Context: an optimization exercise on an open-source flow, tuned for small area, a short achievable clock period and few clock cycles per item. The choices shown serve that exercise and are no tape-out recipe.
The RTL was checked by simulation tests, not by an equivalence proof against the original design.
Some runs may be left out. An edit can pass the tests and still lose a function that they never use.

==> design/flow/design.v <==
`timescale 1ns/1ps
`default_nettype none
module div_unit #(
    parameter integer LATENCY    = 32  
) (
    input  logic        clk_i,
    input  logic        rst_ni,
    input  logic        start_i,       
    input  logic [2:0]  op_type_i,     
    input  logic [31:0] operand_a_i,   
    input  logic [31:0] operand_b_i,   
    output logic [31:0] result_o,
    output logic        done_o,
    output logic        busy_o,
    output logic        exception_valid_o,
    output logic [31:0] exception_cause_o
);
    localparam integer DATA_WIDTH = 32;
    localparam logic [31:0] CAUSE_ILLEGAL_INSTRUCTION = 32'h2;
    localparam logic [2:0] OP_TYPE_DIV  = 3'b100;  
    localparam logic [2:0] OP_TYPE_DIVU = 3'b101;  
    localparam logic [2:0] OP_TYPE_REM  = 3'b110;  
    localparam logic [2:0] OP_TYPE_REMU = 3'b111;  
    logic [31:0] operand_a_q, operand_b_q;
    logic [2:0]  op_type_q;
    logic [31:0] div_result_signed;    
    logic [31:0] div_result_unsigned;  
    logic [31:0] rem_result_signed;    
    logic [31:0] rem_result_unsigned;  
    logic [LATENCY-1:0] busy_q;
    logic div_by_zero;
    logic signed_overflow;
    logic use_default_result;
    always_ff @(posedge clk_i or negedge rst_ni) begin
        if (!rst_ni) begin
            operand_a_q <= '0;
            operand_b_q <= '0;
            op_type_q   <= '0;
        end else if (start_i) begin
            operand_a_q <= operand_a_i;
            operand_b_q <= operand_b_i;
            op_type_q   <= op_type_i;
        end
    end
    assign div_by_zero = (operand_b_q == '0);
    assign signed_overflow = (operand_a_q == {1'b1, {(DATA_WIDTH-1){1'b0}}}) && (operand_b_q == {DATA_WIDTH{1'b1}});
    assign use_default_result = div_by_zero || signed_overflow;
    assign exception_valid_o = use_default_result;
    always_comb begin
        if (div_by_zero) begin
            exception_cause_o = CAUSE_ILLEGAL_INSTRUCTION;
        end else if (signed_overflow) begin
            exception_cause_o = CAUSE_ILLEGAL_INSTRUCTION;
        end else begin
            exception_cause_o = '0;
        end
    end
    assign div_result_signed   = ($signed(operand_a_q) / $signed(operand_b_q));
    assign div_result_unsigned = (operand_a_q / operand_b_q);
    assign rem_result_signed   = ($signed(operand_a_q) % $signed(operand_b_q));
    assign rem_result_unsigned = (operand_a_q % operand_b_q);
    always_comb begin
        if (use_default_result) begin
            case (op_type_q)
                OP_TYPE_DIV:  result_o = div_by_zero ? {DATA_WIDTH{1'b1}} : operand_a_q;  
                OP_TYPE_DIVU: result_o = div_by_zero ? {DATA_WIDTH{1'b1}} : div_result_unsigned;  
                OP_TYPE_REM:  result_o = div_by_zero ? operand_a_q : '0;  
                OP_TYPE_REMU: result_o = operand_a_q;  
                default:      result_o = '0;
            endcase
        end else begin
            case (op_type_q)
                OP_TYPE_DIV:  result_o = div_result_signed;    
                OP_TYPE_DIVU: result_o = div_result_unsigned;  
                OP_TYPE_REM:  result_o = rem_result_signed;    
                OP_TYPE_REMU: result_o = rem_result_unsigned;  
                default:      result_o = '0;
            endcase
        end
    end
    always_ff @(posedge clk_i or negedge rst_ni) begin
        if (!rst_ni) begin
            busy_q <= '0;
        end else begin
            if (start_i) begin
                busy_q <= {{(LATENCY-1){1'b0}}, 1'b1};  
            end else begin
                busy_q <= {busy_q[LATENCY-2:0], 1'b0};  
            end
        end
    end
    assign done_o = busy_q[LATENCY-1];  
    assign busy_o = |busy_q;  
endmodule
==> design/flow/run.sh <==
#!/bin/bash
# synth_recipe.tcl (not shown) runs the flow's synth.tcl, then flattens the netlist and writes it again
# the make line also repeats each setting of config.mk as NAME=value (left out here)
make -C /OpenROAD-flow-scripts/flow DESIGN_CONFIG=/design/flow/config.mk WORK_HOME=/design/flow/orfs CLKGATE_MAP_FILE= SYNTH_SCRIPT=/design/flow/synth_recipe.tcl finish
==> design/flow/config.mk <==
export PLATFORM = sky130hd
export DESIGN_NAME = div_unit
export DESIGN_NICKNAME = div_unit
export VERILOG_FILES = /design/flow/design.v
export SDC_FILE = /design/flow/constraint.sdc
export NUM_CORES = 4
export LEC_CHECK = 0
export CAP_MARGIN = 20
export CORE_MARGIN = 2
export CORE_UTILIZATION = 40
export SLEW_MARGIN = 20
==> design/flow/constraint.sdc <==
create_clock -name core_clock -period 150.0 [get_ports {clk_i}]
set_input_delay 30.0000 -clock core_clock [delete_from_list [all_inputs] [get_ports {clk_i}]]
set_output_delay 30.0000 -clock core_clock [all_outputs]
set_load 0.01 [all_outputs]
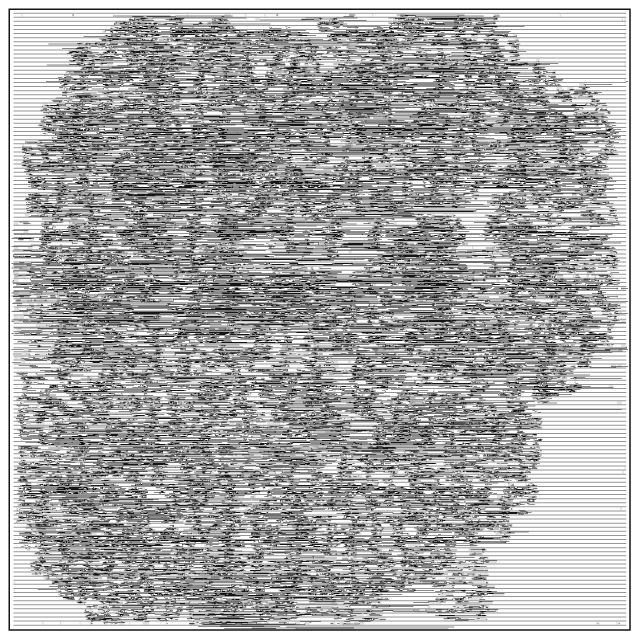
Fig. 1. Met1 routing (run 1).
Scale: 1.5 px per um. Supply wires on this layer in gray.
The longest straight run is 125 um. 10527 nets have wire on it.
wire length after detailed routing: 330500 um
met1 Usage GRT: 50.56%
detailed-route via count: 79340

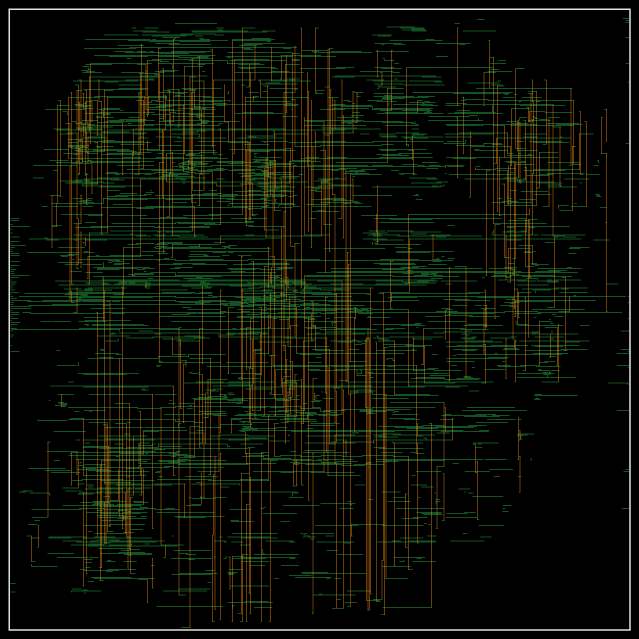
Fig. 2. Wiring by layer (run 1).
Scale: 1.5 px per um. Only two layers are drawn.
Green marks metal 3, wire length 35.1 mm. Orange marks metal 4, wire length 20.2 mm.

==> Implementation_results.wiki, run 1 <==
{| class="wikitable"
! Metric !! Value
|-
| Result of the run || no timing/DRC/antenna violations
|-
| Total number of tap cells || 2204
|-
| Post-Synth Simple-Gate Area || 25.97%
|-
| Worst Setup Start Kind || flop
|-
| Share of the synthesized area in the top cell type || 19.89%
|-
| Type of the worst setup path || flop to output pin
|-
| Max-slew headroom at the worst pin || 23.39%
|-
| M1 wire length || 140200 um
|-
| Antenna violation net count after detailed routing || 0
|-
| Mux cell area share after synthesis || 2.828%
|-
| DRC violation total after the first TritonRoute iteration || 9593
|-
| Multi-input gate share of the layout cell area || 86.76%
|-
| Top_reg_cell synth || dfrtp_1
|-
| CTS tree || yes
|-
| #FFs+latches synth || 99
|-
| Kind of cell adding the most delay to the critical path || compound AO/OA/AOI/OAI gates
|-
| Most congested layer reported by global routing || met2
|-
| Min-delay src || busy_q[12]$_DFF_PN0_
|-
| Core Util, Final || 42.69%
|-
| Number of clock buffer instances in the layout || 9
|-
| Finish-stage setup viols || 0
|-
| Area used by multi-input combinational logic || 61730 um2
|-
| Total Nets Final || 10935
|-
| Buffers on Ports || 105
|-
| Metal2 WL || 135000 um
|-
| Sequential-to-total area share from yosys stat || 3.706%
|-
| Hold Path End || busy_q[13]$_DFF_PN0_
|-
| Sequential fraction of total cell area || 3.485%
|-
| Unique cell type count in the Yosys netlist || 109
|-
| Remaining global-route overflow || 0
|-
| Worst setup path endpoint || result_o[25]
|-
| Non-clock buffer share || 3.413%
|-
| Stages on worst setup path || 333
|-
| Origin of the critical flop-to-flop path || operand_b_q[0]$_DFFE_PN0P_
|-
| Clock sink total || 99
|-
| Largest family of logic cells by synthesized area || compound AO/OA/AOI/OAI gates
|-
| Unrepaired setup endpoints after global routing || no
|-
| Placement Cell Area || 70810 um2
|-
| Initial antenna violation count || 18
|-
| Multi-input gates || 9019
|-
| Critical path's most frequent cell || ha_1
|-
| Pin count of the biggest net entering global routing || 91
|-
| Pre-antenna DRT Iters || 7
|-
| Worst reg2reg setup slack || 147.49 ns
|-
| Most numerous cell in the Yosys netlist || ha_1
|-
| Launch point of the critical path || operand_b_q[0]$_DFFE_PN0P_
|-
| Met2 demand-to-capacity share in global routing || 55.62%
|-
| Layout inverter count without the clock tree || 382
|-
| Final critical-path required period || 130.75 ns
|-
| Period utilization || 87.17%
|-
| Setup TNS || 0 ns
|-
| Largest registers || busy_q (32), operand_a_q (32), operand_b_q (32)
|-
| Final-report hold violation count || 0
|-
| Post-cts gate resize count || 0
|-
| Die area || 170400 um2
|-
| Count of placed standard cells including taps || 11992
|-
| Reg clk slew, reported paths || 0.10 ns
|-
| Floorplan die height || 412.8 um
|-
| Max frequency || 7.648 MHz
|-
| Overall die width || 412.8 um
|-
| Count of maximum capacitance violations || 0
|-
| Number of rows created at floorplan || 150
|-
| Cell type of the slowest stage on the worst timing path || a2111oi_4
|-
| Routability-driven placement congestion ratio || 1.077
|-
| Top layer used by detailed routing || met5
|-
| Number of ordinary and repair buffers in the finished layout || 289
|-
| Proportion of layout cells with a drive suffix above 1 || 6.150%
|-
| Total DRC errors in the routed layout || 0
|-
| Cell group occupying the most layout area || multi-input combinational cells
|}
Testbench counts for the RTL of run 1, summed over its fixed seeds: cycles 51,208, ops 1,600.
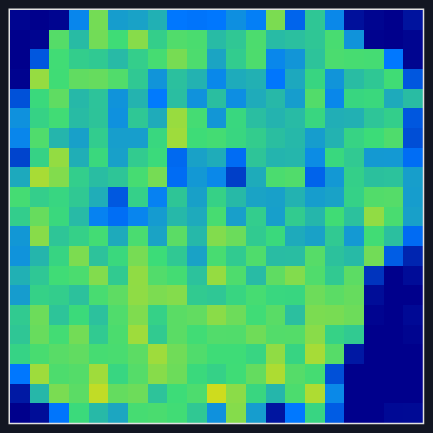
Fig. 3. Placement density heat map (run 1).
Scale: 1 px per um. 21 x 21 tiles, from dark blue (low) to red (high), 0 to 100% covered.
The densest ninth of the die: south. The fullest tile reaches 69%. The emptiest ninth of the die: south-east. 8.4% of the tiles are nearly empty.

## run 1: layout by cell type (no fill, tap or decap), drive strengths merged, types with 34 or more instances in the layout
cell | synthesis | layout
mux2i | 64 | 64
nor3 | 384 | 384
o21a | 280 | 280
nand2 | 1050 | 1050
nand2b | 101 | 101
a211o | 34 | 34
a21boi | 43 | 43
and2 | 84 | 84
nand3 | 265 | 265
o211ai | 115 | 115
nor2 | 995 | 995
buf | 100 | 185
xnor2 | 523 | 523
or4 | 38 | 38
nor4 | 69 | 69
xor2 | 306 | 306
dfrtp | 99 | 99
a21oi | 869 | 869
and3 | 70 | 70
o21ai | 639 | 639
mux2 | 111 | 111
o221ai | 35 | 35
nand4 | 123 | 123
clkdlybuf4s50 | 0 | 103
a21o | 320 | 320
or2 | 107 | 107
o31ai | 97 | 97
or3 | 149 | 149
inv | 381 | 383
nor2b | 145 | 145
a221oi | 43 | 43
o21bai | 98 | 98
ha | 1063 | 1063
a31oi | 149 | 149
a211oi | 101 | 101
==> inputs of run 2 (changes only) <==
==> design/flow/design.v (replaced) <==
`timescale 1ns/1ps
`default_nettype none
module div_unit #(
    parameter integer K = 4
) (
    input  logic        clk_i,
    input  logic        rst_ni,
    input  logic        start_i,
    input  logic [2:0]  op_type_i,
    input  logic [31:0] operand_a_i,
    input  logic [31:0] operand_b_i,
    output logic [31:0] result_o,
    output logic        done_o,
    output logic        busy_o,
    output logic        exception_valid_o,
    output logic [31:0] exception_cause_o
);
    localparam integer W  = 32 + K - 1;           
    localparam integer MM = (32 + K - 1) / K;     
    logic        busy_q, done_q, first_q;
    logic [3:0]  cnt_q;
    logic [2:0]  op_q;
    logic [31:0] r_q, d_q, q_q;
    logic        nq_q, nr_q, bz_q, exc_q;
    logic        sgn;
    logic [31:0] abs_a, abs_b;
    logic [5:0]  la, lb;
    logic signed [7:0] n;
    logic [3:0]  m;
    logic [W-1:0] d_al;
    logic        bz, ovf;
    assign sgn   = ~op_q[0];
    assign abs_a = (sgn & r_q[31]) ? (~r_q + 32'd1) : r_q;
    assign abs_b = (sgn & d_q[31]) ? (~d_q + 32'd1) : d_q;
    assign bz    = (d_q == 32'd0);
    assign ovf   = (r_q == 32'h80000000) && (d_q == 32'hFFFFFFFF);
    always_comb begin
        la = 6'd0;
        lb = 6'd0;
        for (int i = 0; i < 32; i++) begin
            if (abs_a[i]) la = 6'(i + 1);
            if (abs_b[i]) lb = 6'(i + 1);
        end
    end
    assign n = $signed({2'b00, la}) - $signed({2'b00, lb}) + 8'sd1;
    always_comb begin
        m = 4'd1;
        for (int j = 2; j <= MM; j++)
            if (n > (j - 1) * K) m = 4'(j);
    end
    always_comb begin
        d_al = '0;
        for (int j = 1; j <= MM; j++)
            if (m == 4'(j)) d_al = W'({{(K-1){1'b0}}, abs_b}) << (j * K - 1);
    end
    logic [W-1:0]  dcur;
    logic [31:0]   rs [0:K];
    logic [K-1:0]  qb;
    logic [31:0]   qbase;
    assign dcur  = first_q ? d_al : W'(d_q);
    assign rs[0] = first_q ? abs_a : r_q;
    assign qbase = first_q ? 32'd0 : q_q;
    for (genvar j = 0; j < K; j++) begin : g_step
        logic [W-1:0] dj;
        logic         hi;
        logic [32:0]  diff;
        assign dj   = dcur >> j;
        if (W - j > 32) begin : g_hi
            assign hi = |dj[W-1:32];
        end else begin : g_nohi
            assign hi = 1'b0;
        end
        assign diff = {1'b0, rs[j]} - {1'b0, dj[31:0]};
        assign qb[K-1-j] = ~hi & ~diff[32];
        assign rs[j+1] = qb[K-1-j] ? diff[31:0] : rs[j];
    end
    logic        last, nq, nr, bzc;
    logic [31:0] qf, x, res;
    logic        neg;
    assign last = first_q ? (m == 4'd1) : (cnt_q == 4'd1);
    assign nq   = first_q ? (sgn & (r_q[31] ^ d_q[31])) : nq_q;
    assign nr   = first_q ? (sgn & r_q[31]) : nr_q;
    assign bzc  = first_q ? bz : bz_q;
    assign qf   = {qbase[31-K:0], qb};
    assign x    = op_q[1] ? rs[K] : qf;
    assign neg  = op_q[1] ? nr : nq;
    always_comb begin
        res = (x ^ {32{neg}}) + {31'd0, neg};
        if (bzc & ~op_q[1]) res = 32'hFFFFFFFF;
        if (~op_q[2]) res = 32'd0;
    end
    always_ff @(posedge clk_i or negedge rst_ni) begin
        if (!rst_ni) begin
            busy_q <= 1'b0;
            done_q <= 1'b0;
        end else if (start_i) begin
            busy_q <= 1'b1;
            done_q <= 1'b0;
        end else if (done_q) begin
            busy_q <= 1'b0;
            done_q <= 1'b0;
        end else if (busy_q && last) begin
            done_q <= 1'b1;
        end
    end
    always_ff @(posedge clk_i) begin
        if (start_i) begin
            r_q     <= operand_a_i;
            d_q     <= operand_b_i;
            op_q    <= op_type_i;
            first_q <= 1'b1;
        end else if (busy_q && !done_q) begin
            first_q <= 1'b0;
            r_q     <= rs[K];
            d_q     <= 32'(dcur >> K);
            q_q     <= last ? res : qf;
            cnt_q   <= (first_q ? m : cnt_q) - 4'd1;
            if (first_q) begin
                nq_q  <= sgn & (r_q[31] ^ d_q[31]);
                nr_q  <= sgn & r_q[31];
                bz_q  <= bz;
                exc_q <= bz | ovf;
            end
        end
    end
    assign result_o          = q_q;
    assign done_o            = done_q;
    assign busy_o            = busy_q;
    assign exception_valid_o = exc_q;
    assign exception_cause_o = {30'd0, exc_q, 1'b0};
endmodule
==> run 2 against run 1 <==
Synthesized area decreased by 70%. Cell count decreased by 71%. Sequential share of layout area increased by 11 points. Clock skew increased by 0.022 ns. Routed wire length decreased by 73%. Worst setup slack improved by 99 ns. Count of clock-buffer cells in the layout unchanged.
==> Implementation_results.wiki, run 2 <==
{| class="wikitable"
! Metric !! Value
|-
| Result of the run || no timing/DRC/antenna violations
|-
| Register-to-Register Path Depth || 85
|-
| Clock sink total || 110
|-
| Proportion of layout cells with a drive suffix above 1 || 7.040%
|-
| Number of synthesis warnings || 2
|-
| Detailed-route via count || 22504
|-
| Hold path depth || 2
|-
| Data required, critical path || 120.00 ns
|-
| Synth async-reset ratio || 1.818%
|-
| Largest clock skew in the final design || 0.02662 ns
|-
| Final hold slack || 0.6131 ns
|-
| Worst reg2reg setup slack || 123.87 ns
|-
| Metal2 WL || 40450 um
|-
| Crit Reg-Reg Endpoint || q_q[28]$_DFFE_PP_
|-
| Stages on worst setup path || 1
|-
| Wire length after detailed routing || 88460 um
|-
| Routability-driven placement congestion ratio || 1.015
|-
| CTS tree || yes
|-
| Root buffer cell || clkbuf_16
|-
| Die area || 52530 um2
|-
| Clock latency at the later pin of the worst-skew pair || 0.41 ns
|-
| Remaining global-route overflow || 0
|-
| Initial antenna violation count || 4
|-
| Post-cts gate resize count || 0
|-
| CP endpoint kind || output pin
|-
| Met3 Wirelength || 7524 um
|-
| Ports placed on the boundary || 137
|-
| Layout Area Growth over Synthesis || 10.31%
|-
| Unique cell type count in the Yosys netlist || 107
|-
| Biggest fanout along the worst timing path || 4
|-
| Count of placed standard cells including taps || 3439
|-
| Final std cell area, no fill || 22380 um2
|-
| Netlist area before placement || 20280 um2
|-
| Top_reg_cell synth || edfxtp_1
|-
| List of cells traversed by the critical path || clkdlybuf4s50_1
|-
| DRC violation total after the first TritonRoute iteration || 3081
|-
| Crit path arrival time || 1.41 ns
|-
| Most frequent cells after synthesis || nor2_1, nand2_1, a21oi_1
|-
| Count of maximum capacitance violations || 0
|-
| Max frequency || 31.84 MHz
|-
| Total Nets Final || 2993
|-
| Buffers on Ports || 105
|-
| Max-slew headroom at the worst pin || 24.98%
|-
| Global-route wire length before repair || 131300 um
|-
| Launch point of the critical path || q_q[7]$_DFFE_PP_
|-
| Transition time at the pin with the least slew margin || 1.123 ns
|-
| Worst setup slack before clock tree synthesis || 118.23 ns
|-
| Worst Setup Start Kind || flop
|-
| Main area contributors after synthesis || edfxtp_1, ha_1, xnor2_1
|-
| Pin count of the biggest net entering global routing || 73
|-
| Floorplan die height || 229.2 um
|-
| Unrepaired setup endpoints after global routing || no
|-
| Hold Path End || bz_q$_DFFE_PP_
|-
| Number of rows created at floorplan || 82
|-
| Most numerous cell in the Yosys netlist || nor2_1
|-
| Origin of the critical flop-to-flop path || op_q[0]$_DFFE_PP_
|-
| Top layer used by detailed routing || met5
|-
| Pre-antenna DRT Iters || 7
|-
| Largest registers || d_q (32), q_q (32), r_q (32)
|-
| Kind of cell adding the most delay to the critical path || buffers and inverters
|-
| Finish-stage setup viols || 0
|-
| Type of the worst setup path || flop to output pin
|-
| Cell type of the slowest stage on the worst timing path || clkdlybuf4s50_1
|-
| Period utilization || 20.94%
|-
| Commonest cells after routing, fill and taps aside || nor2_1, nand2_1, a21oi_1
|-
| Placement Cell Area || 22030 um2
|-
| Via count of the first global-routing pass || 20882
|-
| Setup TNS || 0 ns
|-
| Number of setup buffers added after CTS || 0
|-
| Share of the synthesized area in the top cell type || 15.84%
|-
| Min-delay src || bz_q$_DFFE_PP_
|-
| Reg clk slew, reported paths || 0.10 ns
|-
| Worst Setup Slack, final || 118.59 ns
|-
| Final-report hold violation count || 0
|-
| Number of H-tree branching levels || 3
|-
| Sequential-to-total area share from yosys stat || 16.19%
|-
| Antenna violation net count after detailed routing || 0
|-
| M1 wire length || 34960 um
|-
| Final critical-path required period || 31.41 ns
|-
| #FFs+latches synth || 110
|-
| Overall die width || 229.2 um
|-
| Total DRC errors in the routed layout || 0
|-
| Worst setup path endpoint || result_o[7]
|-
| Critical path buffer and inverter count || 1
|}
Testbench counts for the RTL of run 2, summed over its fixed seeds: cycles 5,628, ops 1,600.
[run 2: logic make-up (layout without fill, tap and decap cells)]
family | after synthesis | after routing | share of synthesized area, %
adder cells (fa/ha/maj) | 144 | 144 | 9.068
AO/OA/AOI/OAI | 941 | 941 | 31.60
multiplexers | 80 | 80 | 4.121
other | 1 | 32 | 0.01849
AND/OR/NAND/NOR | 906 | 906 | 21.49
XOR/XNOR | 255 | 255 | 11.05
flip-flops | 110 | 110 | 16.19
buffers and inverters | 311 | 317 | 6.465
[run 2: area by class of cell]
type                            count  area (um2)
Fill cell                        5208       27690
Tap cell                          672       840.8
Clock buffer                        9       225.2
Antenna cell                        1       2.502
Timing Repair Buffer              178        1617
Inverter                          123       461.7
Clock inverter                      7       85.08
Sequential cell                   110        3283
Multi-Input combinational cell   2357       15860
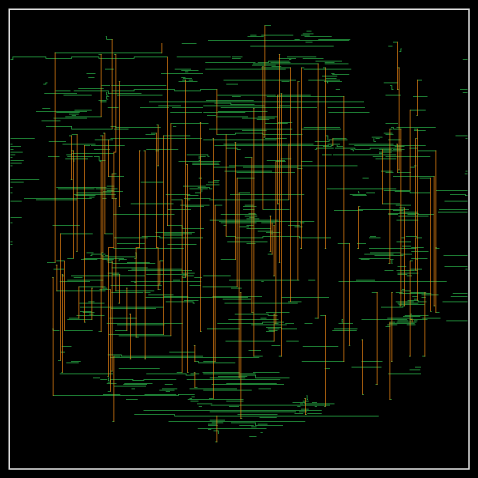
Fig. 4. Wiring by layer (run 2).
Scale: 2 px per um. Only two layers are drawn.
Tot GR Track Use: 32.65%
routed wirelength normalized by instance count: 25.59 um

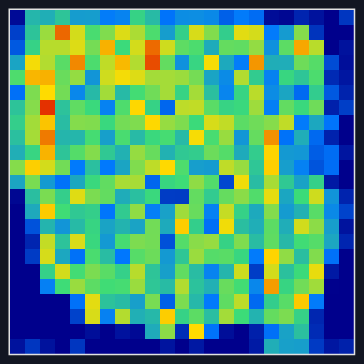
Fig. 5. Placement density heat map (run 2).
Scale: 1.5 px per um. 23 x 23 tiles, from dark blue (low) to red (high), 0 to 100% covered.
core footprint: 50070 um2
initial core utilization: 40.51%

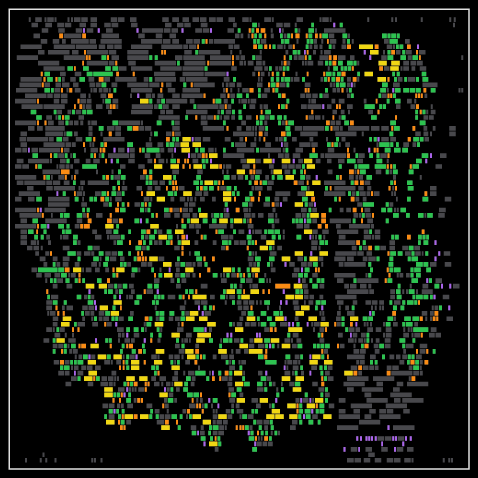
Fig. 6. Logic cells by family (run 2).
Scale: 2 px per um.
Purple marks inv cells, cells 123, where all over the die. Yellow marks fa/ha/maj cells, cells 144. Green marks aoi and oai cells, cells 761, where all over the die. Orange marks nand cells, cells 383, where all over the die.
most common library cell in the layout ignoring fill and taps: nor2_1
multi-input gate share of the layout cell area: 70.88%
Post-Layout Cell Count: 3457

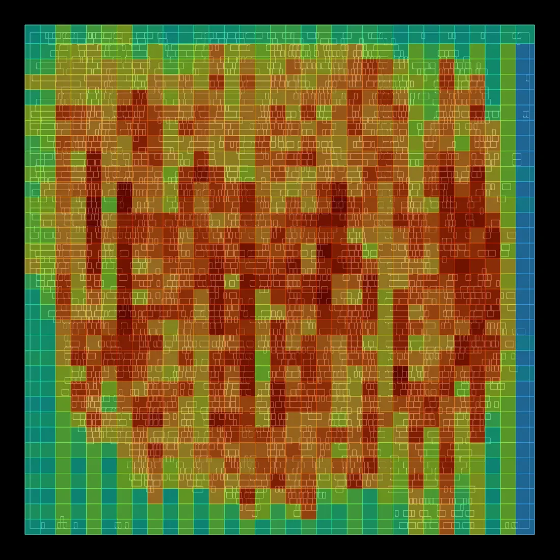
Fig. 7. Routing congestion (run 2).
fraction of met3 tracks used by global routing: 4.582%
most congested layer reported by global routing: met2
met1 Usage GRT: 41.19%
met2 demand-to-capacity share in global routing: 53.35%
Core Util, Final: 44.69%

--- run 3 (changed files replaced; the others as in run 2) ---
==> design/flow/design.v <==
`timescale 1ns/1ps
`default_nettype none
module div_unit #(
    parameter integer K = 4
) (
    input  logic        clk_i,
    input  logic        rst_ni,
    input  logic        start_i,
    input  logic [2:0]  op_type_i,
    input  logic [31:0] operand_a_i,
    input  logic [31:0] operand_b_i,
    output logic [31:0] result_o,
    output logic        done_o,
    output logic        busy_o,
    output logic        exception_valid_o,
    output logic [31:0] exception_cause_o
);
    localparam integer W  = 32 + K - 1;        
    localparam integer MM = (32 + K - 1) / K;  
    function automatic logic [33:0] add32(input logic [31:0] x, input logic [31:0] y);
        logic [31:0] g, p, gg, pp;
        g  = x & y;
        p  = x ^ y;
        gg = g;
        pp = p;
        for (int l = 0; l < 5; l++)
            for (int i = 0; i < 32; i++)
                if ((i % (2 << l)) == (2 << l) - 1) begin
                    gg[i] = gg[i] | (pp[i] & gg[i - (1 << l)]);
                    pp[i] = pp[i] & pp[i - (1 << l)];
                end
        for (int l = 3; l >= 0; l--)
            for (int i = 0; i < 32; i++)
                if ((i % (2 << l)) == (1 << l) - 1 && i >= (2 << l)) begin
                    gg[i] = gg[i] | (pp[i] & gg[i - (1 << l)]);
                    pp[i] = pp[i] & pp[i - (1 << l)];
                end
        add32 = {gg[31], pp[31], p ^ {gg[30:0], 1'b0}};
    endfunction
    logic        busy_q, done_q, first_q, acc_q;
    logic [3:0]  cnt_q;
    logic [2:0]  op_q;
    logic [31:0] r_q, d_q, q_q;
    logic        sa_q, exc_q;
    logic        sgn, sa0, sa, sb, bz, ovf;
    logic [31:0] x0, bm, nb;
    logic [32:0] cb;
    logic [5:0]  la, lb;
    logic signed [7:0] n;
    logic [3:0]  m, mcur;
    assign sgn = ~op_q[0];
    assign sa0 = sgn & r_q[31];
    assign sa  = first_q ? sa0 : sa_q;
    assign sb  = sgn & d_q[31];
    assign x0  = r_q ^ {32{sa0}};
    assign bm  = d_q ^ {32{sb}};
    assign bz  = (d_q == 32'd0);
    assign ovf = (r_q == 32'h80000000) && (d_q == 32'hFFFFFFFF);
    assign cb[0] = ~sb;
    for (genvar i = 0; i < 32; i++) begin : g_inc
        assign nb[i]    = ~bm[i] ^ cb[i];
        assign cb[i+1] = ~bm[i] & cb[i];
    end
    always_comb begin
        la = 6'd0;
        lb = 6'd0;
        for (int i = 0; i < 32; i++) begin
            if (x0[i]) la = 6'(i + 1);
            if (bm[i]) lb = 6'(i + 1);
        end
    end
    assign n = $signed({2'b00, la}) - $signed({2'b00, lb}) + $signed({7'd0, sa0 & ~sb}) + 8'sd1;
    always_comb begin
        m = 4'd1;
        for (int j = 2; j <= MM; j++)
            if (n > (j - 1) * K) m = 4'(j);
    end
    assign mcur = first_q ? m : cnt_q;
    logic [W-1:0] yw;
    always_comb begin
        yw = '1;
        for (int j = 1; j <= MM; j++)
            if (mcur == 4'(j))
                yw = W'({1'b1, nb}) << (j * K - 1);
    end
    logic [31:0]  rs [0:K];
    logic [K-1:0] qb;
    assign rs[0] = first_q ? x0 : r_q;
    for (genvar j = 0; j < K; j++) begin : g_step
        logic [W-1:0] yj;
        logic         hiok;
        logic [33:0]  sum;
        assign yj = W'({{j{1'b1}}, yw} >> j);
        if (W - j > 32) begin : g_hi
            assign hiok = &yj[W-1-j:32];
        end else begin : g_nohi
            assign hiok = 1'b1;
        end
        assign sum = add32(rs[j], yj[31:0]);
        assign qb[K-1-j] = hiok & ~(sa & rs[j][31]) & (sum[33] | (sa & sum[32]));
        assign rs[j+1] = qb[K-1-j] ? sum[31:0] : rs[j];
    end
    logic        last, negq, cl;
    logic [31:0] qbase, qf, res;
    logic [31-K:0] qhi, qhin;
    logic [32-K:0] ch;
    logic [K-1:0]  qlo;
    assign last  = (mcur == 4'd1);
    assign qbase = first_q ? 32'd0 : q_q;
    assign qf    = {qbase[31-K:0], qb};
    assign negq  = sa ^ sb;
    assign qhi   = qbase[31-K:0] ^ {(32-K){negq}};
    assign ch[0] = negq;
    for (genvar i = 0; i < 32 - K; i++) begin : g_neg
        assign ch[i+1] = ch[i] & qhi[i];
        assign qhin[i] = qhi[i] ^ (ch[i] & cl);
    end
    assign cl  = ~|qb;
    assign qlo = negq ? (~qb + K'(1)) : qb;
    always_comb begin
        if (~op_q[2])           res = 32'd0;
        else if (op_q[1])       res = rs[K] ^ {32{sa}};
        else if (bz)            res = 32'hFFFFFFFF;
        else                    res = {qhin, qlo};
    end
    always_ff @(posedge clk_i or negedge rst_ni) begin
        if (!rst_ni) begin
            busy_q <= 1'b0;
            done_q <= 1'b0;
            acc_q  <= 1'b1;
        end else if (start_i) begin
            busy_q <= 1'b1;
            done_q <= 1'b0;
            acc_q  <= 1'b0;
        end else if (done_q) begin
            busy_q <= 1'b0;
            done_q <= 1'b0;
            acc_q  <= 1'b1;
        end else if (busy_q && last) begin
            done_q <= 1'b1;
            acc_q  <= 1'b1;
        end
    end
    always_ff @(posedge clk_i) begin
        first_q <= start_i;
        cnt_q   <= mcur - 4'd1;
        q_q     <= last ? res : qf;
        if (acc_q) begin
            r_q  <= operand_a_i;
            d_q  <= operand_b_i;
            op_q <= op_type_i;
        end else begin
            r_q  <= rs[K];
        end
        if (first_q) begin
            sa_q  <= sa0;
            exc_q <= bz | ovf;
        end
    end
    assign result_o          = q_q;
    assign done_o            = done_q;
    assign busy_o            = busy_q;
    assign exception_valid_o = exc_q;
    assign exception_cause_o = {30'd0, exc_q, 1'b0};
endmodule
==> design/flow/config.mk <==
export PLATFORM = sky130hd
export DESIGN_NAME = div_unit
export DESIGN_NICKNAME = div_unit
export VERILOG_FILES = /design/flow/design.v
export SDC_FILE = /design/flow/constraint.sdc
export NUM_CORES = 4
export LEC_CHECK = 0
export ABC_AREA = 1
export CAP_MARGIN = 20
export CORE_MARGIN = 2
export CORE_UTILIZATION = 40
export SLEW_MARGIN = 20
==> run 3 against run 2 <==
Still clean. Count of clock-buffer cells in the layout increased by 1. Synthesized cell count decreased by 8.0%. Final area decreased by 17%. Critical path type unchanged.
==> Implementation_results.wiki, run 3 <==
{| class="wikitable"
! Metric !! Value
|-
| Result of the run || no timing/DRC/antenna violations
|-
| Max stage delay on crit path || 0.56 ns
|-
| Largest clock skew in the final design || 0.03205 ns
|-
| Remaining global-route overflow || 0
|-
| Number of rows created at floorplan || 75
|-
| Max Slew Vio Count || 0
|-
| CP endpoint kind || output pin
|-
| Overall die width || 209.4 um
|-
| Mux cell area share after synthesis || 0%
|-
| Biggest fanout along the worst timing path || 4
|-
| Post-Synth Simple-Gate Area || 26.60%
|-
| Number of buffers created by CTS || 9
|-
| Total Nets Final || 2881
|-
| Number of setup buffers added after CTS || 0
|-
| Hold Path End || done_q$_DFF_PN0_
|-
| Routability-driven placement congestion ratio || 0.9153
|-
| Final critical-path required period || 31.34 ns
|-
| Unrepaired setup endpoints after global routing || no
|-
| Share of synthesized cell area in full adder, half adder and majority cells || 20.23%
|-
| Largest family of logic cells by synthesized area || simple AND/OR/NAND/NOR gates
|-
| Sequential-to-total area share from yosys stat || 15.16%
|-
| Initial antenna violation count || 1
|-
| Worst Setup Slack, final || 118.66 ns
|-
| Number of hold buffers added after cts || 0
|-
| Initial core utilization || 40.41%
|-
| Final hold slack || 0.5109 ns
|-
| Total DRC errors in the routed layout || 0
|-
| DRC violation total after the first TritonRoute iteration || 1304
|-
| Most numerous cell in the Yosys netlist || nand2_1
|-
| Final-report hold violation count || 0
|-
| Launch point of the critical path || done_q$_DFF_PN0_
|-
| Global-route wire length before repair || 88230 um
|-
| Pin count of the biggest net entering global routing || 101
|-
| Root buffer cell || clkbuf_16
|-
| CTS tree || yes
|-
| Ports placed on the boundary || 137
|-
| Antenna violation net count after detailed routing || 0
|-
| Post-DP HPWL || 45690 um
|-
| Final std cell area, no fill || 18480 um2
|-
| Buffers on Ports || 105
|-
| Number of synthesis warnings || 2
|-
| Min-delay src || done_q$_DFF_PN0_
|-
| Fill cell total of the finished layout || 4386
|-
| Cell type of the slowest stage on the worst timing path || clkdlybuf4s50_1
|-
| Worst reg2reg setup slack || 123.38 ns
|-
| Main area contributors after synthesis || nand2_1, ha_1, inv_1
|-
| Number of H-tree branching levels || 3
|-
| Die area || 43840 um2
|-
| Period utilization || 20.89%
|-
| CTS Buffer Depth || 2
|-
| Clock sink total || 109
|-
| Tot GR Track Use || 26.03%
|-
| Commonest cells after routing, fill and taps aside || nand2_1, inv_1, o21ai_0
|-
| Proportion of layout cells with a drive suffix above 1 || 4.998%
|-
| Xor/xnor share of the synthesized area || 8.661%
|-
| #FFs+latches synth || 109
|-
| Unique cell type count in the Yosys netlist || 68
|-
| Share of the synthesized area in the top cell type || 13.70%
|-
| Area fraction in compound gates after synthesis || 16.08%
|-
| Routed wirelength normalized by instance count || 18.35 um
|-
| Worst Setup Start Kind || flop
|-
| Largest registers || d_q (32), q_q (32), r_q (32)
|-
| Post-cts gate resize count || 0
|-
| Register-to-Register Path Depth || 147
|-
| Crit path arrival time || 1.34 ns
|-
| Vias/cell || 5.339
|-
| Clock latency at the later pin of the worst-skew pair || 0.42 ns
|-
| Worst setup path endpoint || done_o
|-
| Hold path depth || 1
|-
| Post-synth EDFFs || 36
|-
| Max-slew headroom at the worst pin || 28.31%
|-
| Top_reg_cell synth || dfxtp_1
|-
| Count of mapped cells out of synthesis || 2528
|-
| Diodes inserted || 0
|-
| Reg clk slew, reported paths || 0.07 ns
|-
| Max frequency || 31.91 MHz
|-
| Placement Cell Area || 18140 um2
|-
| Post-synthesis area per instance || 6.675 um2
|-
| Most frequent cells after synthesis || nand2_1, inv_1, o21ai_0
|-
| Count of maximum capacitance violations || 0
|-
| Core footprint || 41760 um2
|-
| Layout Area Growth over Synthesis || 9.536%
|-
| Synth async-reset ratio || 2.752%
|-
| Type of the worst setup path || flop to output pin
|-
| Pre-antenna DRT Iters || 6
|-
| Netlist area before placement || 16870 um2
|-
| Worst setup slack before clock tree synthesis || 119.08 ns
|-
| Data required, critical path || 120.00 ns
|-
| Origin of the critical flop-to-flop path || op_q[0]$_DFFE_PP_
|-
| Cell type contributing the most total cell area after synthesis || nand2_1
|-
| Count of placed standard cells including taps || 3103
|-
| Floorplan die height || 209.4 um
|-
| List of cells traversed by the critical path || clkdlybuf4s50_1
|-
| Stages on worst setup path || 1
|-
| Kind of cell adding the most delay to the critical path || buffers and inverters
|-
| Transition time at the pin with the least slew margin || 1.065 ns
|-
| Finish-stage setup viols || 0
|-
| Crit Reg-Reg Endpoint || q_q[31]$_DFF_P_
|-
| Setup TNS || 0 ns
|-
| Class of the tightest hold or removal check || flop to flop
|-
| Via count of the first global-routing pass || 15593
|-
| Critical path buffer and inverter count || 1
|}
Testbench counts for the RTL of run 3, summed over its fixed seeds: cycles 5,665, ops 1,600.
[run 3: changes by cell type after synthesis, sizes merged, moves of 52 or more]
| cell | previous run | this run |
|---|---|---|
| a21oi | 249 | 76 |
| clkbuf | 120 | 50 |
| dfxtp | 1 | 70 |
| edfxtp | 107 | 36 |
| fa | 5 | 63 |
| inv | 123 | 389 |
| mux2i | 52 | 0 |
| nand2 | 259 | 645 |
| nand3 | 49 | 119 |
| nor2 | 266 | 166 |
| nor3 | 88 | 30 |
| o21ai | 177 | 252 |
| xnor2 | 164 | 63 |
[run 3: cell type report]
cell class / instances / area (um2) / area share (%)
flip-flops and latches: 109 / 2564 / 13.87
inverters: 392 / 1479 / 8.002
well taps: 539 / 674.4 / 3.649
multi-input cells: 1937 / 12210 / 66.08
clock inverters: 6 / 85.08 / 0.4603
repair buffers: 127 / 1236 / 6.688
clock buffers: 10 / 230.2 / 1.246
[run 3: metal layers]
layer	wire length [um]	track usage, %
met1	26620	35.49
met2	26190	43.34
met3	3216	3.561
met4	1220	6.700
met5	18	0
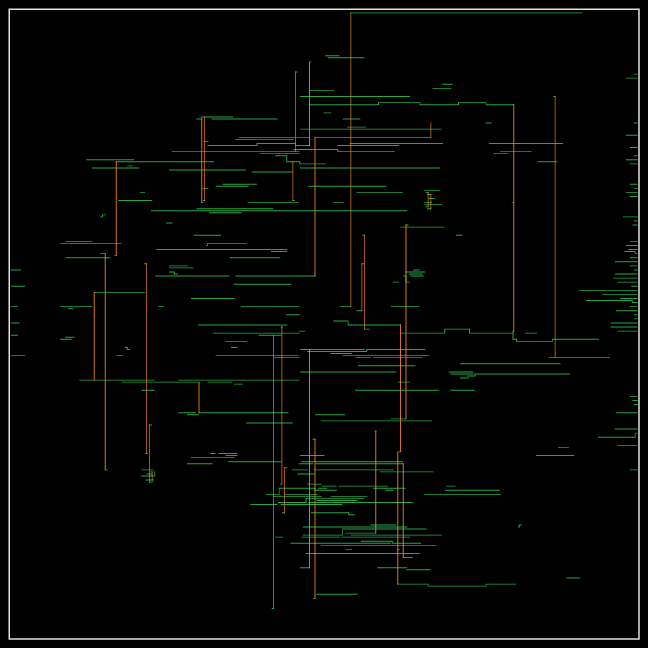
Fig. 8. Wiring by layer (run 3).
Scale: 3 px per um. Only two layers are drawn.
Orange marks metal 4, wire length 1220 um. Green marks metal 3, wire length 3220 um.

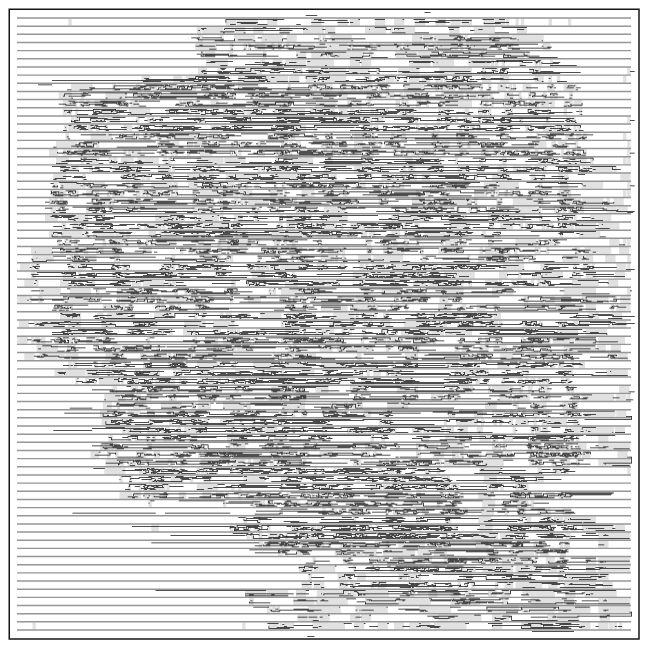
Fig. 9. Met1 routing (run 3).
Scale: 3 px per um. Supply wires on this layer in gray.
The layer holds 46% of the routed length. The layer carries 26.6 mm of wire. The longest straight run is 59.8 um.
detailed-route via count: 16659
met1 Usage GRT: 35.49%
wire length after detailed routing: 57260 um

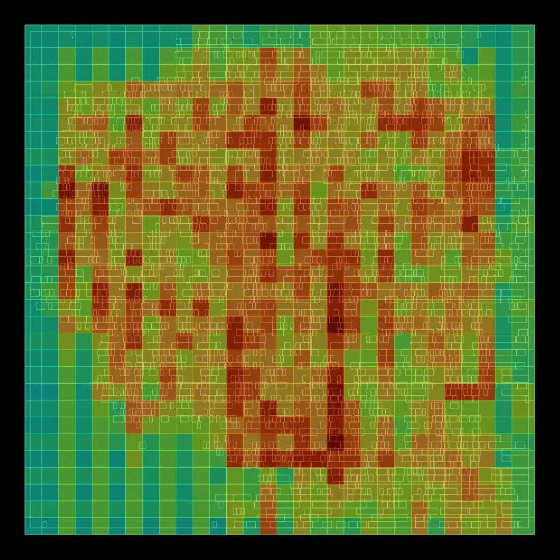
Fig. 10. Routing congestion (run 3).
met2 demand-to-capacity share in global routing: 43.34%
Core Util, Final: 44.26%

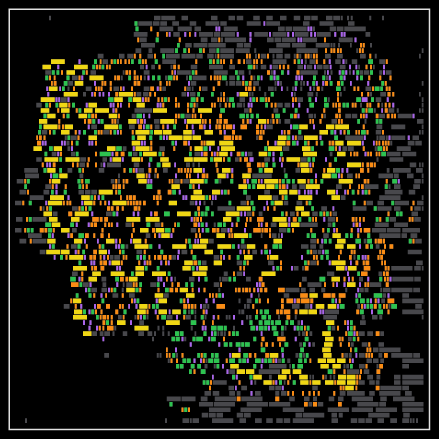
Fig. 11. Logic cells by family (run 3).
Scale: 2 px per um.
Yellow marks fa/ha/maj cells, cells 235. Orange marks nand cells, cells 805. Purple marks inv cells, cells 392. Green marks aoi and oai cells, cells 440, where all over the die.
Post-Layout Cell Count: 3120
most common library cell in the layout ignoring fill and taps: nand2_1
multi-input gate share of the layout cell area: 66.08%

==> inputs of run 4 (changes only) <==
--- a/design/flow/design.v
+++ b/design/flow/design.v
@@ -2,2 +2,32 @@
 `default_nettype none
+module div_unit_step (
+    input  logic [31:0] r,
+    input  logic [31:0] y,
+    input  logic        hiok,
+    input  logic        sa,
+    output logic        q,
+    output logic [31:0] rn
+);
+    logic [31:0] g, p, gg, pp;
+    always_comb begin
+        g  = r & y;
+        p  = r ^ y;
+        gg = g;
+        pp = p;
+        for (int l = 0; l < 5; l++)
+            for (int i = 0; i < 32; i++)
+                if ((i % (2 << l)) == (2 << l) - 1) begin
+                    gg[i] = gg[i] | (pp[i] & gg[i - (1 << l)]);
+                    pp[i] = pp[i] & pp[i - (1 << l)];
+                end
+        for (int l = 3; l >= 0; l--)
+            for (int i = 0; i < 32; i++)
+                if ((i % (2 << l)) == (1 << l) - 1 && i >= (2 << l)) begin
+                    gg[i] = gg[i] | (pp[i] & gg[i - (1 << l)]);
+                    pp[i] = pp[i] & pp[i - (1 << l)];
+                end
+    end
+    assign q  = hiok & ~(sa & r[31]) & (gg[31] | (sa & pp[31]));
+    assign rn = q ? (p ^ {gg[30:0], 1'b0}) : r;
+endmodule
 module div_unit #(
@@ -19,22 +49,2 @@
     localparam integer MM = (32 + K - 1) / K;  
-    function automatic logic [33:0] add32(input logic [31:0] x, input logic [31:0] y);
-        logic [31:0] g, p, gg, pp;
-        g  = x & y;
-        p  = x ^ y;
-        gg = g;
-        pp = p;
-        for (int l = 0; l < 5; l++)
-            for (int i = 0; i < 32; i++)
-                if ((i % (2 << l)) == (2 << l) - 1) begin
-                    gg[i] = gg[i] | (pp[i] & gg[i - (1 << l)]);
-                    pp[i] = pp[i] & pp[i - (1 << l)];
-                end
-        for (int l = 3; l >= 0; l--)
-            for (int i = 0; i < 32; i++)
-                if ((i % (2 << l)) == (1 << l) - 1 && i >= (2 << l)) begin
-                    gg[i] = gg[i] | (pp[i] & gg[i - (1 << l)]);
-                    pp[i] = pp[i] & pp[i - (1 << l)];
-                end
-        add32 = {gg[31], pp[31], p ^ {gg[30:0], 1'b0}};
-    endfunction
     logic        busy_q, done_q, first_q, acc_q;
@@ -91,3 +101,2 @@
         logic         hiok;
-        logic [33:0]  sum;
         assign yj = W'({{j{1'b1}}, yw} >> j);
@@ -98,11 +107,9 @@
         end
-        assign sum = add32(rs[j], yj[31:0]);
-        assign qb[K-1-j] = hiok & ~(sa & rs[j][31]) & (sum[33] | (sa & sum[32]));
-        assign rs[j+1] = qb[K-1-j] ? sum[31:0] : rs[j];
+        div_unit_step u_step (
+            .r(rs[j]), .y(yj[31:0]), .hiok(hiok), .sa(sa), .q(qb[K-1-j]), .rn(rs[j+1])
+        );
     end
-    logic        last, negq, cl;
-    logic [31:0] qbase, qf, res;
-    logic [31-K:0] qhi, qhin;
-    logic [32-K:0] ch;
-    logic [K-1:0]  qlo;
+    logic        last, negq, anyq;
+    logic [31:0] qbase, qf, res, divr;
+    logic [32:0] orq;
     assign last  = (mcur == 4'd1);
@@ -111,10 +118,14 @@
     assign negq  = sa ^ sb;
-    assign qhi   = qbase[31-K:0] ^ {(32-K){negq}};
-    assign ch[0] = negq;
-    for (genvar i = 0; i < 32 - K; i++) begin : g_neg
-        assign ch[i+1] = ch[i] & qhi[i];
-        assign qhin[i] = qhi[i] ^ (ch[i] & cl);
+    assign anyq = |qb;
+    assign orq[0] = 1'b0;
+    for (genvar i = 0; i < 32; i++) begin : g_neg
+        if (i < K) begin : g_lo
+            assign orq[i+1] = orq[i] | qb[i];
+        end else if (i == K) begin : g_k
+            assign orq[i+1] = anyq | qbase[i-K];
+        end else begin : g_hi
+            assign orq[i+1] = orq[i] | qbase[i-K];
+        end
+        assign divr[i] = qf[i] ^ (negq & (i > K ? (orq[i] | anyq) : orq[i]));
     end
-    assign cl  = ~|qb;
-    assign qlo = negq ? (~qb + K'(1)) : qb;
     always_comb begin
@@ -123,3 +134,3 @@
         else if (bz)            res = 32'hFFFFFFFF;
-        else                    res = {qhin, qlo};
+        else                    res = divr;
     end
==> run 4 against run 3 <==
Hold slack worse by 0.019 ns. Cell count is 5.6% lower. Final area is 3.5% lower. Utilization is 0.64 points higher.
==> Implementation_results.wiki, run 4 <==
{| class="wikitable"
! Metric !! Value
|-
| Clock sink total || 109
|-
| Most frequent cells after synthesis || nand2_1, inv_1, o21ai_0
|-
| Post-cts gate resize count || 0
|-
| Count of maximum capacitance violations || 0
|-
| Proportion of layout cells with a drive suffix above 1 || 4.963%
|-
| Largest registers || d_q (32), q_q (32), r_q (32)
|-
| Top_reg_cell synth || dfxtp_1
|-
| Overall die width || 204.6 um
|-
| Stages on worst setup path || 1
|-
| Post-synthesis area per instance || 6.820 um2
|-
| Final critical-path required period || 31.31 ns
|-
| Finish-stage setup viols || 0
|-
| Largest clock skew in the final design || 0.02332 ns
|-
| Number of synthesis warnings || 4
|-
| Main area contributors after synthesis || ha_1, nand2_1, dfxtp_1
|-
| Layout Area Growth over Synthesis || 10.85%
|-
| Most numerous cell in the Yosys netlist || nand2_1
|-
| Total DRC errors in the routed layout || 0
|-
| Cell type of the slowest stage on the worst timing path || clkdlybuf4s50_1
|-
| Synth async-reset ratio || 2.752%
|-
| Via count of the first global-routing pass || 14945
|-
| Data required, critical path || 120.00 ns
|-
| Buffers on Ports || 105
|-
| Final std cell area, no fill || 17840 um2
|-
| Min-delay src || done_q$_DFF_PN0_
|-
| Sequential-to-total area share from yosys stat || 15.90%
|-
| Period utilization || 20.87%
|-
| CTS Buffer Depth || 2
|-
| Final-report hold violation count || 0
|-
| #FFs+latches synth || 109
|-
| Transition time at the pin with the least slew margin || 1.084 ns
|-
| Vias/cell || 5.507
|-
| Hold Path End || done_q$_DFF_PN0_
|-
| Final hold slack || 0.4922 ns
|-
| Result of the run || no timing/DRC/antenna violations
|-
| Unique cell type count in the Yosys netlist || 61
|-
| Biggest fanout along the worst timing path || 4
|-
| Cell type contributing the most total cell area after synthesis || ha_1
|-
| Origin of the critical flop-to-flop path || d_q[31]$_DFFE_PP_
|-
| Number of H-tree branching levels || 3
|-
| Kind of cell adding the most delay to the critical path || buffers and inverters
|-
| Share of the synthesized area in the top cell type || 13.29%
|-
| Post-DP HPWL || 45440 um
|-
| List of cells traversed by the critical path || clkdlybuf4s50_1
|-
| Hold path depth || 1
|-
| Number of rows created at floorplan || 73
|-
| Launch point of the critical path || done_q$_DFF_PN0_
|-
| Worst setup slack before clock tree synthesis || 119.09 ns
|-
| Pin count of the biggest net entering global routing || 101
|-
| Unrepaired setup endpoints after global routing || no
|-
| Initial antenna violation count || 0
|-
| Critical path buffer and inverter count || 1
|-
| Worst Setup Start Kind || flop
|-
| Class of the tightest hold or removal check || flop to flop
|-
| Number of setup buffers added after CTS || 0
|-
| Remaining global-route overflow || 0
|-
| Placement Cell Area || 17530 um2
|-
| Number of hold buffers added after cts || 0
|-
| CTS tree || yes
|-
| Commonest cells after routing, fill and taps aside || nand2_1, inv_1, o21ai_0
|-
| Crit path arrival time || 1.31 ns
|-
| Setup TNS || 0 ns
|-
| Count of mapped cells out of synthesis || 2360
|-
| Register-to-Register Path Depth || 165
|-
| Crit Reg-Reg Endpoint || q_q[28]$_DFF_P_
|-
| Reg clk slew, reported paths || 0.07 ns
|-
| Netlist area before placement || 16090 um2
|-
| Type of the worst setup path || flop to output pin
|-
| Clock latency at the later pin of the worst-skew pair || 0.40 ns
|-
| Max stage delay on crit path || 0.55 ns
|-
| Pre-antenna DRT Iters || 5
|-
| Antenna violation net count after detailed routing || 0
|-
| Worst reg2reg setup slack || 120.70 ns
|-
| Most common library cell in the layout ignoring fill and taps || nand2_1
|-
| Routability-driven placement congestion ratio || 0.9820
|-
| Ports placed on the boundary || 137
|-
| DRC violation total after the first TritonRoute iteration || 1417
|-
| Count of placed standard cells including taps || 2927
|-
| Number of buffers created by CTS || 9
|-
| Die area || 41860 um2
|-
| CP endpoint kind || output pin
|-
| Max-slew headroom at the worst pin || 27.62%
|-
| Global-route wire length before repair || 85990 um
|-
| Max frequency || 31.94 MHz
|-
| Worst Setup Slack, final || 118.69 ns
|-
| Floorplan die height || 204.6 um
|-
| Max Slew Vio Count || 0
|-
| Root buffer cell || clkbuf_16
|-
| Total Nets Final || 2719
|-
| Worst setup path endpoint || done_o
|-
| Post-synth EDFFs || 36
|}
Testbench counts for the RTL of run 4, summed over its fixed seeds: cycles 5,665, ops 1,600.
[run 4: changes by cell type after synthesis, moves of 16 or more]
cell and delta:
nand2_1 -90, inv_1 -49, nor2_1 -38, a21oi_1 +33
clkbuf_1 +22, o211ai_1 +22, o21ai_0 +21, o21bai_1 -17
nand3_1 -16
[run 4: per-layer routing]
layer  vias to the layer above  global-route usage (%)  wire length (um)
met4                         0                   7.816              1460
met3                        64                   2.848              3829
met5                         -                       0                 0
li1                       7908                       -                 -
met2                       580                   41.08             24140
met1                      7667                   39.21             26530
[run 4: layout make-up]
| cell class | instances | area, um2 |
|---|---|---|
| fillers | 4133 | 21890 |
| multi-input cells | 1820 | 11800 |
| flip-flops and latches | 109 | 2562 |
| inverters | 345 | 1295 |
| repair buffers | 128 | 1224 |
| well taps | 525 | 656.9 |
| clock buffers | 11 | 264.0 |
| clock inverters | 5 | 38.79 |
| diodes | 2 | 5.005 |
[run 4: logic make-up after synthesis]
group	share of synthesized area (%)
simple gates	24.59
compound gates	18.68
buf+inv	11.65
fa+ha+maj	21.38
xor+xnor	7.782
flops	15.90
other cells	0.02330
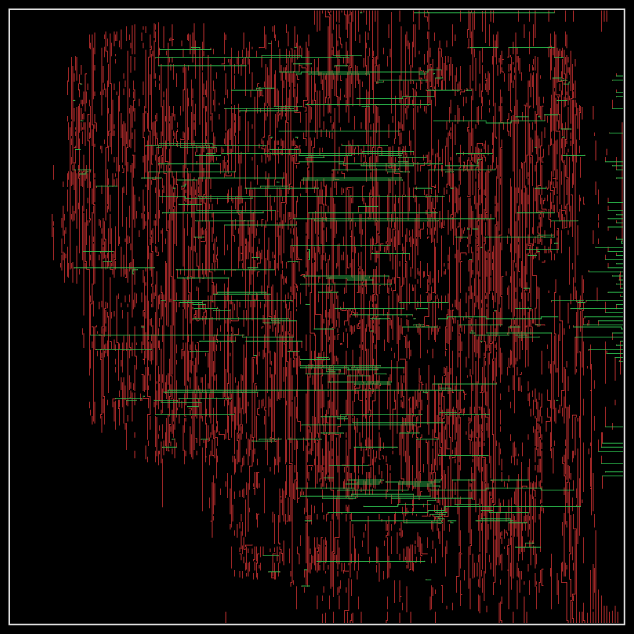
Fig. 12. Wiring by layer (run 4).
Scale: 3 px per um. Only two layers are drawn.
Red marks metal 2, wire length 24.1 mm. Green marks metal 3, wire length 3830 um.
routed wirelength normalized by instance count: 19.00 um
detailed-route via count: 16219
wire length after detailed routing: 55960 um
Tot GR Track Use: 26.74%

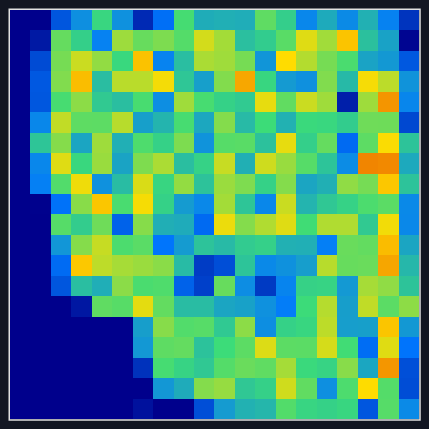
Fig. 13. Placement density heat map (run 4).
Scale: 2 px per um. 20 x 20 tiles, from dark blue (low) to red (high), 0 to 100% covered.
Core Util, Final: 44.90%
core footprint: 39730 um2
initial core utilization: 40.51%

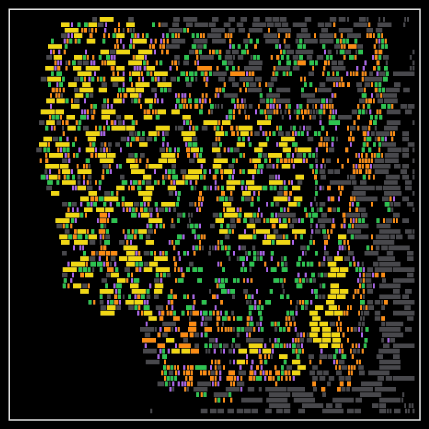
Fig. 14. Logic cells by family (run 4).
Scale: 2 px per um.
Post-Layout Cell Count: 2945
multi-input gate share of the layout cell area: 66.11%

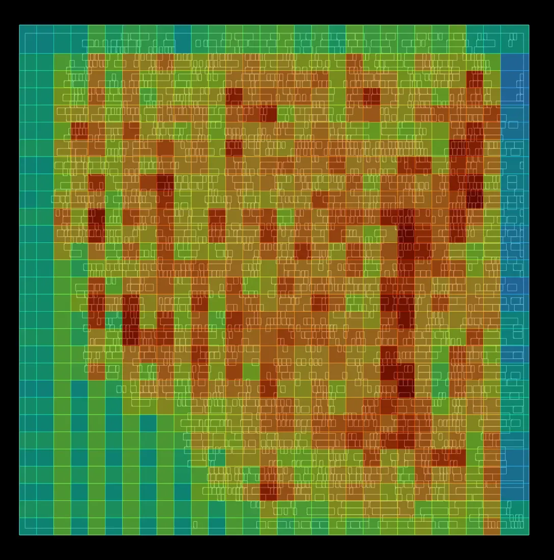
Fig. 15. Routing congestion (run 4).
met2 demand-to-capacity share in global routing: 41.08%
fraction of met3 tracks used by global routing: 2.848%

==> inputs of run 5 (changes only) <==
==> design/flow/flow/run.sh (new file) <==
#!/bin/bash
# Standard ORFS layout; only the port buffers are the smallest buffer cell
# instead of the default choice. Each tool's output goes to its own log.
set -euo pipefail
export BUFFER_PORTS_ARGS="-buffer_cell sky130_fd_sc_hd__buf_1"
bash standard.sh > standard_flow.log 2>&1
==> design/flow/standard.sh (new file) <==
#!/bin/bash
# synth_recipe.tcl (not shown) runs the flow's synth.tcl, then flattens the netlist and writes it again
# the make line also repeats each setting of config.mk as NAME=value (left out here)
make -C /OpenROAD-flow-scripts/flow DESIGN_CONFIG=/design/flow/config.mk WORK_HOME=/design/flow/orfs CLKGATE_MAP_FILE= SYNTH_SCRIPT=/design/flow/synth_recipe.tcl "${@:-finish}"
removed: design/flow/run.sh
==> run 5 against run 4 <==
Non-clock buffer count rose by 2. Critical path depth did not move. Clock skew fell by 0.0084 ns. Die area did not move. Register-to-register slack improved by 1.5 ns. Utilization fell by 1.6 points. Via count fell by 0.46%. Global-route usage fell by 0.29 points.
==> Implementation_results.wiki, run 5 <==
{| class="wikitable"
! Metric !! Value
|-
| #FFs+latches synth || 109
|-
| Proportion of layout cells with a drive suffix above 1 || 5.083%
|-
| Share of synthesized cell area in full adder, half adder and majority cells || 21.38%
|-
| Top_reg_cell synth || dfxtp_1
|-
| Count of placed standard cells including taps || 2929
|-
| Root buffer cell || clkbuf_16
|-
| Cell type contributing the most total cell area after synthesis || ha_1
|-
| Max-slew headroom at the worst pin || 31.28%
|-
| Final critical-path required period || 30.93 ns
|-
| Number of rows created at floorplan || 73
|-
| Final-report hold violation count || 0
|-
| Most numerous cell in the Yosys netlist || nand2_1
|-
| Core footprint || 39730 um2
|-
| Cell type of the slowest stage on the worst timing path || dfrtp_1
|-
| Number of ordinary and repair buffers in the finished layout || 130
|-
| Unrepaired setup endpoints after global routing || no
|-
| Pin count of the biggest net entering global routing || 101
|-
| Post-synthesis area per instance || 6.820 um2
|-
| Crit path arrival time || 0.93 ns
|-
| Post-Layout Cell Count || 2945
|-
| Xor/xnor share of the synthesized area || 7.782%
|-
| Total number of tap cells || 525
|-
| Post-synth EDFFs || 36
|-
| Synth async-reset ratio || 2.752%
|-
| Number of buffers created by CTS || 9
|-
| Largest clock skew in the final design || 0.01491 ns
|-
| M1 wire length || 26500 um
|-
| Most congested layer reported by global routing || met2
|-
| Number of hold buffers added after cts || 0
|-
| Mux cell area share after synthesis || 0%
|-
| CTS tree || yes
|-
| Max stage delay on crit path || 0.39 ns
|-
| Floorplan die height || 204.6 um
|-
| Met3 Wirelength || 3840 um
|-
| Max Slew Vio Count || 0
|-
| Count of maximum capacitance violations || 0
|-
| Most frequent cells after synthesis || nand2_1, inv_1, o21ai_0
|-
| Most common library cell in the layout ignoring fill and taps || nand2_1
|-
| Multi-input gate share of the layout cell area || 68.65%
|-
| Layout Area Growth over Synthesis || 6.803%
|-
| Max frequency || 32.33 MHz
|-
| Number of H-tree branching levels || 3
|-
| Tot GR Track Use || 26.45%
|-
| Global-route wire length before repair || 85560 um
|-
| Post-DP HPWL || 45380 um
|-
| CP endpoint kind || output pin
|-
| List of cells traversed by the critical path || buf_1
|-
| Via count of the first global-routing pass || 14666
|-
| Result of the run || no timing/DRC/antenna violations
|-
| Finish-stage setup viols || 0
|-
| Kind of cell adding the most delay to the critical path || flip-flops
|-
| Remaining global-route overflow || 0
|-
| Vias/cell || 5.482
|-
| Antenna violation net count after detailed routing || 0
|-
| Largest registers || d_q (32), q_q (32), r_q (32)
|-
| Total DRC errors in the routed layout || 0
|-
| Clock sink total || 109
|-
| Die area || 41860 um2
|-
| Setup TNS || 0 ns
|-
| Sequential cell area || 2562 um2
|-
| Fill cell total of the finished layout || 4176
|-
| Unique cell type count in the Yosys netlist || 61
|-
| Largest family of logic cells by synthesized area || simple AND/OR/NAND/NOR gates
|-
| Buffers on Ports || 105
|-
| Post-cts gate resize count || 0
|-
| Seq_cells || 109
|-
| Type of the worst setup path || flop to output pin
|-
| Ports placed on the boundary || 137
|-
| Initial core utilization || 40.51%
|-
| Pre-antenna DRT Iters || 6
|-
| Diodes inserted || 0
|-
| Layout inverter count without the clock tree || 345
|-
| Worst reg2reg setup slack || 122.20 ns
|-
| DRC violation total after the first TritonRoute iteration || 1346
|-
| Routability-driven placement congestion ratio || 0.9453
|-
| Count of mapped cells out of synthesis || 2360
|-
| Sequential fraction of total cell area || 14.91%
|-
| Area fraction in compound gates after synthesis || 18.68%
|-
| CTS Buffer Depth || 2
|-
| Sequential-to-total area share from yosys stat || 15.90%
|-
| Non-clock buffer share || 3.385%
|-
| Overall die width || 204.6 um
|-
| Layout clock area frac || 1.703%
|-
| Clock latency at the later pin of the worst-skew pair || 0.39 ns
|-
| Number of synthesis warnings || 4
|-
| Met1 Usage GRT || 39.32%
|-
| Netlist area before placement || 16090 um2
|-
| Class of the tightest hold or removal check || flop to flop
|-
| Worst Setup Start Kind || flop
|-
| Reg clk slew, reported paths || 0.08 ns
|-
| Wire length after detailed routing || 55300 um
|-
| Share of the synthesized area in the top cell type || 13.29%
|-
| Number of setup buffers added after CTS || 0
|-
| Area used by multi-input combinational logic || 11800 um2
|-
| Multi-input gates || 1820
|-
| Metal2 WL || 23950 um
|-
| Period utilization || 20.62%
|-
| Cell group occupying the most layout area || multi-input combinational cells
|-
| Critical path buffer and inverter count || 1
|-
| Transition time at the pin with the least slew margin || 1.020 ns
|-
| Main area contributors after synthesis || ha_1, nand2_1, dfxtp_1
|-
| Top layer used by detailed routing || met4
|-
| Initial antenna violation count || 0
|-
| Detailed-route via count || 16144
|-
| Post-Synth Simple-Gate Area || 24.59%
|-
| Biggest fanout along the worst timing path || 4
|-
| Total Nets Final || 2721
|-
| Number of clock buffer instances in the layout || 9
|-
| Commonest cells after routing, fill and taps aside || nand2_1, inv_1, o21ai_0
|-
| Data required, critical path || 120.00 ns
|}
-- run 5: cell counts after synthesis --
Identical to the previous run, type by type.
-- run 5: through the flow --
stage          worst slack, ns  hold slack, ns  util [%]  instance area (um2)
3_3_place_gp            119.48          0.4679     42.53                16900
4_1_cts                 119.05          0.4896     43.26                17190
3_5_place_dp            119.48          0.4794     42.53                16900
6_report                119.07          0.4863     43.26                17190
5_1_grt                 119.00          0.5352     43.26                17190
2_1_floorplan           119.42          0.4290         -                16210
-- run 5: worst paths after layout --
check,from,cells after the start,endpoint
max in group asynchronous,rst_ni,1,acc_q$_DFFE_PN1P_
max,done_q$_DFF_PN0_,1,done_o
max reg2reg,d_q[31]$_DFFE_PP_,163,q_q[27]$_DFF_P_
min in group asynchronous,rst_ni,1,done_q$_DFF_PN0_
min reg2reg,done_q$_DFF_PN0_,1,done_q$_DFF_PN0_
min,done_q$_DFF_PN0_,1,done_q$_DFF_PN0_
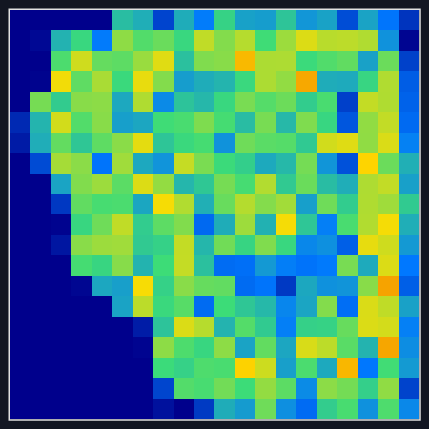
Fig. 16. Placement density heat map (run 5).
Scale: 2 px per um. 20 x 20 tiles, from dark blue (low) to red (high), 0 to 100% covered.
Core Util, Final: 43.26%

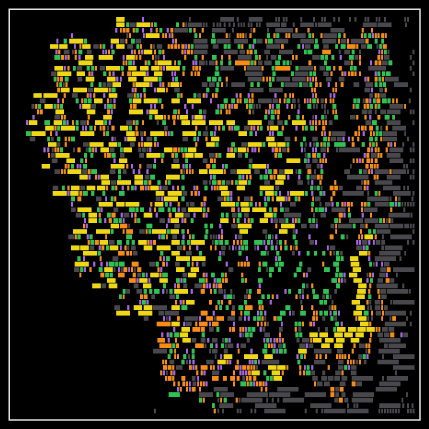
Fig. 17. Logic cells by family (run 5).
Scale: 2 px per um.
Orange marks nand cells, cells 692, where all over the die. Green marks aoi and oai cells, cells 496, where all over the die. Yellow marks fa/ha/maj cells, cells 236, where all over the die. Purple marks inv cells, cells 345.

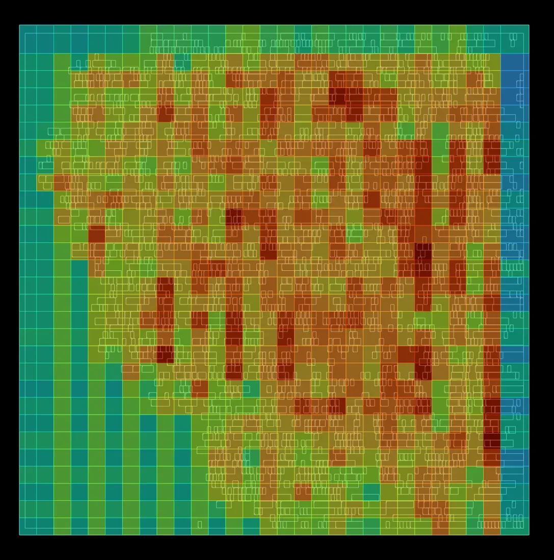
Fig. 18. Routing congestion (run 5).
routed wirelength normalized by instance count: 18.78 um
met2 demand-to-capacity share in global routing: 40.34%
fraction of met3 tracks used by global routing: 3.213%

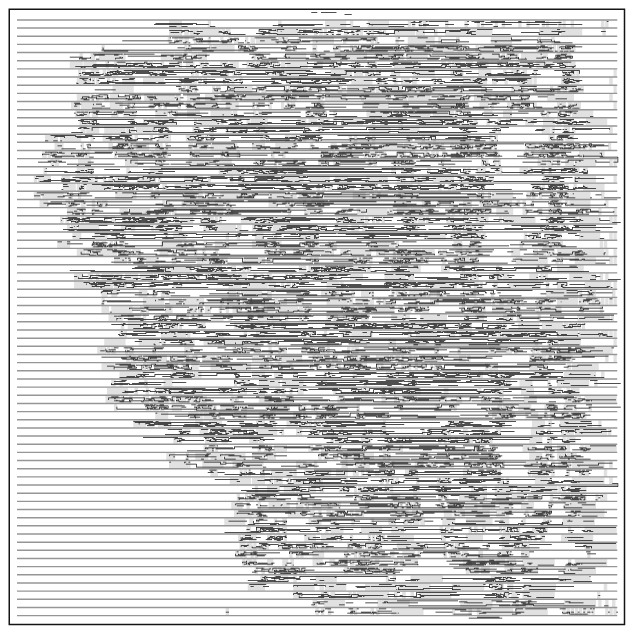
Fig. 19. Met1 routing (run 5).
Scale: 3 px per um. Supply wires on this layer in gray.
The layer carries 26.5 mm of wire. The layer holds 48% of the routed length. 2549 nets have wire on it. The wires run mostly horizontal.

==> inputs of run 6 (changes only) <==
--- a/design/flow/design.v
+++ b/design/flow/design.v
@@ -33,3 +33,3 @@
 module div_unit #(
-    parameter integer K = 4
+    parameter integer K = 5
 ) (
@@ -64,3 +64,3 @@
     assign sb  = sgn & d_q[31];
-    assign x0  = r_q ^ {32{sa0}};
+    assign x0  = r_q ^ {32{first_q & sa0}};
     assign bm  = d_q ^ {32{sb}};
@@ -97,3 +97,3 @@
     logic [K-1:0] qb;
-    assign rs[0] = first_q ? x0 : r_q;
+    assign rs[0] = x0;
     for (genvar j = 0; j < K; j++) begin : g_step
--- a/design/flow/config.mk
+++ b/design/flow/config.mk
@@ -10,3 +10,3 @@
 export CORE_MARGIN = 2
-export CORE_UTILIZATION = 40
+export CORE_UTILIZATION = 65
 export SLEW_MARGIN = 20
==> run 6 against run 5 <==
Sequential share of layout area decreased by 0.64 points. Non-clock buffer count is 7 lower. Clock skew shrank 0.00069 ns. Sequential cell count is the same. Critical path type unchanged. Cell count decreased by 2.9%. Count of clock-buffer cells in the layout did not move. Maximum frequency hardly changed. Routed wire length fell by 3.8%. Synthesized area up 6.5%. Critical path depth unchanged. Utilization increased by 26 points. Highest routed layer unchanged. Still clean.
==> Implementation_results.wiki, run 6 <==
{| class="wikitable"
! Metric !! Value
|-
| Worst setup path endpoint || done_o
|-
| Final critical-path required period || 30.95 ns
|-
| Initial core utilization || 65.99%
|-
| Proportion of layout cells with a drive suffix above 1 || 5.305%
|-
| Commonest cells after routing, fill and taps aside || nand2_1, inv_1, o21ai_0
|-
| Via count of the first global-routing pass || 16074
|-
| Max-slew headroom at the worst pin || 21.08%
|-
| Kind of cell adding the most delay to the critical path || flip-flops
|-
| Final-report hold violation count || 0
|-
| Data required, critical path || 120.00 ns
|-
| Origin of the critical flop-to-flop path || first_q$_DFF_P_
|-
| Period utilization || 20.63%
|-
| Result of the run || no timing/DRC/antenna violations
|-
| Max Slew Vio Count || 0
|-
| Pin count of the biggest net entering global routing || 101
|-
| Floorplan die height || 166.4 um
|-
| Layout Area Growth over Synthesis || 4.736%
|-
| Post-cts gate resize count || 0
|-
| Register-to-Register Path Depth || 119
|-
| CTS tree || yes
|-
| Count of maximum capacitance violations || 0
|-
| Mux cell area share after synthesis || 0%
|-
| Post-Layout Cell Count || 2861
|-
| Final std cell area, no fill || 17960 um2
|-
| Number of buffers created by CTS || 9
|-
| Clock sink total || 109
|-
| Total Nets Final || 2868
|-
| Area fraction in compound gates after synthesis || 17.65%
|-
| Crit Reg-Reg Endpoint || q_q[24]$_DFF_P_
|-
| Post-synthesis area per instance || 6.956 um2
|-
| Main area contributors after synthesis || ha_1, nand2_1, fa_1
|-
| Number of hold buffers added after cts || 0
|-
| Top layer used by detailed routing || met4
|-
| Global-route wire length before repair || 84260 um
|-
| Antenna violation net count after detailed routing || 0
|-
| Post-Synth Simple-Gate Area || 24.47%
|-
| Vias/cell || 5.992
|-
| Overall die width || 166.4 um
|-
| Min-delay src || done_q$_DFF_PN0_
|-
| Metal2 WL || 24620 um
|-
| Share of the synthesized area in the top cell type || 14.52%
|-
| Top_reg_cell synth || dfxtp_1
|-
| Type of the worst setup path || flop to output pin
|-
| Largest registers || d_q (32), q_q (32), r_q (32)
|-
| Unrepaired setup endpoints after global routing || no
|-
| Critical path buffer and inverter count || 1
|-
| Transition time at the pin with the least slew margin || 1.171 ns
|-
| Sequential-to-total area share from yosys stat || 14.92%
|-
| Share of synthesized cell area in full adder, half adder and majority cells || 23.63%
|-
| Core footprint || 25980 um2
|-
| Max frequency || 32.31 MHz
|-
| Number of H-tree branching levels || 3
|-
| Hold Path End || done_q$_DFF_PN0_
|-
| Launch point of the critical path || done_q$_DFF_PN0_
|-
| Largest family of logic cells by synthesized area || simple AND/OR/NAND/NOR gates
|-
| Post-synth EDFFs || 36
|-
| Number of synthesis warnings || 4
|-
| Number of setup buffers added after CTS || 0
|-
| Ports placed on the boundary || 137
|-
| Stages on worst setup path || 1
|-
| Biggest fanout along the worst timing path || 4
|-
| Most frequent cells after synthesis || nand2_1, inv_1, o21ai_0
|-
| Max stage delay on crit path || 0.41 ns
|-
| Hold path depth || 1
|-
| Class of the tightest hold or removal check || flop to flop
|-
| Die area || 27690 um2
|-
| Cell type of the slowest stage on the worst timing path || dfrtp_1
|-
| Xor/xnor share of the synthesized area || 8.370%
|-
| Met3 Wirelength || 4582 um
|-
| Count of mapped cells out of synthesis || 2465
|-
| Crit path arrival time || 0.95 ns
|-
| Worst reg2reg setup slack || 123.27 ns
|-
| Most numerous cell in the Yosys netlist || nand2_1
|-
| CP endpoint kind || output pin
|-
| Post-DP HPWL || 43650 um
|-
| Cell type contributing the most total cell area after synthesis || ha_1
|-
| Initial antenna violation count || 0
|-
| Placement Cell Area || 17640 um2
|-
| CTS Buffer Depth || 2
|-
| Pre-antenna DRT Iters || 6
|-
| Total DRC errors in the routed layout || 0
|-
| Buffers on Ports || 105
|-
| Diodes inserted || 0
|-
| Setup TNS || 0 ns
|-
| Largest clock skew in the final design || 0.01423 ns
|-
| DRC violation total after the first TritonRoute iteration || 1697
|-
| Most common library cell in the layout ignoring fill and taps || nand2_1
|-
| Finish-stage setup viols || 0
|-
| List of cells traversed by the critical path || buf_1
|-
| Netlist area before placement || 17150 um2
|-
| Worst Setup Start Kind || flop
|-
| Count of placed standard cells including taps || 2845
|-
| Synth async-reset ratio || 2.752%
|-
| Unique cell type count in the Yosys netlist || 65
|-
| Number of rows created at floorplan || 59
|-
| M1 wire length || 21610 um
|-
| Routability-driven placement congestion ratio || 0.9991
|-
| #FFs+latches synth || 109
|-
| Reg clk slew, reported paths || 0.08 ns
|-
| Root buffer cell || clkbuf_16
|-
| Remaining global-route overflow || 0
|-
| Clock latency at the later pin of the worst-skew pair || 0.36 ns
|}
Testbench counts for the RTL of run 6, summed over its fixed seeds: cycles 5,099, ops 1,600.
==> run 6: changes by cell type after synthesis, sizes merged, moves of 7 or more <==
cell / change
o21a: +11
buf: +8
a21o: -7
nor2: -9
or2: +16
nor3: -19
xnor2: +14
fa: +13
nand2: +39
ha: +28
a31oi: -9
clkbuf: -16
nor4: +8
nand4: +11
==> run 6: final cells by class <==
| type | count | area [um2] |
|---|---|---|
| multi-input combinational | 1935 | 12840 |
| fill | 2369 | 8026 |
| sequential | 109 | 2562 |
| inverter | 343 | 1290 |
| timing repair buffer | 123 | 529.3 |
| tap | 335 | 419.2 |
| clock buffer | 9 | 225.2 |
| clock inverter | 7 | 88.84 |
==> run 6: layer usage <==
layer  vias to the layer above  track usage [%]
met2                       752            62.99
met5                         -                0
li1                       8268                -
met4                         0            15.29
met1                      7982            49.36
met3                       142            5.870
==> run 6: per-stage QoR <==
stage / setup slack [ns] / hold WS (ns) / utilization (%)
floorplan: 119.42 / 0.5089 / -
global placement: 119.47 / 0.4707 / 67.90
detailed placement: 119.45 / 0.5113 / 67.90
CTS: 119.06 / 0.5223 / 69.11
global route: 119.05 / 0.5319 / 69.11
finish: 119.05 / 0.5406 / 69.11
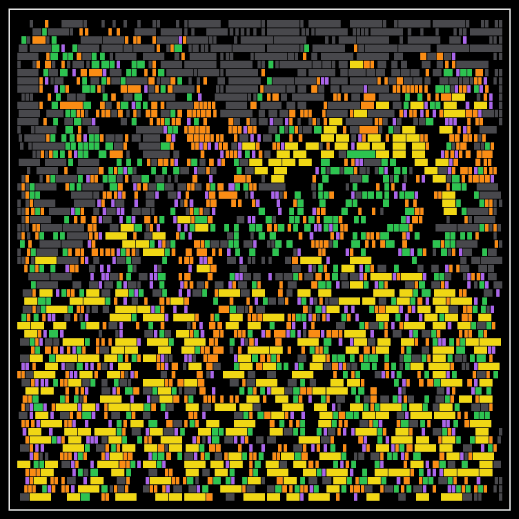
Fig. 20. Logic cells by family (run 6).
Scale: 3 px per um.
Yellow marks fa/ha/maj cells, cells 277, where all over the die. Purple marks inv cells, cells 343, where all over the die. Orange marks nand cells, cells 747, where all over the die. Green marks aoi and oai cells, cells 492, where all over the die.

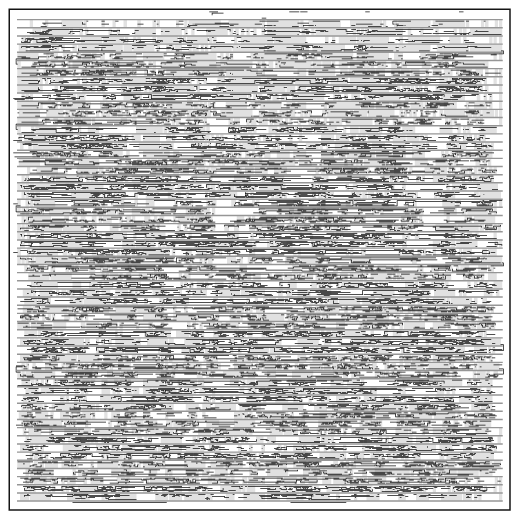
Fig. 21. Met1 routing (run 6).
Scale: 3 px per um. Supply wires on this layer in gray.
2683 nets have wire on it. The layer holds 41% of the routed length. The longest straight run is 54.3 um.
wire length after detailed routing: 53220 um
met1 Usage GRT: 49.36%
detailed-route via count: 17144

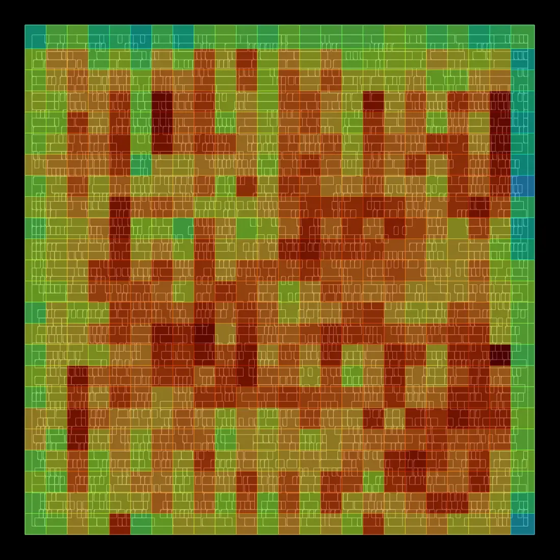
Fig. 22. Routing congestion (run 6).
Core Util, Final: 69.11%
Tot GR Track Use: 37.84%
routed wirelength normalized by instance count: 18.60 um
met2 demand-to-capacity share in global routing: 62.99%
fraction of met3 tracks used by global routing: 5.870%

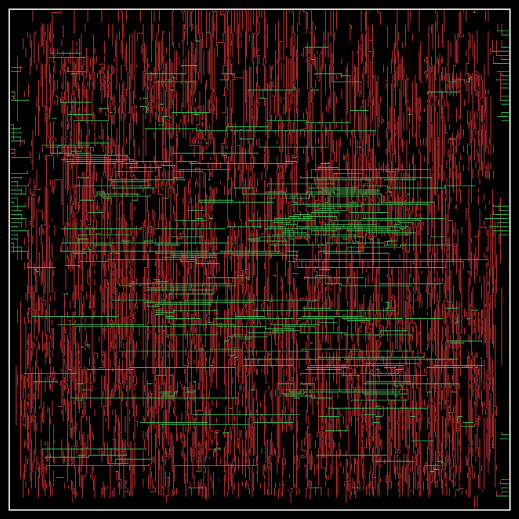
Fig. 23. Wiring by layer (run 6).
Scale: 3 px per um. Only two layers are drawn.
Green marks metal 3, wire length 4580 um. Red marks metal 2, wire length 24.6 mm.

==> inputs of run 7 (changes only) <==
--- a/design/flow/config.mk
+++ b/design/flow/config.mk
@@ -10,3 +10,3 @@
 export CORE_MARGIN = 2
-export CORE_UTILIZATION = 65
+export CORE_UTILIZATION = 40
 export SLEW_MARGIN = 20
==> run 7 against run 6 <==
Still clean. Routed wire length up 8.8%. First-iteration DRC count down 23%. Synthesized cell count unchanged. Final area up 1.7%. Count of clock-buffer cells in the layout up 3. Worst setup slack worse by 0.0090 ns. Global-route usage down 12 points. Via count down 1.6%. Hold slack worse by 0.025 ns. Sequential share of layout area down 0.24 points. Critical path type unchanged.
==> Implementation_results.wiki, run 7 <==
{| class="wikitable"
! Metric !! Value
|-
| Result of the run || no timing/DRC/antenna violations
|-
| Crit path arrival time || 0.96 ns
|-
| Die area || 44540 um2
|-
| Netlist area before placement || 17150 um2
|-
| Share of the synthesized area in the top cell type || 14.52%
|-
| Number of buffers created by CTS || 9
|-
| Fill cell total of the finished layout || 4382
|-
| Count of maximum capacitance violations || 0
|-
| Max stage delay on crit path || 0.40 ns
|-
| Via count of the first global-routing pass || 16294
|-
| Finish-stage setup viols || 0
|-
| Vias/cell || 5.487
|-
| Commonest cells after routing, fill and taps aside || nand2_1, inv_1, o21ai_0
|-
| Final critical-path required period || 30.96 ns
|-
| Data required, critical path || 120.00 ns
|-
| Layout clock area frac || 1.589%
|-
| Total number of tap cells || 539
|-
| Sequential-to-total area share from yosys stat || 14.92%
|-
| Layout inverter count without the clock tree || 343
|-
| Setup TNS || 0 ns
|-
| Seq_cells || 109
|-
| CP endpoint kind || output pin
|-
| Unique cell type count in the Yosys netlist || 65
|-
| Number of rows created at floorplan || 75
|-
| #FFs+latches synth || 109
|-
| Worst setup path endpoint || done_o
|-
| Stages on worst setup path || 1
|-
| Synth async-reset ratio || 2.752%
|-
| Max Slew Vio Count || 0
|-
| Final-report hold violation count || 0
|-
| Root buffer cell || clkbuf_16
|-
| Most common library cell in the layout ignoring fill and taps || nand2_1
|-
| Buffers on Ports || 105
|-
| Critical path buffer and inverter count || 1
|-
| Register-to-Register Path Depth || 138
|-
| Post-synthesis area per instance || 6.956 um2
|-
| Most frequent cells after synthesis || nand2_1, inv_1, o21ai_0
|-
| Antenna violation net count after detailed routing || 0
|-
| Final hold slack || 0.5154 ns
|-
| Hold path depth || 1
|-
| Proportion of layout cells with a drive suffix above 1 || 5.599%
|-
| Routability-driven placement congestion ratio || 0.9517
|-
| Number of setup buffers added after CTS || 0
|-
| DRC violation total after the first TritonRoute iteration || 1311
|-
| Pre-antenna DRT Iters || 6
|-
| Biggest fanout along the worst timing path || 4
|-
| Routed wirelength normalized by instance count || 18.83 um
|-
| Largest registers || d_q (32), q_q (32), r_q (32)
|-
| Most numerous cell in the Yosys netlist || nand2_1
|-
| Number of hold buffers added after cts || 0
|-
| Multi-input gates || 1935
|-
| Count of mapped cells out of synthesis || 2465
|-
| Pin count of the biggest net entering global routing || 101
|-
| Period utilization || 20.64%
|-
| Cell type contributing the most total cell area after synthesis || ha_1
|-
| Ports placed on the boundary || 137
|-
| Cell type of the slowest stage on the worst timing path || dfrtp_1
|-
| Area used by multi-input combinational logic || 12840 um2
|-
| Crit Reg-Reg Endpoint || q_q[29]$_DFF_P_
|-
| Reg clk slew, reported paths || 0.07 ns
|-
| Clock sink total || 109
|-
| Non-clock buffer share || 3.309%
|-
| Top_reg_cell synth || dfxtp_1
|-
| Number of clock buffer instances in the layout || 12
|-
| Worst Setup Start Kind || flop
|-
| Origin of the critical flop-to-flop path || first_q$_DFF_P_
|-
| CTS tree || yes
|-
| Unrepaired setup endpoints after global routing || no
|-
| Floorplan die height || 211.0 um
|-
| Layout Area Growth over Synthesis || 6.524%
|-
| Kind of cell adding the most delay to the critical path || flip-flops
|-
| Clock latency at the later pin of the worst-skew pair || 0.39 ns
|-
| Main area contributors after synthesis || ha_1, nand2_1, fa_1
|-
| Post-synth EDFFs || 36
|-
| Number of H-tree branching levels || 3
|-
| Max-slew headroom at the worst pin || 28.09%
|-
| Diodes inserted || 0
|-
| Cell group occupying the most layout area || multi-input combinational cells
|-
| Launch point of the critical path || done_q$_DFF_PN0_
|-
| Transition time at the pin with the least slew margin || 1.067 ns
|-
| Remaining global-route overflow || 0
|-
| Worst reg2reg setup slack || 122.13 ns
|-
| Hold Path End || done_q$_DFF_PN0_
|-
| Largest clock skew in the final design || 0.01451 ns
|-
| Sequential fraction of total cell area || 14.03%
|-
| Sequential cell area || 2562 um2
|-
| List of cells traversed by the critical path || buf_1
|-
| Type of the worst setup path || flop to output pin
|-
| Post-DP HPWL || 48180 um
|-
| CTS Buffer Depth || 2
|-
| Post-cts gate resize count || 0
|-
| Max frequency || 32.30 MHz
|-
| Global-route wire length before repair || 90360 um
|-
| Number of ordinary and repair buffers in the finished layout || 133
|-
| Class of the tightest hold or removal check || flop to flop
|-
| Number of synthesis warnings || 4
|-
| Total DRC errors in the routed layout || 0
|-
| Multi-input gate share of the layout cell area || 70.32%
|-
| Initial antenna violation count || 3
|-
| Overall die width || 211.0 um
|-
| Min-delay src || done_q$_DFF_PN0_
|-
| Total Nets Final || 2878
|}
-- run 7: cell counts after synthesis --
No cell type changed its count.
-- run 7: cells by family after synthesis --
logic type	count (synthesis)	share of synthesized area [%]
and+or+nand+nor	936	24.47
DFF	109	14.92
AOI/OAI and AO/OA	528	17.65
buffers and inverters	451	10.93
other	1	0.02187
xor gates and xnor gates	163	8.370
adders and majority gates	277	23.63
-- run 7: routing by layer --
layer	track usage, %	share of wire [%]	wire length [um]	vias to the layer above
li1	-	-	-	8279
met1	33.04	43	24910	7937
met2	45.41	47	27380	517
met3	3.390	5.3	3052	134
met4	10.22	4.4	2524	4
met5	0	0.041	24	-
-- run 7: stage by stage --
step	utilization, %	std cells	instance area [um2]	setup slack (ns)
2_1_floorplan	-	2495	17260	119.42
3_3_place_gp	42.66	3059	17970	119.47
3_5_place_dp	42.66	3059	17970	119.45
4_1_cts	43.35	3075	18270	119.03
5_1_grt	43.35	3075	18270	119.01
6_report	43.35	3075	18270	119.04
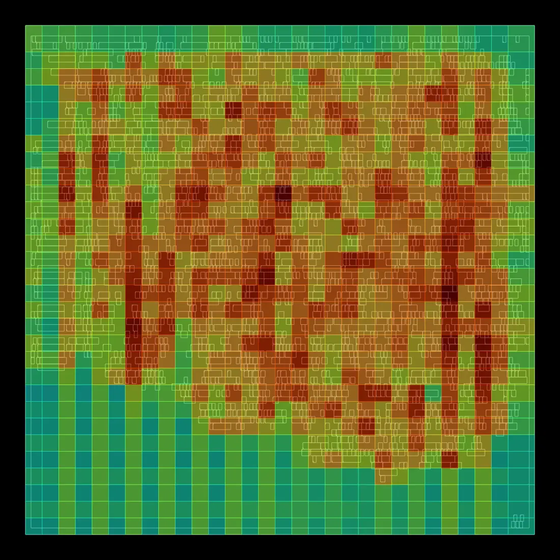
Fig. 24. Routing congestion (run 7).
Tot GR Track Use: 26.22%
Core Util, Final: 43.35%

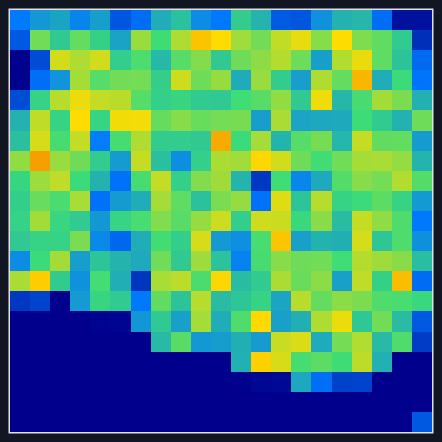
Fig. 25. Placement density heat map (run 7).
Scale: 2 px per um. 21 x 21 tiles, from dark blue (low) to red (high), 0 to 100% covered.
The fullest tile reaches 82%. 20% of the tiles are nearly empty. 2.5% of the tiles are over 75% full. The emptiest ninth of the die: south-west.
initial core utilization: 40.69%
core footprint: 42130 um2

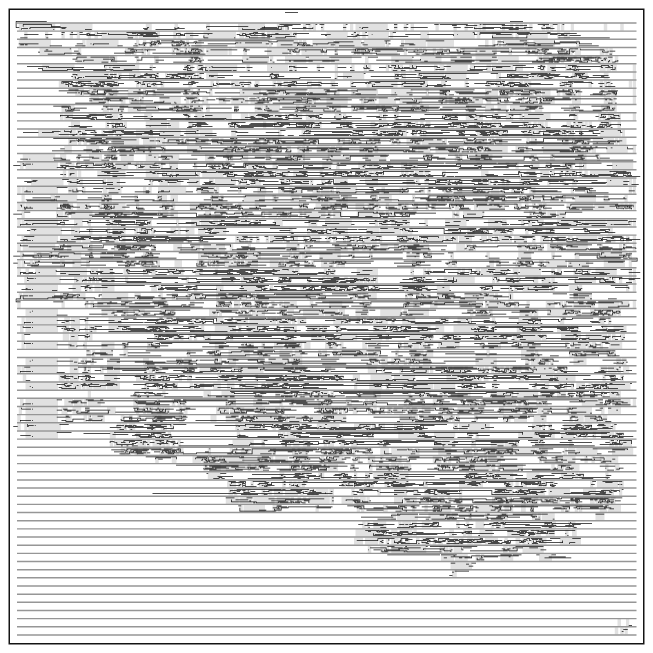
Fig. 26. Met1 routing (run 7).
Scale: 3 px per um. Supply wires on this layer in gray.
met1 Usage GRT: 33.04%
wire length after detailed routing: 57900 um
detailed-route via count: 16871

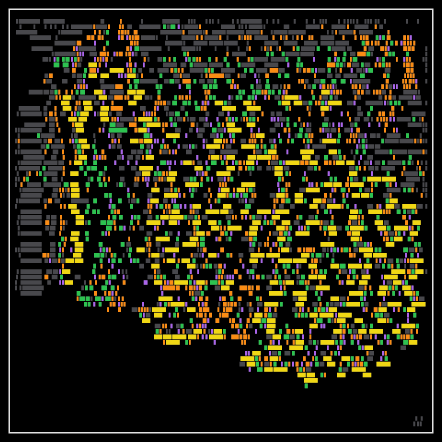
Fig. 27. Logic cells by family (run 7).
Scale: 2 px per um.
Orange marks nand cells, cells 747, where all over the die. Yellow marks fa/ha/maj cells, cells 277. Purple marks inv cells, cells 343, where all over the die. Green marks aoi and oai cells, cells 492, where all over the die.

==> inputs of run 8 (changes only) <==
==> design/flow/flow/run.sh (replaced) <==
#!/bin/bash
# Standard ORFS layout with two changes: the logic is mapped with the ABC
# script in flow/abc_area.script, and the port buffers are the smallest
# buffer cell. Each tool's output goes to its own log file.
set -euo pipefail
rm -rf orfs_scripts
cp -r "$FLOW_HOME/scripts" orfs_scripts
cp flow/abc_area.script orfs_scripts/abc_area.script
export SCRIPTS_DIR="$PWD/orfs_scripts"
export BUFFER_PORTS_ARGS="-buffer_cell sky130_fd_sc_hd__buf_1"
bash standard.sh > standard_flow.log 2>&1
==> design/flow/flow/abc_area.script (new file) <==
strash
dch
amap
topo
--- a/design/flow/config.mk
+++ b/design/flow/config.mk
@@ -10,3 +10,3 @@
 export CORE_MARGIN = 2
-export CORE_UTILIZATION = 40
+export CORE_UTILIZATION = 65
 export SLEW_MARGIN = 20
==> run 8 against run 7 <==
Synthesized area is 9.3% lower. Still clean. Highest routed layer unchanged. Register-to-register slack worse by 9.4 ns. Routed wire length is 7.8% lower. Cell count is 16% lower.
==> Implementation_results.wiki, run 8 <==
{| class="wikitable"
! Metric !! Value
|-
| Result of the run || no timing/DRC/antenna violations
|-
| Commonest cells after routing, fill and taps aside || nor2_1, clkinv_1, ha_1
|-
| Die area || 25170 um2
|-
| Number of hold buffers added after cts || 0
|-
| Finish-stage setup viols || 0
|-
| Hold path depth || 2
|-
| Max-slew headroom at the worst pin || 25.33%
|-
| Seq_cells || 109
|-
| Count of maximum capacitance violations || 0
|-
| #FFs+latches synth || 109
|-
| Routability-driven placement congestion ratio || 1.047
|-
| Total Nets Final || 2597
|-
| Multi-input gates || 1676
|-
| Number of buffers created by CTS || 9
|-
| Final std cell area, no fill || 16760 um2
|-
| Largest registers || d_q (32), q_q (32), r_q (32)
|-
| Pre-antenna DRT Iters || 6
|-
| Number of clock buffer instances in the layout || 10
|-
| Post-synthesis area per instance || 7.374 um2
|-
| Initial antenna violation count || 2
|-
| Worst setup slack before clock tree synthesis || 114.13 ns
|-
| Crit path arrival time || 37.56 ns
|-
| Vias/cell || 6.737
|-
| Count of mapped cells out of synthesis || 2108
|-
| Count of placed standard cells including taps || 2558
|-
| Sequential cell area || 2559 um2
|-
| DRC violation total after the first TritonRoute iteration || 2024
|-
| Data required, critical path || 150.25 ns
|-
| Post-cts gate resize count || 0
|-
| Register-to-Register Path Depth || 145
|-
| Number of ordinary and repair buffers in the finished layout || 133
|-
| Biggest fanout along the worst timing path || 62
|-
| Hold Path End || q_q[21]$_DFF_P_
|-
| Floorplan die height || 158.6 um
|-
| Cell type contributing the most total cell area after synthesis || ha_1
|-
| Unique cell type count in the Yosys netlist || 46
|-
| Fill cell total of the finished layout || 1984
|-
| Layout clock area frac || 1.680%
|-
| Global-route wire length before repair || 83320 um
|-
| Final-report hold violation count || 0
|-
| Number of H-tree branching levels || 3
|-
| Area used by multi-input combinational logic || 11710 um2
|-
| Via count of the first global-routing pass || 16169
|-
| Antenna violation net count after detailed routing || 0
|-
| Initial core utilization || 66.22%
|-
| Origin of the critical flop-to-flop path || first_q$_DFF_P_
|-
| Cell group occupying the most layout area || multi-input combinational cells
|-
| Number of synthesis warnings || 4
|-
| Total number of tap cells || 319
|-
| Reg clk slew, reported paths || 0.10 ns
|-
| Number of rows created at floorplan || 56
|-
| Diodes inserted || 0
|-
| Top_reg_cell synth || dfxtp_1
|-
| Root buffer cell || clkbuf_16
|-
| Placement Cell Area || 16480 um2
|-
| Most numerous cell in the Yosys netlist || nor2_1
|-
| Sequential fraction of total cell area || 15.27%
|-
| Metal2 WL || 23880 um
|-
| CTS tree || yes
|-
| Max frequency || 26.80 MHz
|-
| Period utilization || 24.87%
|-
| Setup TNS || 0 ns
|-
| Ports placed on the boundary || 137
|-
| Final hold slack || 0.4895 ns
|-
| Worst Setup Slack, final || 112.69 ns
|-
| Final critical-path required period || 37.31 ns
|-
| Buffers on Ports || 105
|-
| Largest clock skew in the final design || 0.02116 ns
|-
| Cell type of the slowest stage on the worst timing path || clkinv_1
|-
| CTS Buffer Depth || 2
|-
| Min-delay src || q_q[16]$_DFF_P_
|-
| Critical path's most frequent cell || nor2_1
|-
| Worst reg2reg setup slack || 112.69 ns
|-
| Post-synth EDFFs || 36
|-
| Main area contributors after synthesis || ha_1, fa_1, dfxtp_1
|-
| Worst Setup Start Kind || flop
|-
| Total DRC errors in the routed layout || 0
|-
| Max Slew Vio Count || 0
|-
| Layout inverter count without the clock tree || 321
|-
| Share of the synthesized area in the top cell type || 16.02%
|-
| Crit Reg-Reg Endpoint || q_q[31]$_DFF_P_
|-
| Max stage delay on crit path || 0.90 ns
|-
| M1 wire length || 20410 um
|-
| Remaining global-route overflow || 0
|-
| Number of setup buffers added after CTS || 0
|-
| Most frequent cells after synthesis || nor2_1, clkinv_1, ha_1
|-
| Post-DP HPWL || 42650 um
|-
| Layout Area Growth over Synthesis || 7.832%
|-
| Class of the tightest hold or removal check || flop to flop
|-
| CP endpoint kind || flop
|-
| Sequential-to-total area share from yosys stat || 16.46%
|-
| Type of the worst setup path || flop to flop
|-
| Overall die width || 158.6 um
|}
-- run 8: cell families after synthesis --
| family | after synthesis | share of synthesized area [%] |
|---|---|---|
| compound gates | 723 | 29.74 |
| xor+xnor | 9 | 0.5072 |
| fa+ha+maj | 277 | 26.06 |
| buf+inv | 353 | 9.297 |
| flops | 109 | 16.46 |
| other cells | 1 | 0.02413 |
| simple gates | 636 | 17.91 |
-- run 8: critical path: cells and delay by family (launching register included) --
kind | cells | cell delay, ns
adders and majority gates | 9 | 3.50
and+or+nand+nor | 61 | 12.21
AOI/OAI and AO/OA | 49 | 13.85
buffers and inverters | 26 | 7.00
DFF | 1 | 0.44
-- run 8: worst max path at each step --
stage                      startpoint         endpoint  depth (start not counted)
floorplan           d_q[31]$_DFFE_PP_  q_q[31]$_DFF_P_                        137
global placement      first_q$_DFF_P_  q_q[31]$_DFF_P_                        147
detailed placement    first_q$_DFF_P_  q_q[31]$_DFF_P_                        146
CTS                   first_q$_DFF_P_  q_q[31]$_DFF_P_                        146
global route          first_q$_DFF_P_  q_q[31]$_DFF_P_                        150
finish                first_q$_DFF_P_  q_q[31]$_DFF_P_                        145
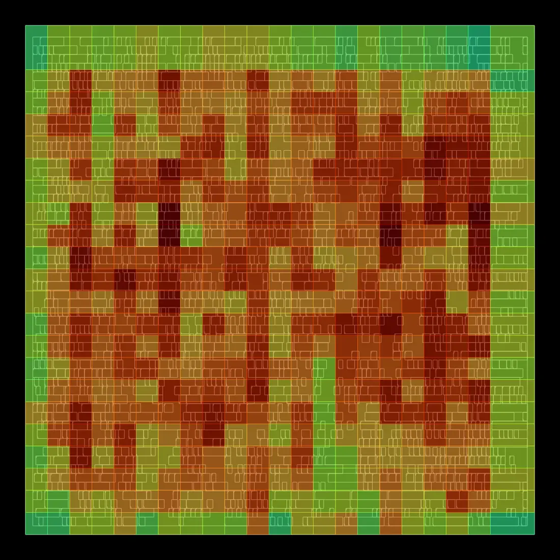
Fig. 28. Routing congestion (run 8).
routed wirelength normalized by instance count: 20.74 um
met2 demand-to-capacity share in global routing: 68.13%
fraction of met3 tracks used by global routing: 9.173%
Tot GR Track Use: 42.61%
met1 Usage GRT: 54.46%

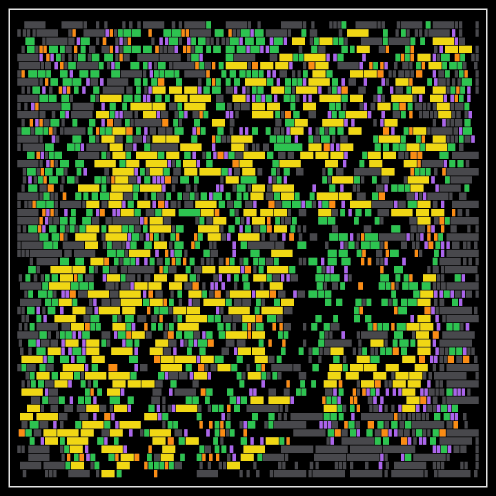
Fig. 29. Logic cells by family (run 8).
Scale: 3 px per um.
most common library cell in the layout ignoring fill and taps: nor2_1
multi-input gate share of the layout cell area: 69.88%
Post-Layout Cell Count: 2574

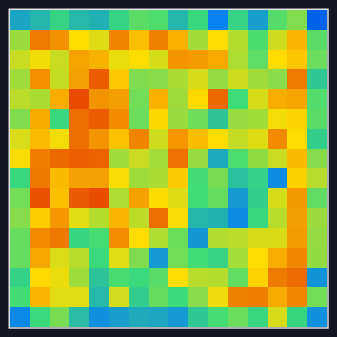
Fig. 30. Placement density heat map (run 8).
Scale: 2 px per um. 16 x 16 tiles, from dark blue (low) to red (high), 0 to 100% covered.
core footprint: 23470 um2
Core Util, Final: 71.41%

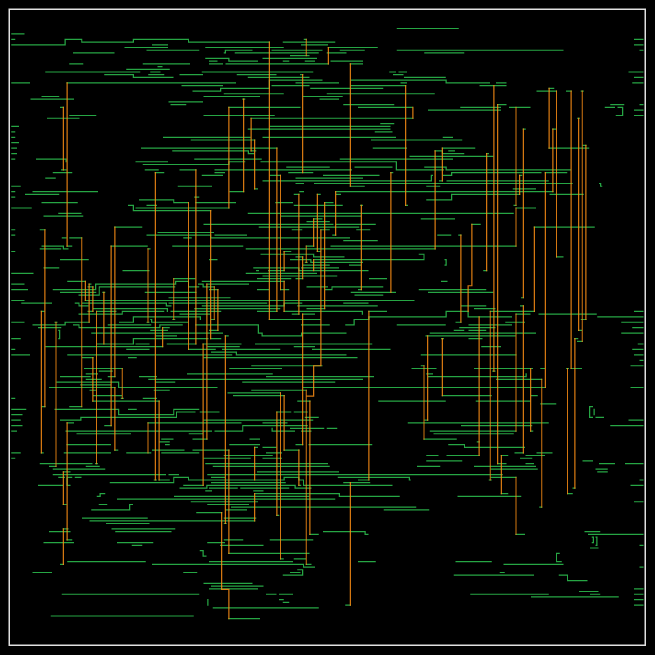
Fig. 31. Wiring by layer (run 8).
Scale: 4 px per um. Only two layers are drawn.
wire length after detailed routing: 53400 um
detailed-route via count: 17342

==> inputs of run 9 (changes only) <==
==> design/flow/flow/abc_area.script (replaced) <==
strash
dch
map -a
topo
stime -c
buffer -c
upsize -c
dnsize -c
==> run 9 against run 8 <==
Still clean. Routed wire length fell by 2.8%. Critical path depth rose by 2. Die area rose by 6.8%. First-iteration DRC count fell by 13%. Register-to-register slack improved by 5.8 ns. Synthesized area rose by 6.9%. Via count fell by 6.0%. Sequential share of layout area fell by 0.65 points. Critical endpoint unchanged. Highest routed layer is now met4.
==> Implementation_results.wiki, run 9 <==
{| class="wikitable"
! Metric !! Value
|-
| Worst Setup Slack, final || 118.47 ns
|-
| Via count of the first global-routing pass || 15060
|-
| Remaining global-route overflow || 0
|-
| Max Slew Vio Count || 0
|-
| Number of buffers created by CTS || 9
|-
| Class of the tightest hold or removal check || flop to flop
|-
| Layout Area Growth over Synthesis || 5.291%
|-
| Pin count of the biggest net entering global routing || 53
|-
| Post-synthesis area per instance || 7.359 um2
|-
| Share of synthesized cell area in full adder, half adder and majority cells || 24.37%
|-
| Global-route wire length before repair || 80000 um
|-
| Critical path buffer and inverter count || 25
|-
| Overall die width || 163.9 um
|-
| Synth async-reset ratio || 2.752%
|-
| Number of rows created at floorplan || 58
|-
| Biggest fanout along the worst timing path || 50
|-
| Met2 demand-to-capacity share in global routing || 59.28%
|-
| Number of setup buffers added after CTS || 0
|-
| Cell type of the slowest stage on the worst timing path || clkinv_1
|-
| Unrepaired setup endpoints after global routing || no
|-
| Antenna violation net count after detailed routing || 0
|-
| Pre-antenna DRT Iters || 7
|-
| Count of mapped cells out of synthesis || 2259
|-
| Worst Setup Start Kind || flop
|-
| Largest registers || d_q (32), q_q (32), r_q (32)
|-
| Main area contributors after synthesis || ha_1, fa_1, dfxtp_1
|-
| Most congested layer reported by global routing || met2
|-
| Metal2 WL || 22290 um
|-
| Count of placed standard cells including taps || 2638
|-
| Post-Synth Simple-Gate Area || 16.95%
|-
| Unique cell type count in the Yosys netlist || 67
|-
| Initial antenna violation count || 0
|-
| Met3 Wirelength || 5322 um
|-
| Die area || 26870 um2
|-
| Most common library cell in the layout ignoring fill and taps || nand2_1
|-
| Register-to-Register Path Depth || 147
|-
| Data required, critical path || 150.22 ns
|-
| Post-Layout Cell Count || 2654
|-
| Max frequency || 31.72 MHz
|-
| CP endpoint kind || flop
|-
| Worst setup path endpoint || q_q[31]$_DFF_P_
|-
| Result of the run || no timing/DRC/antenna violations
|-
| Reg clk slew, reported paths || 0.07 ns
|-
| Routability-driven placement congestion ratio || 1.007
|-
| Buffers on Ports || 105
|-
| Floorplan die height || 163.9 um
|-
| M1 wire length || 22010 um
|-
| Post-DP HPWL || 42410 um
|-
| Kind of cell adding the most delay to the critical path || compound AO/OA/AOI/OAI gates
|-
| Vias/cell || 6.145
|-
| Final hold slack || 0.5028 ns
|-
| Mux cell area share after synthesis || 1.016%
|-
| Sequential-to-total area share from yosys stat || 15.39%
|-
| Most numerous cell in the Yosys netlist || nand2_1
|-
| Transition time at the pin with the least slew margin || 1.244 ns
|-
| Min-delay src || done_q$_DFF_PN0_
|-
| Crit Reg-Reg Endpoint || q_q[31]$_DFF_P_
|-
| Ports placed on the boundary || 137
|-
| Stages on worst setup path || 147
|-
| Final std cell area, no fill || 17500 um2
|-
| Top layer used by detailed routing || met4
|-
| Area fraction in compound gates after synthesis || 22.35%
|-
| Clock latency at the later pin of the worst-skew pair || 0.36 ns
|-
| Number of hold buffers added after cts || 0
|-
| Post-synth EDFFs || 36
|-
| Share of the synthesized area in the top cell type || 14.98%
|-
| Post-cts gate resize count || 0
|-
| Cell type contributing the most total cell area after synthesis || ha_1
|-
| Period utilization || 21.02%
|-
| Critical path's most frequent cell || a21oi_1
|-
| DRC violation total after the first TritonRoute iteration || 1764
|-
| Top_reg_cell synth || dfxtp_1
|-
| Max stage delay on crit path || 0.97 ns
|-
| Commonest cells after routing, fill and taps aside || nand2_1, inv_1, o21ai_0
|-
| Launch point of the critical path || first_q$_DFF_P_
|-
| Fraction of met3 tracks used by global routing || 6.742%
|-
| Largest family of logic cells by synthesized area || adder cells
|-
| Proportion of layout cells with a drive suffix above 1 || 7.358%
|-
| Clock sink total || 109
|-
| Type of the worst setup path || flop to flop
|-
| #FFs+latches synth || 109
|-
| Origin of the critical flop-to-flop path || first_q$_DFF_P_
|-
| Netlist area before placement || 16620 um2
|-
| Largest clock skew in the final design || 0.01511 ns
|-
| Finish-stage setup viols || 0
|-
| Diodes inserted || 0
|-
| CTS Buffer Depth || 2
|-
| Most frequent cells after synthesis || nand2_1, inv_1, o21ai_0
|-
| Final critical-path required period || 31.53 ns
|-
| Crit path arrival time || 31.74 ns
|-
| Setup TNS || 0 ns
|-
| Worst setup slack before clock tree synthesis || 119.31 ns
|-
| Fill cell total of the finished layout || 2186
|-
| Number of synthesis warnings || 4
|-
| Final-report hold violation count || 0
|-
| Xor/xnor share of the synthesized area || 9.431%
|-
| Total DRC errors in the routed layout || 0
|-
| Placement Cell Area || 17210 um2
|-
| Max-slew headroom at the worst pin || 16.21%
|-
| CTS tree || yes
|-
| Count of maximum capacitance violations || 0
|-
| Total Nets Final || 2666
|-
| Worst reg2reg setup slack || 118.47 ns
|-
| Root buffer cell || clkbuf_16
|-
| Number of H-tree branching levels || 3
|}
run 9: final cells by class:
| class | instances | area [um2] | share of cell area [%] |
|---|---|---|---|
| sequential | 109 | 2559 | 14.62 |
| multi-input combinational | 1752 | 12470 | 71.27 |
| inverter | 319 | 1200 | 6.855 |
| clock buffer | 9 | 225.2 | 1.287 |
| tap | 330 | 412.9 | 2.359 |
| timing repair buffer | 128 | 566.8 | 3.238 |
| clock inverter | 7 | 65.06 | 0.3717 |
run 9: worst min path at each step:
| stage | to | slack, ns | depth (start not counted) |
|---|---|---|---|
| 2_1_floorplan | q_q[0]$_DFF_P_ | 0.50 | 2 |
| 3_3_place_gp | done_q$_DFF_PN0_ | 0.47 | 1 |
| 3_5_place_dp | done_q$_DFF_PN0_ | 0.49 | 1 |
| 4_1_cts | done_q$_DFF_PN0_ | 0.51 | 1 |
| 5_1_grt | done_q$_DFF_PN0_ | 0.52 | 1 |
| 6_report | done_q$_DFF_PN0_ | 0.50 | 1 |
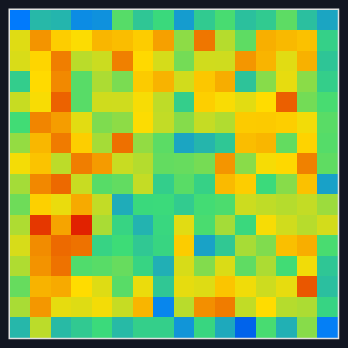
Fig. 32. Placement density heat map (run 9).
Scale: 2 px per um. 16 x 16 tiles, from dark blue (low) to red (high), 0 to 100% covered.
core footprint: 25180 um2
initial core utilization: 66.01%
Core Util, Final: 69.51%

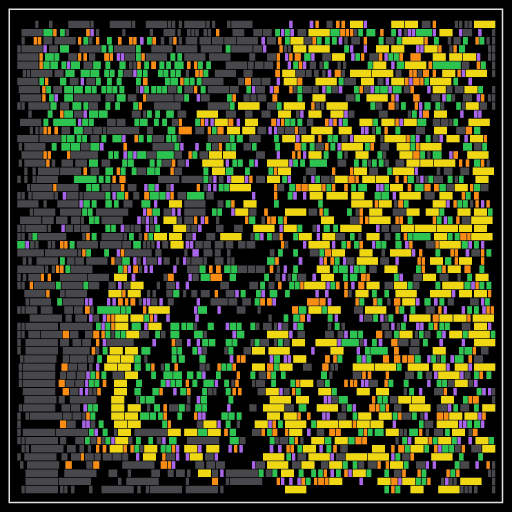
Fig. 33. Logic cells by family (run 9).
Scale: 3 px per um.
Green marks aoi and oai cells, cells 593, where all over the die. Purple marks inv cells, cells 319, where all over the die. Yellow marks fa/ha/maj cells, cells 277, where all over the die. Orange marks nand cells, cells 383, where all over the die.

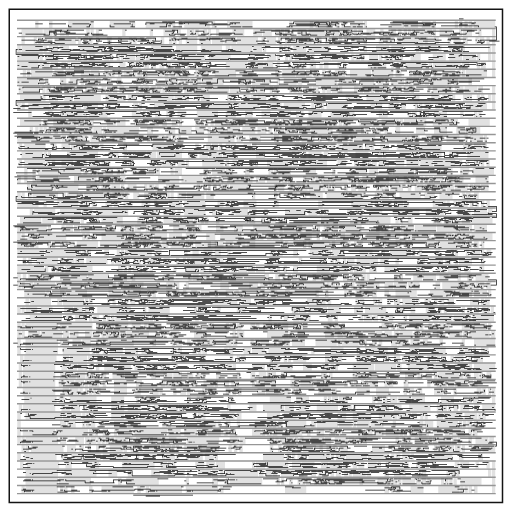
Fig. 34. Met1 routing (run 9).
Scale: 3 px per um. Supply wires on this layer in gray.
wire length after detailed routing: 51920 um
detailed-route via count: 16310
met1 Usage GRT: 53.32%

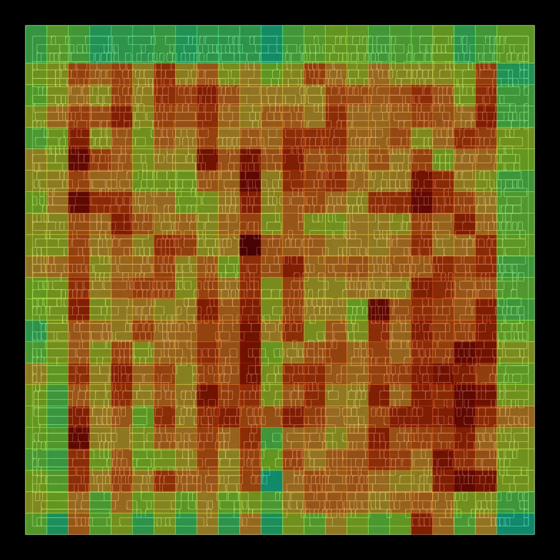
Fig. 35. Routing congestion (run 9).
routed wirelength normalized by instance count: 19.56 um
Tot GR Track Use: 38.44%

==> inputs of run 10 (changes only) <==
--- a/design/flow/design.v
+++ b/design/flow/design.v
@@ -111,26 +111,22 @@
     end
-    logic        last, negq, anyq;
-    logic [31:0] qbase, qf, res, divr;
+    logic        last, is_rem, negl, rflip;
+    logic [31:0] qbase, qf, qn;
     logic [32:0] orq;
-    assign last  = (mcur == 4'd1);
-    assign qbase = first_q ? 32'd0 : q_q;
-    assign qf    = {qbase[31-K:0], qb};
-    assign negq  = sa ^ sb;
-    assign anyq = |qb;
-    assign orq[0] = 1'b0;
-    for (genvar i = 0; i < 32; i++) begin : g_neg
+    assign last   = (mcur == 4'd1);
+    assign is_rem = op_q[2] & op_q[1];
+    assign qbase  = first_q ? 32'd0 : q_q;
+    assign qf     = {qbase[31-K:0], qb & {K{op_q[2]}}};
+    assign negl   = last & op_q[2] & ~op_q[1] & ((sa ^ sb) | bz);
+    assign rflip  = sa;
+    logic [32-K:0] orh;
+    assign orq[0] = bz;
+    assign orh[0] = 1'b0;
+    for (genvar i = 0; i < 32; i++) begin : g_res
         if (i < K) begin : g_lo
-            assign orq[i+1] = orq[i] | qb[i];
-        end else if (i == K) begin : g_k
-            assign orq[i+1] = anyq | qbase[i-K];
+            assign orq[i+1] = orq[i] | qf[i];
         end else begin : g_hi
-            assign orq[i+1] = orq[i] | qbase[i-K];
+            assign orh[i-K+1] = orh[i-K] | qf[i];
+            assign orq[i+1]   = orq[K] | orh[i-K+1];
         end
-        assign divr[i] = qf[i] ^ (negq & (i > K ? (orq[i] | anyq) : orq[i]));
-    end
-    always_comb begin
-        if (~op_q[2])           res = 32'd0;
-        else if (op_q[1])       res = rs[K] ^ {32{sa}};
-        else if (bz)            res = 32'hFFFFFFFF;
-        else                    res = divr;
+        assign qn[i] = is_rem ? (rs[K][i] ^ rflip) : (qf[i] ^ (negl & orq[i]));
     end
@@ -157,3 +153,3 @@
         cnt_q   <= mcur - 4'd1;
-        q_q     <= last ? res : qf;
+        q_q     <= qn;
         if (acc_q) begin
==> design/flow/flow/abc_area.script (replaced) <==
strash
dch
map -B 0.9 -D 14000
topo
stime -c
buffer -c
upsize -c -D 14000
dnsize -c -D 14000
==> run 10 against run 9 <==
Maximum frequency rose by 1.9%. Die area about the same. Via count grew 4.4%. Global-route usage up 0.66 points. Critical endpoint is now done_o.
==> Implementation_results.wiki, run 10 <==
{| class="wikitable"
! Metric !! Value
|-
| Clock sink total || 109
|-
| Sequential fraction of total cell area || 14.62%
|-
| DRC violation total after the first TritonRoute iteration || 1964
|-
| Floorplan die height || 164.0 um
|-
| Commonest cells after routing, fill and taps aside || nand2_1, inv_1, o21ai_0
|-
| Core footprint || 25180 um2
|-
| Count of placed standard cells including taps || 2813
|-
| Number of H-tree branching levels || 3
|-
| Ports placed on the boundary || 137
|-
| CTS Buffer Depth || 2
|-
| Worst Setup Start Kind || flop
|-
| Netlist area before placement || 16630 um2
|-
| Biggest fanout along the worst timing path || 4
|-
| Class of the tightest hold or removal check || flop to flop
|-
| Unrepaired setup endpoints after global routing || no
|-
| Total number of tap cells || 330
|-
| Pre-antenna DRT Iters || 5
|-
| Non-clock buffer share || 3.361%
|-
| Number of clock buffer instances in the layout || 12
|-
| Finish-stage setup viols || 0
|-
| Share of the synthesized area in the top cell type || 14.97%
|-
| Number of setup buffers added after CTS || 0
|-
| Root buffer cell || clkbuf_16
|-
| Area fraction in compound gates after synthesis || 16.33%
|-
| Routability-driven placement congestion ratio || 1.013
|-
| Share of synthesized cell area in full adder, half adder and majority cells || 24.36%
|-
| Initial antenna violation count || 0
|-
| Xor/xnor share of the synthesized area || 8.427%
|-
| Final critical-path required period || 30.92 ns
|-
| Max frequency || 32.34 MHz
|-
| Fill cell total of the finished layout || 2294
|-
| Layout inverter count without the clock tree || 341
|-
| Placement Cell Area || 17240 um2
|-
| Fraction of met3 tracks used by global routing || 5.278%
|-
| Post-Synth Simple-Gate Area || 24.57%
|-
| Global-route wire length before repair || 81980 um
|-
| Remaining global-route overflow || 0
|-
| Tot GR Track Use || 39.11%
|-
| Worst setup slack before clock tree synthesis || 119.45 ns
|-
| Layout clock area frac || 1.684%
|-
| Cell type contributing the most total cell area after synthesis || ha_1
|-
| Sequential cell area || 2562 um2
|-
| Unique cell type count in the Yosys netlist || 48
|-
| Main area contributors after synthesis || ha_1, nand2_1, fa_1
|-
| Setup TNS || 0 ns
|-
| Number of hold buffers added after cts || 0
|-
| CTS tree || yes
|-
| Number of synthesis warnings || 4
|-
| Most common library cell in the layout ignoring fill and taps || nand2_1
|-
| Reg clk slew, reported paths || 0.07 ns
|-
| Most numerous cell in the Yosys netlist || nand2_1
|-
| Synth async-reset ratio || 2.752%
|-
| Data required, critical path || 120.00 ns
|-
| Count of mapped cells out of synthesis || 2432
|-
| Diodes inserted || 0
|-
| Final std cell area, no fill || 17530 um2
|-
| Number of rows created at floorplan || 58
|-
| Mux cell area share after synthesis || 0%
|-
| Total DRC errors in the routed layout || 0
|-
| Final hold slack || 0.5215 ns
|-
| Post-cts gate resize count || 0
|-
| Critical path buffer and inverter count || 1
|-
| Largest family of logic cells by synthesized area || simple AND/OR/NAND/NOR gates
|-
| Overall die width || 164.0 um
|-
| Kind of cell adding the most delay to the critical path || flip-flops
|-
| Via count of the first global-routing pass || 15721
|-
| Number of buffers created by CTS || 9
|-
| Crit path arrival time || 0.92 ns
|-
| Die area || 26880 um2
|-
| Cell group occupying the most layout area || multi-input combinational cells
|-
| Proportion of layout cells with a drive suffix above 1 || 2.601%
|-
| Largest registers || d_q (32), q_q (32), r_q (32)
|-
| Post-DP HPWL || 43110 um
|-
| Buffers on Ports || 105
|-
| Count of maximum capacitance violations || 0
|-
| Multi-input gates || 1902
|-
| Layout Area Growth over Synthesis || 5.425%
|-
| Largest clock skew in the final design || 0.01558 ns
|-
| Total Nets Final || 2841
|-
| Clock latency at the later pin of the worst-skew pair || 0.36 ns
|-
| Vias/cell || 6.021
|-
| Antenna violation net count after detailed routing || 0
|-
| Result of the run || no timing/DRC/antenna violations
|-
| Max Slew Vio Count || 0
|-
| Seq_cells || 109
|-
| Sequential-to-total area share from yosys stat || 15.39%
|-
| Most frequent cells after synthesis || nand2_1, inv_1, o21ai_0
|-
| Transition time at the pin with the least slew margin || 1.133 ns
|-
| Post-synthesis area per instance || 6.838 um2
|-
| Type of the worst setup path || flop to output pin
|-
| Detailed-route via count || 17033
|-
| Most congested layer reported by global routing || met2
|-
| Period utilization || 20.62%
|-
| #FFs+latches synth || 109
|-
| Top_reg_cell synth || dfxtp_1
|-
| Max-slew headroom at the worst pin || 23.64%
|-
| Cell type of the slowest stage on the worst timing path || dfrtp_1
|-
| Number of ordinary and repair buffers in the finished layout || 131
|-
| Wire length after detailed routing || 52270 um
|-
| Worst Setup Slack, final || 119.08 ns
|-
| Pin count of the biggest net entering global routing || 101
|-
| Post-synth EDFFs || 36
|-
| Final-report hold violation count || 0
|-
| Max stage delay on crit path || 0.41 ns
|-
| Area used by multi-input combinational logic || 12390 um2
|-
| CP endpoint kind || output pin
|-
| List of cells traversed by the critical path || buf_1
|}
Testbench counts for the RTL of run 10, summed over its fixed seeds: cycles 5,099, ops 1,600.
-- run 10: cell count changes in the layout (fill, tap and decap cells not counted), moves of 15 or more --
cell and change:
o22ai_1 -21, o21ai_0 -17, xnor2_1 -37, nand3_1 +80, nand2_1 +274, xor2_1 +18, inv_2 -23, nand4_1 +19
inv_1 +44, a21oi_1 -79, mux2_2 -15
-- run 10: final timing paths --
check / startpoint / to / slack, ns / depth (start not counted)
hold reg to reg: done_q$_DFF_PN0_ / done_q$_DFF_PN0_ / 0.52 / 1
setup / recovery: done_q$_DFF_PN0_ / done_o / 119.08 / 1
max in group asynchronous: rst_ni / acc_q$_DFFE_PN1P_ / 120.34 / 1
min in group asynchronous: rst_ni / busy_q$_DFFE_PN0P_ / 29.43 / 1
setup reg to reg: first_q$_DFF_P_ / q_q[7]$_DFF_P_ / 122.64 / 121
hold / removal: done_q$_DFF_PN0_ / done_q$_DFF_PN0_ / 0.52 / 1
-- run 10: routing by layer --
layer | vias up | share of wire (%) | routed length (um)
met5 | - | 0 | 0
li1 | 8167 | - | -
met4 | 0 | 3.9 | 2055
met1 | 7902 | 42 | 21940
met2 | 827 | 44 | 22930
met3 | 137 | 10 | 5346
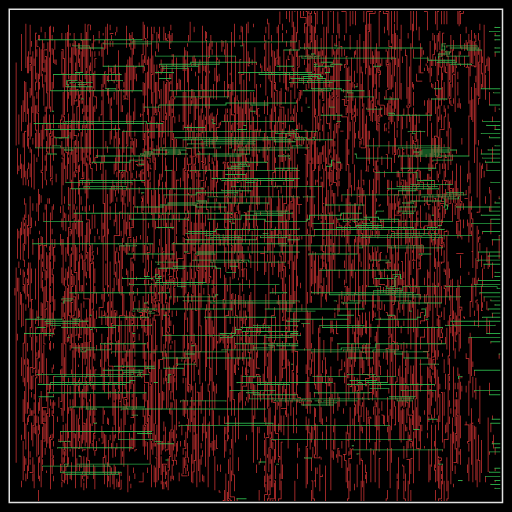
Fig. 36. Wiring by layer (run 10).
Scale: 3 px per um. Only two layers are drawn.
Green marks metal 3, wire length 5350 um. Red marks metal 2, wire length 22.9 mm.

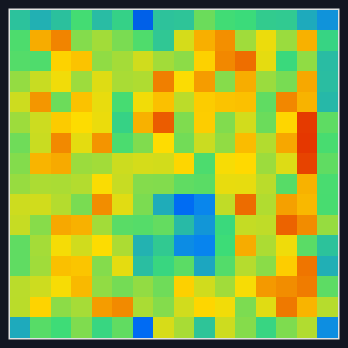
Fig. 37. Placement density heat map (run 10).
Scale: 2 px per um. 16 x 16 tiles, from dark blue (low) to red (high), 0 to 100% covered.
The mean over all tiles is 64%. 25% of the tiles are over 75% full. The fullest tile reaches 94%.
initial core utilization: 66.04%
Core Util, Final: 69.62%

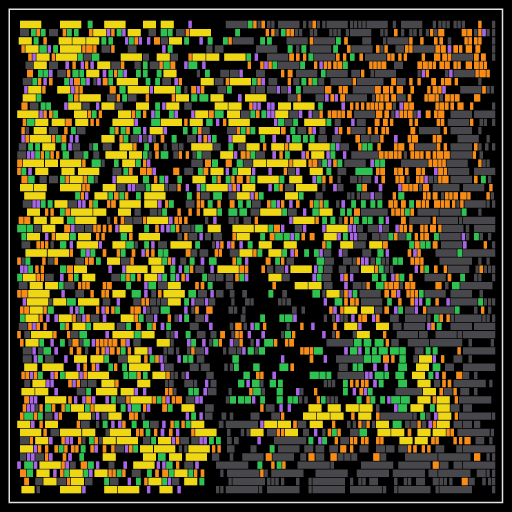
Fig. 38. Logic cells by family (run 10).
Scale: 3 px per um.
Purple marks inv cells, cells 341, where all over the die. Yellow marks fa/ha/maj cells, cells 277, where all over the die. Green marks aoi and oai cells, cells 436, where all over the die. Orange marks nand cells, cells 748, where all over the die.
Post-Layout Cell Count: 2829
multi-input gate share of the layout cell area: 70.68%

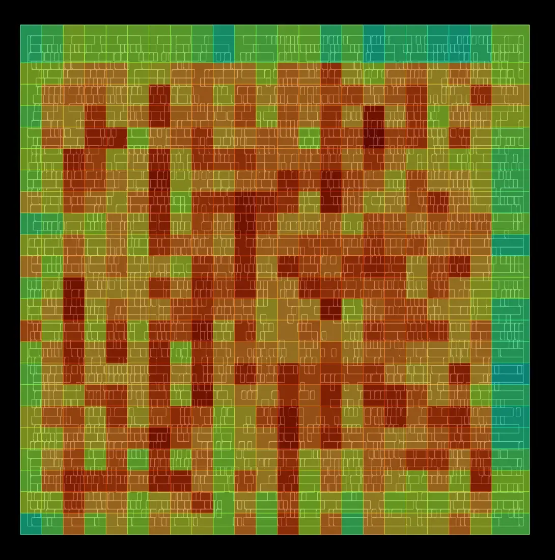
Fig. 39. Routing congestion (run 10).
routed wirelength normalized by instance count: 18.48 um
met1 Usage GRT: 53.94%
met2 demand-to-capacity share in global routing: 62.24%


==> layout pictures side by side <==
Met1 routing.
Plate I
Scale: 3 px per um. Supply wires on this layer in gray.
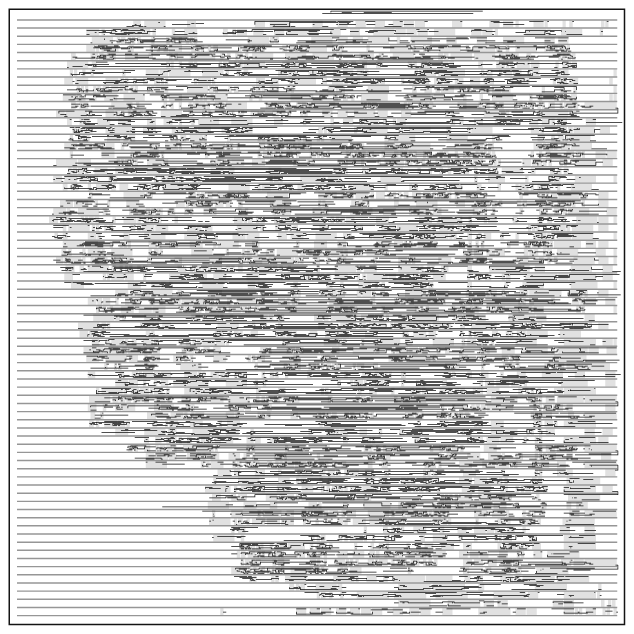
Plate II
Scale: 3 px per um. Supply wires on this layer in gray.
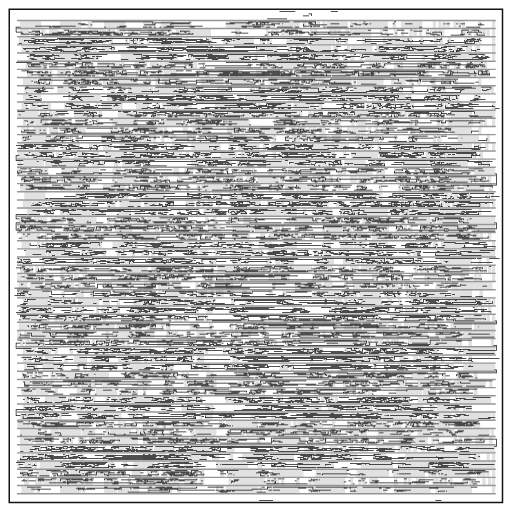
Plate III
Scale: 4 px per um. Supply wires on this layer in gray.
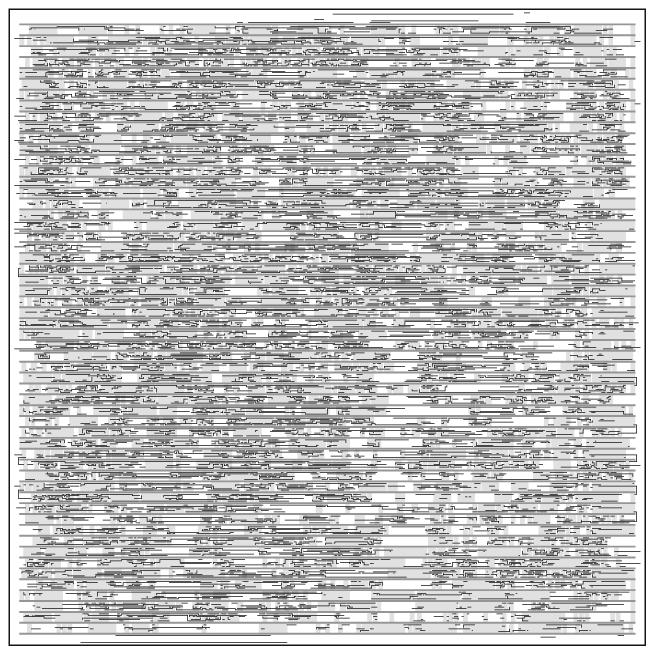
Plate IV
Scale: 2 px per um. Supply wires on this layer in gray.
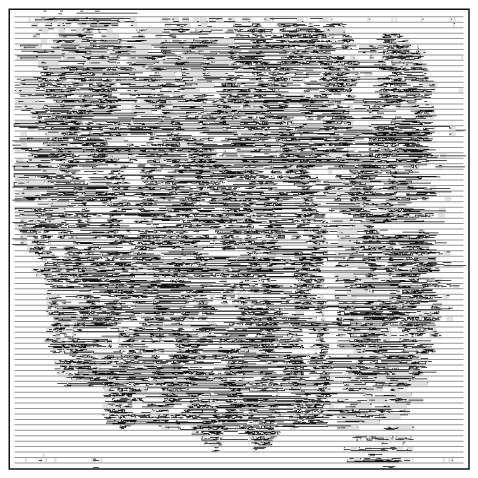
- largest die: Plate IV
run 10: Plate II
run 8: Plate III
run 4: Plate I
run 2: Plate IV


## Gallery

Wiring by layer.
Scale: 3 px per um. Only two layers are drawn.
shot_01.png
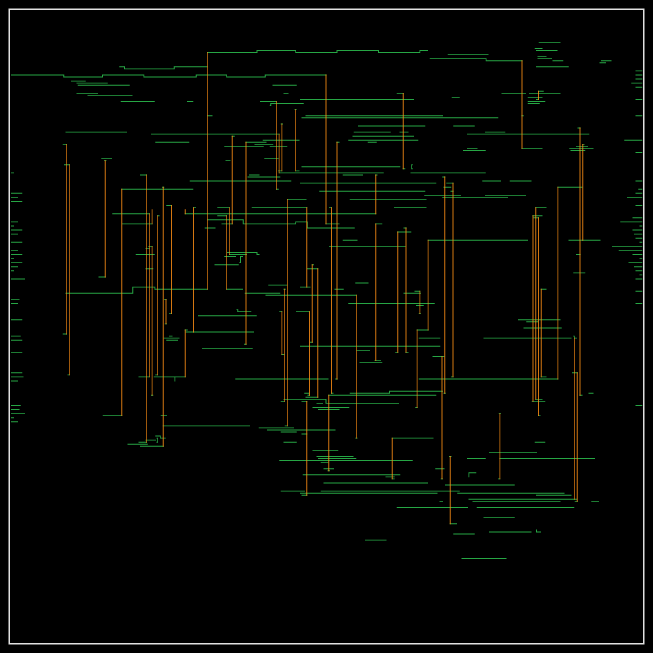
shot_02.png
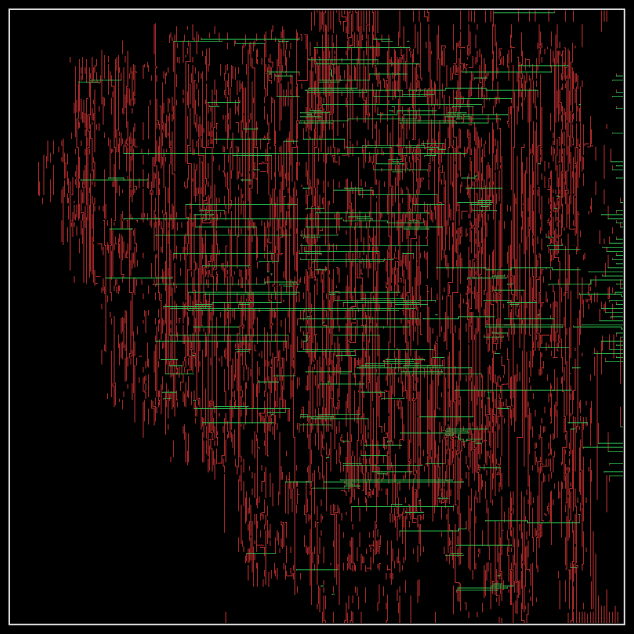
shot_03.png
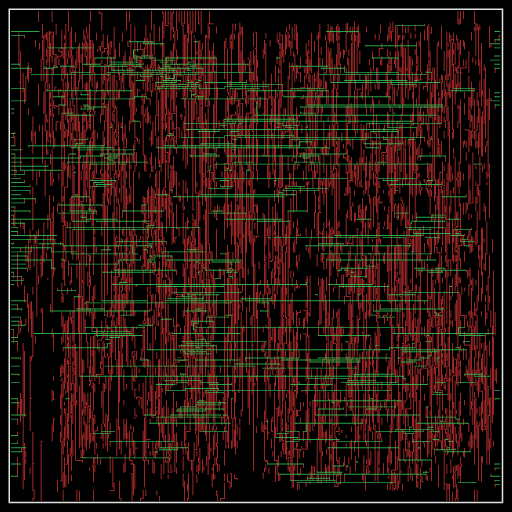
Of these, smallest die: shot_03.png
| picture | from |
|---|---|
| shot_02.png | run 5 |
| shot_01.png | run 7 |
| shot_03.png | run 9 |

what the ideal ports hide:
The results above use ideal ports. As a check the final layouts listed here were re-extracted and re-timed, cells and wires unchanged.
Step 1: set_driving_cell puts a clkbuf_16 on clk_i and a buf_2 on each other input, an assumption about the parent block.
Step 2 times the ports against the registers' clock, not the clock port: input delays grow and output delays shrink by t, the midpoint of the rising clock arrivals with the driver on.
Three values: no drivers, after step 1, after step 2; two values: the first two.
run | t, ns | setup slack, ns | hold WS [ns] | slew at the worst register clock pin (ns)
run 1 | 0.465 | 19.250 / 19.191 / 19.655 | 0.503 / 0.503 / 0.503 | 0.12 / 0.12
run 2 | 0.452 | 118.590 / 118.532 / 118.210 | 0.613 / 0.613 / 0.613 | 0.10 / 0.10
run 3 | 0.457 | 118.658 / 118.605 / 119.062 | 0.511 / 0.511 / 0.511 | 0.10 / 0.10
run 4 | 0.430 | 118.690 / 118.644 / 119.074 | 0.492 / 0.492 / 0.492 | 0.09 / 0.09
run 5 | 0.433 | 119.071 / 119.021 / 119.455 | 0.486 / 0.486 / 0.486 | 0.08 / 0.08
run 6 | 0.404 | 119.053 / 119.002 / 119.406 | 0.541 / 0.541 / 0.541 | 0.08 / 0.08
run 7 | 0.430 | 119.044 / 118.992 / 119.422 | 0.515 / 0.515 / 0.515 | 0.08 / 0.08
run 8 | 0.428 | 112.692 / 112.692 / 112.692 | 0.489 / 0.489 / 0.489 | 0.10 / 0.10
run 9 | 0.397 | 118.474 / 118.474 / 118.474 | 0.503 / 0.503 / 0.503 | 0.09 / 0.09
run 10 | 0.397 | 119.075 / 119.028 / 119.425 | 0.522 / 0.522 / 0.522 | 0.08 / 0.08
After both steps every run listed still meets setup and hold. For run 2, which loses most, drivers alone change the setup slack by -0.058 ns; drivers and shift together by -0.380 ns.
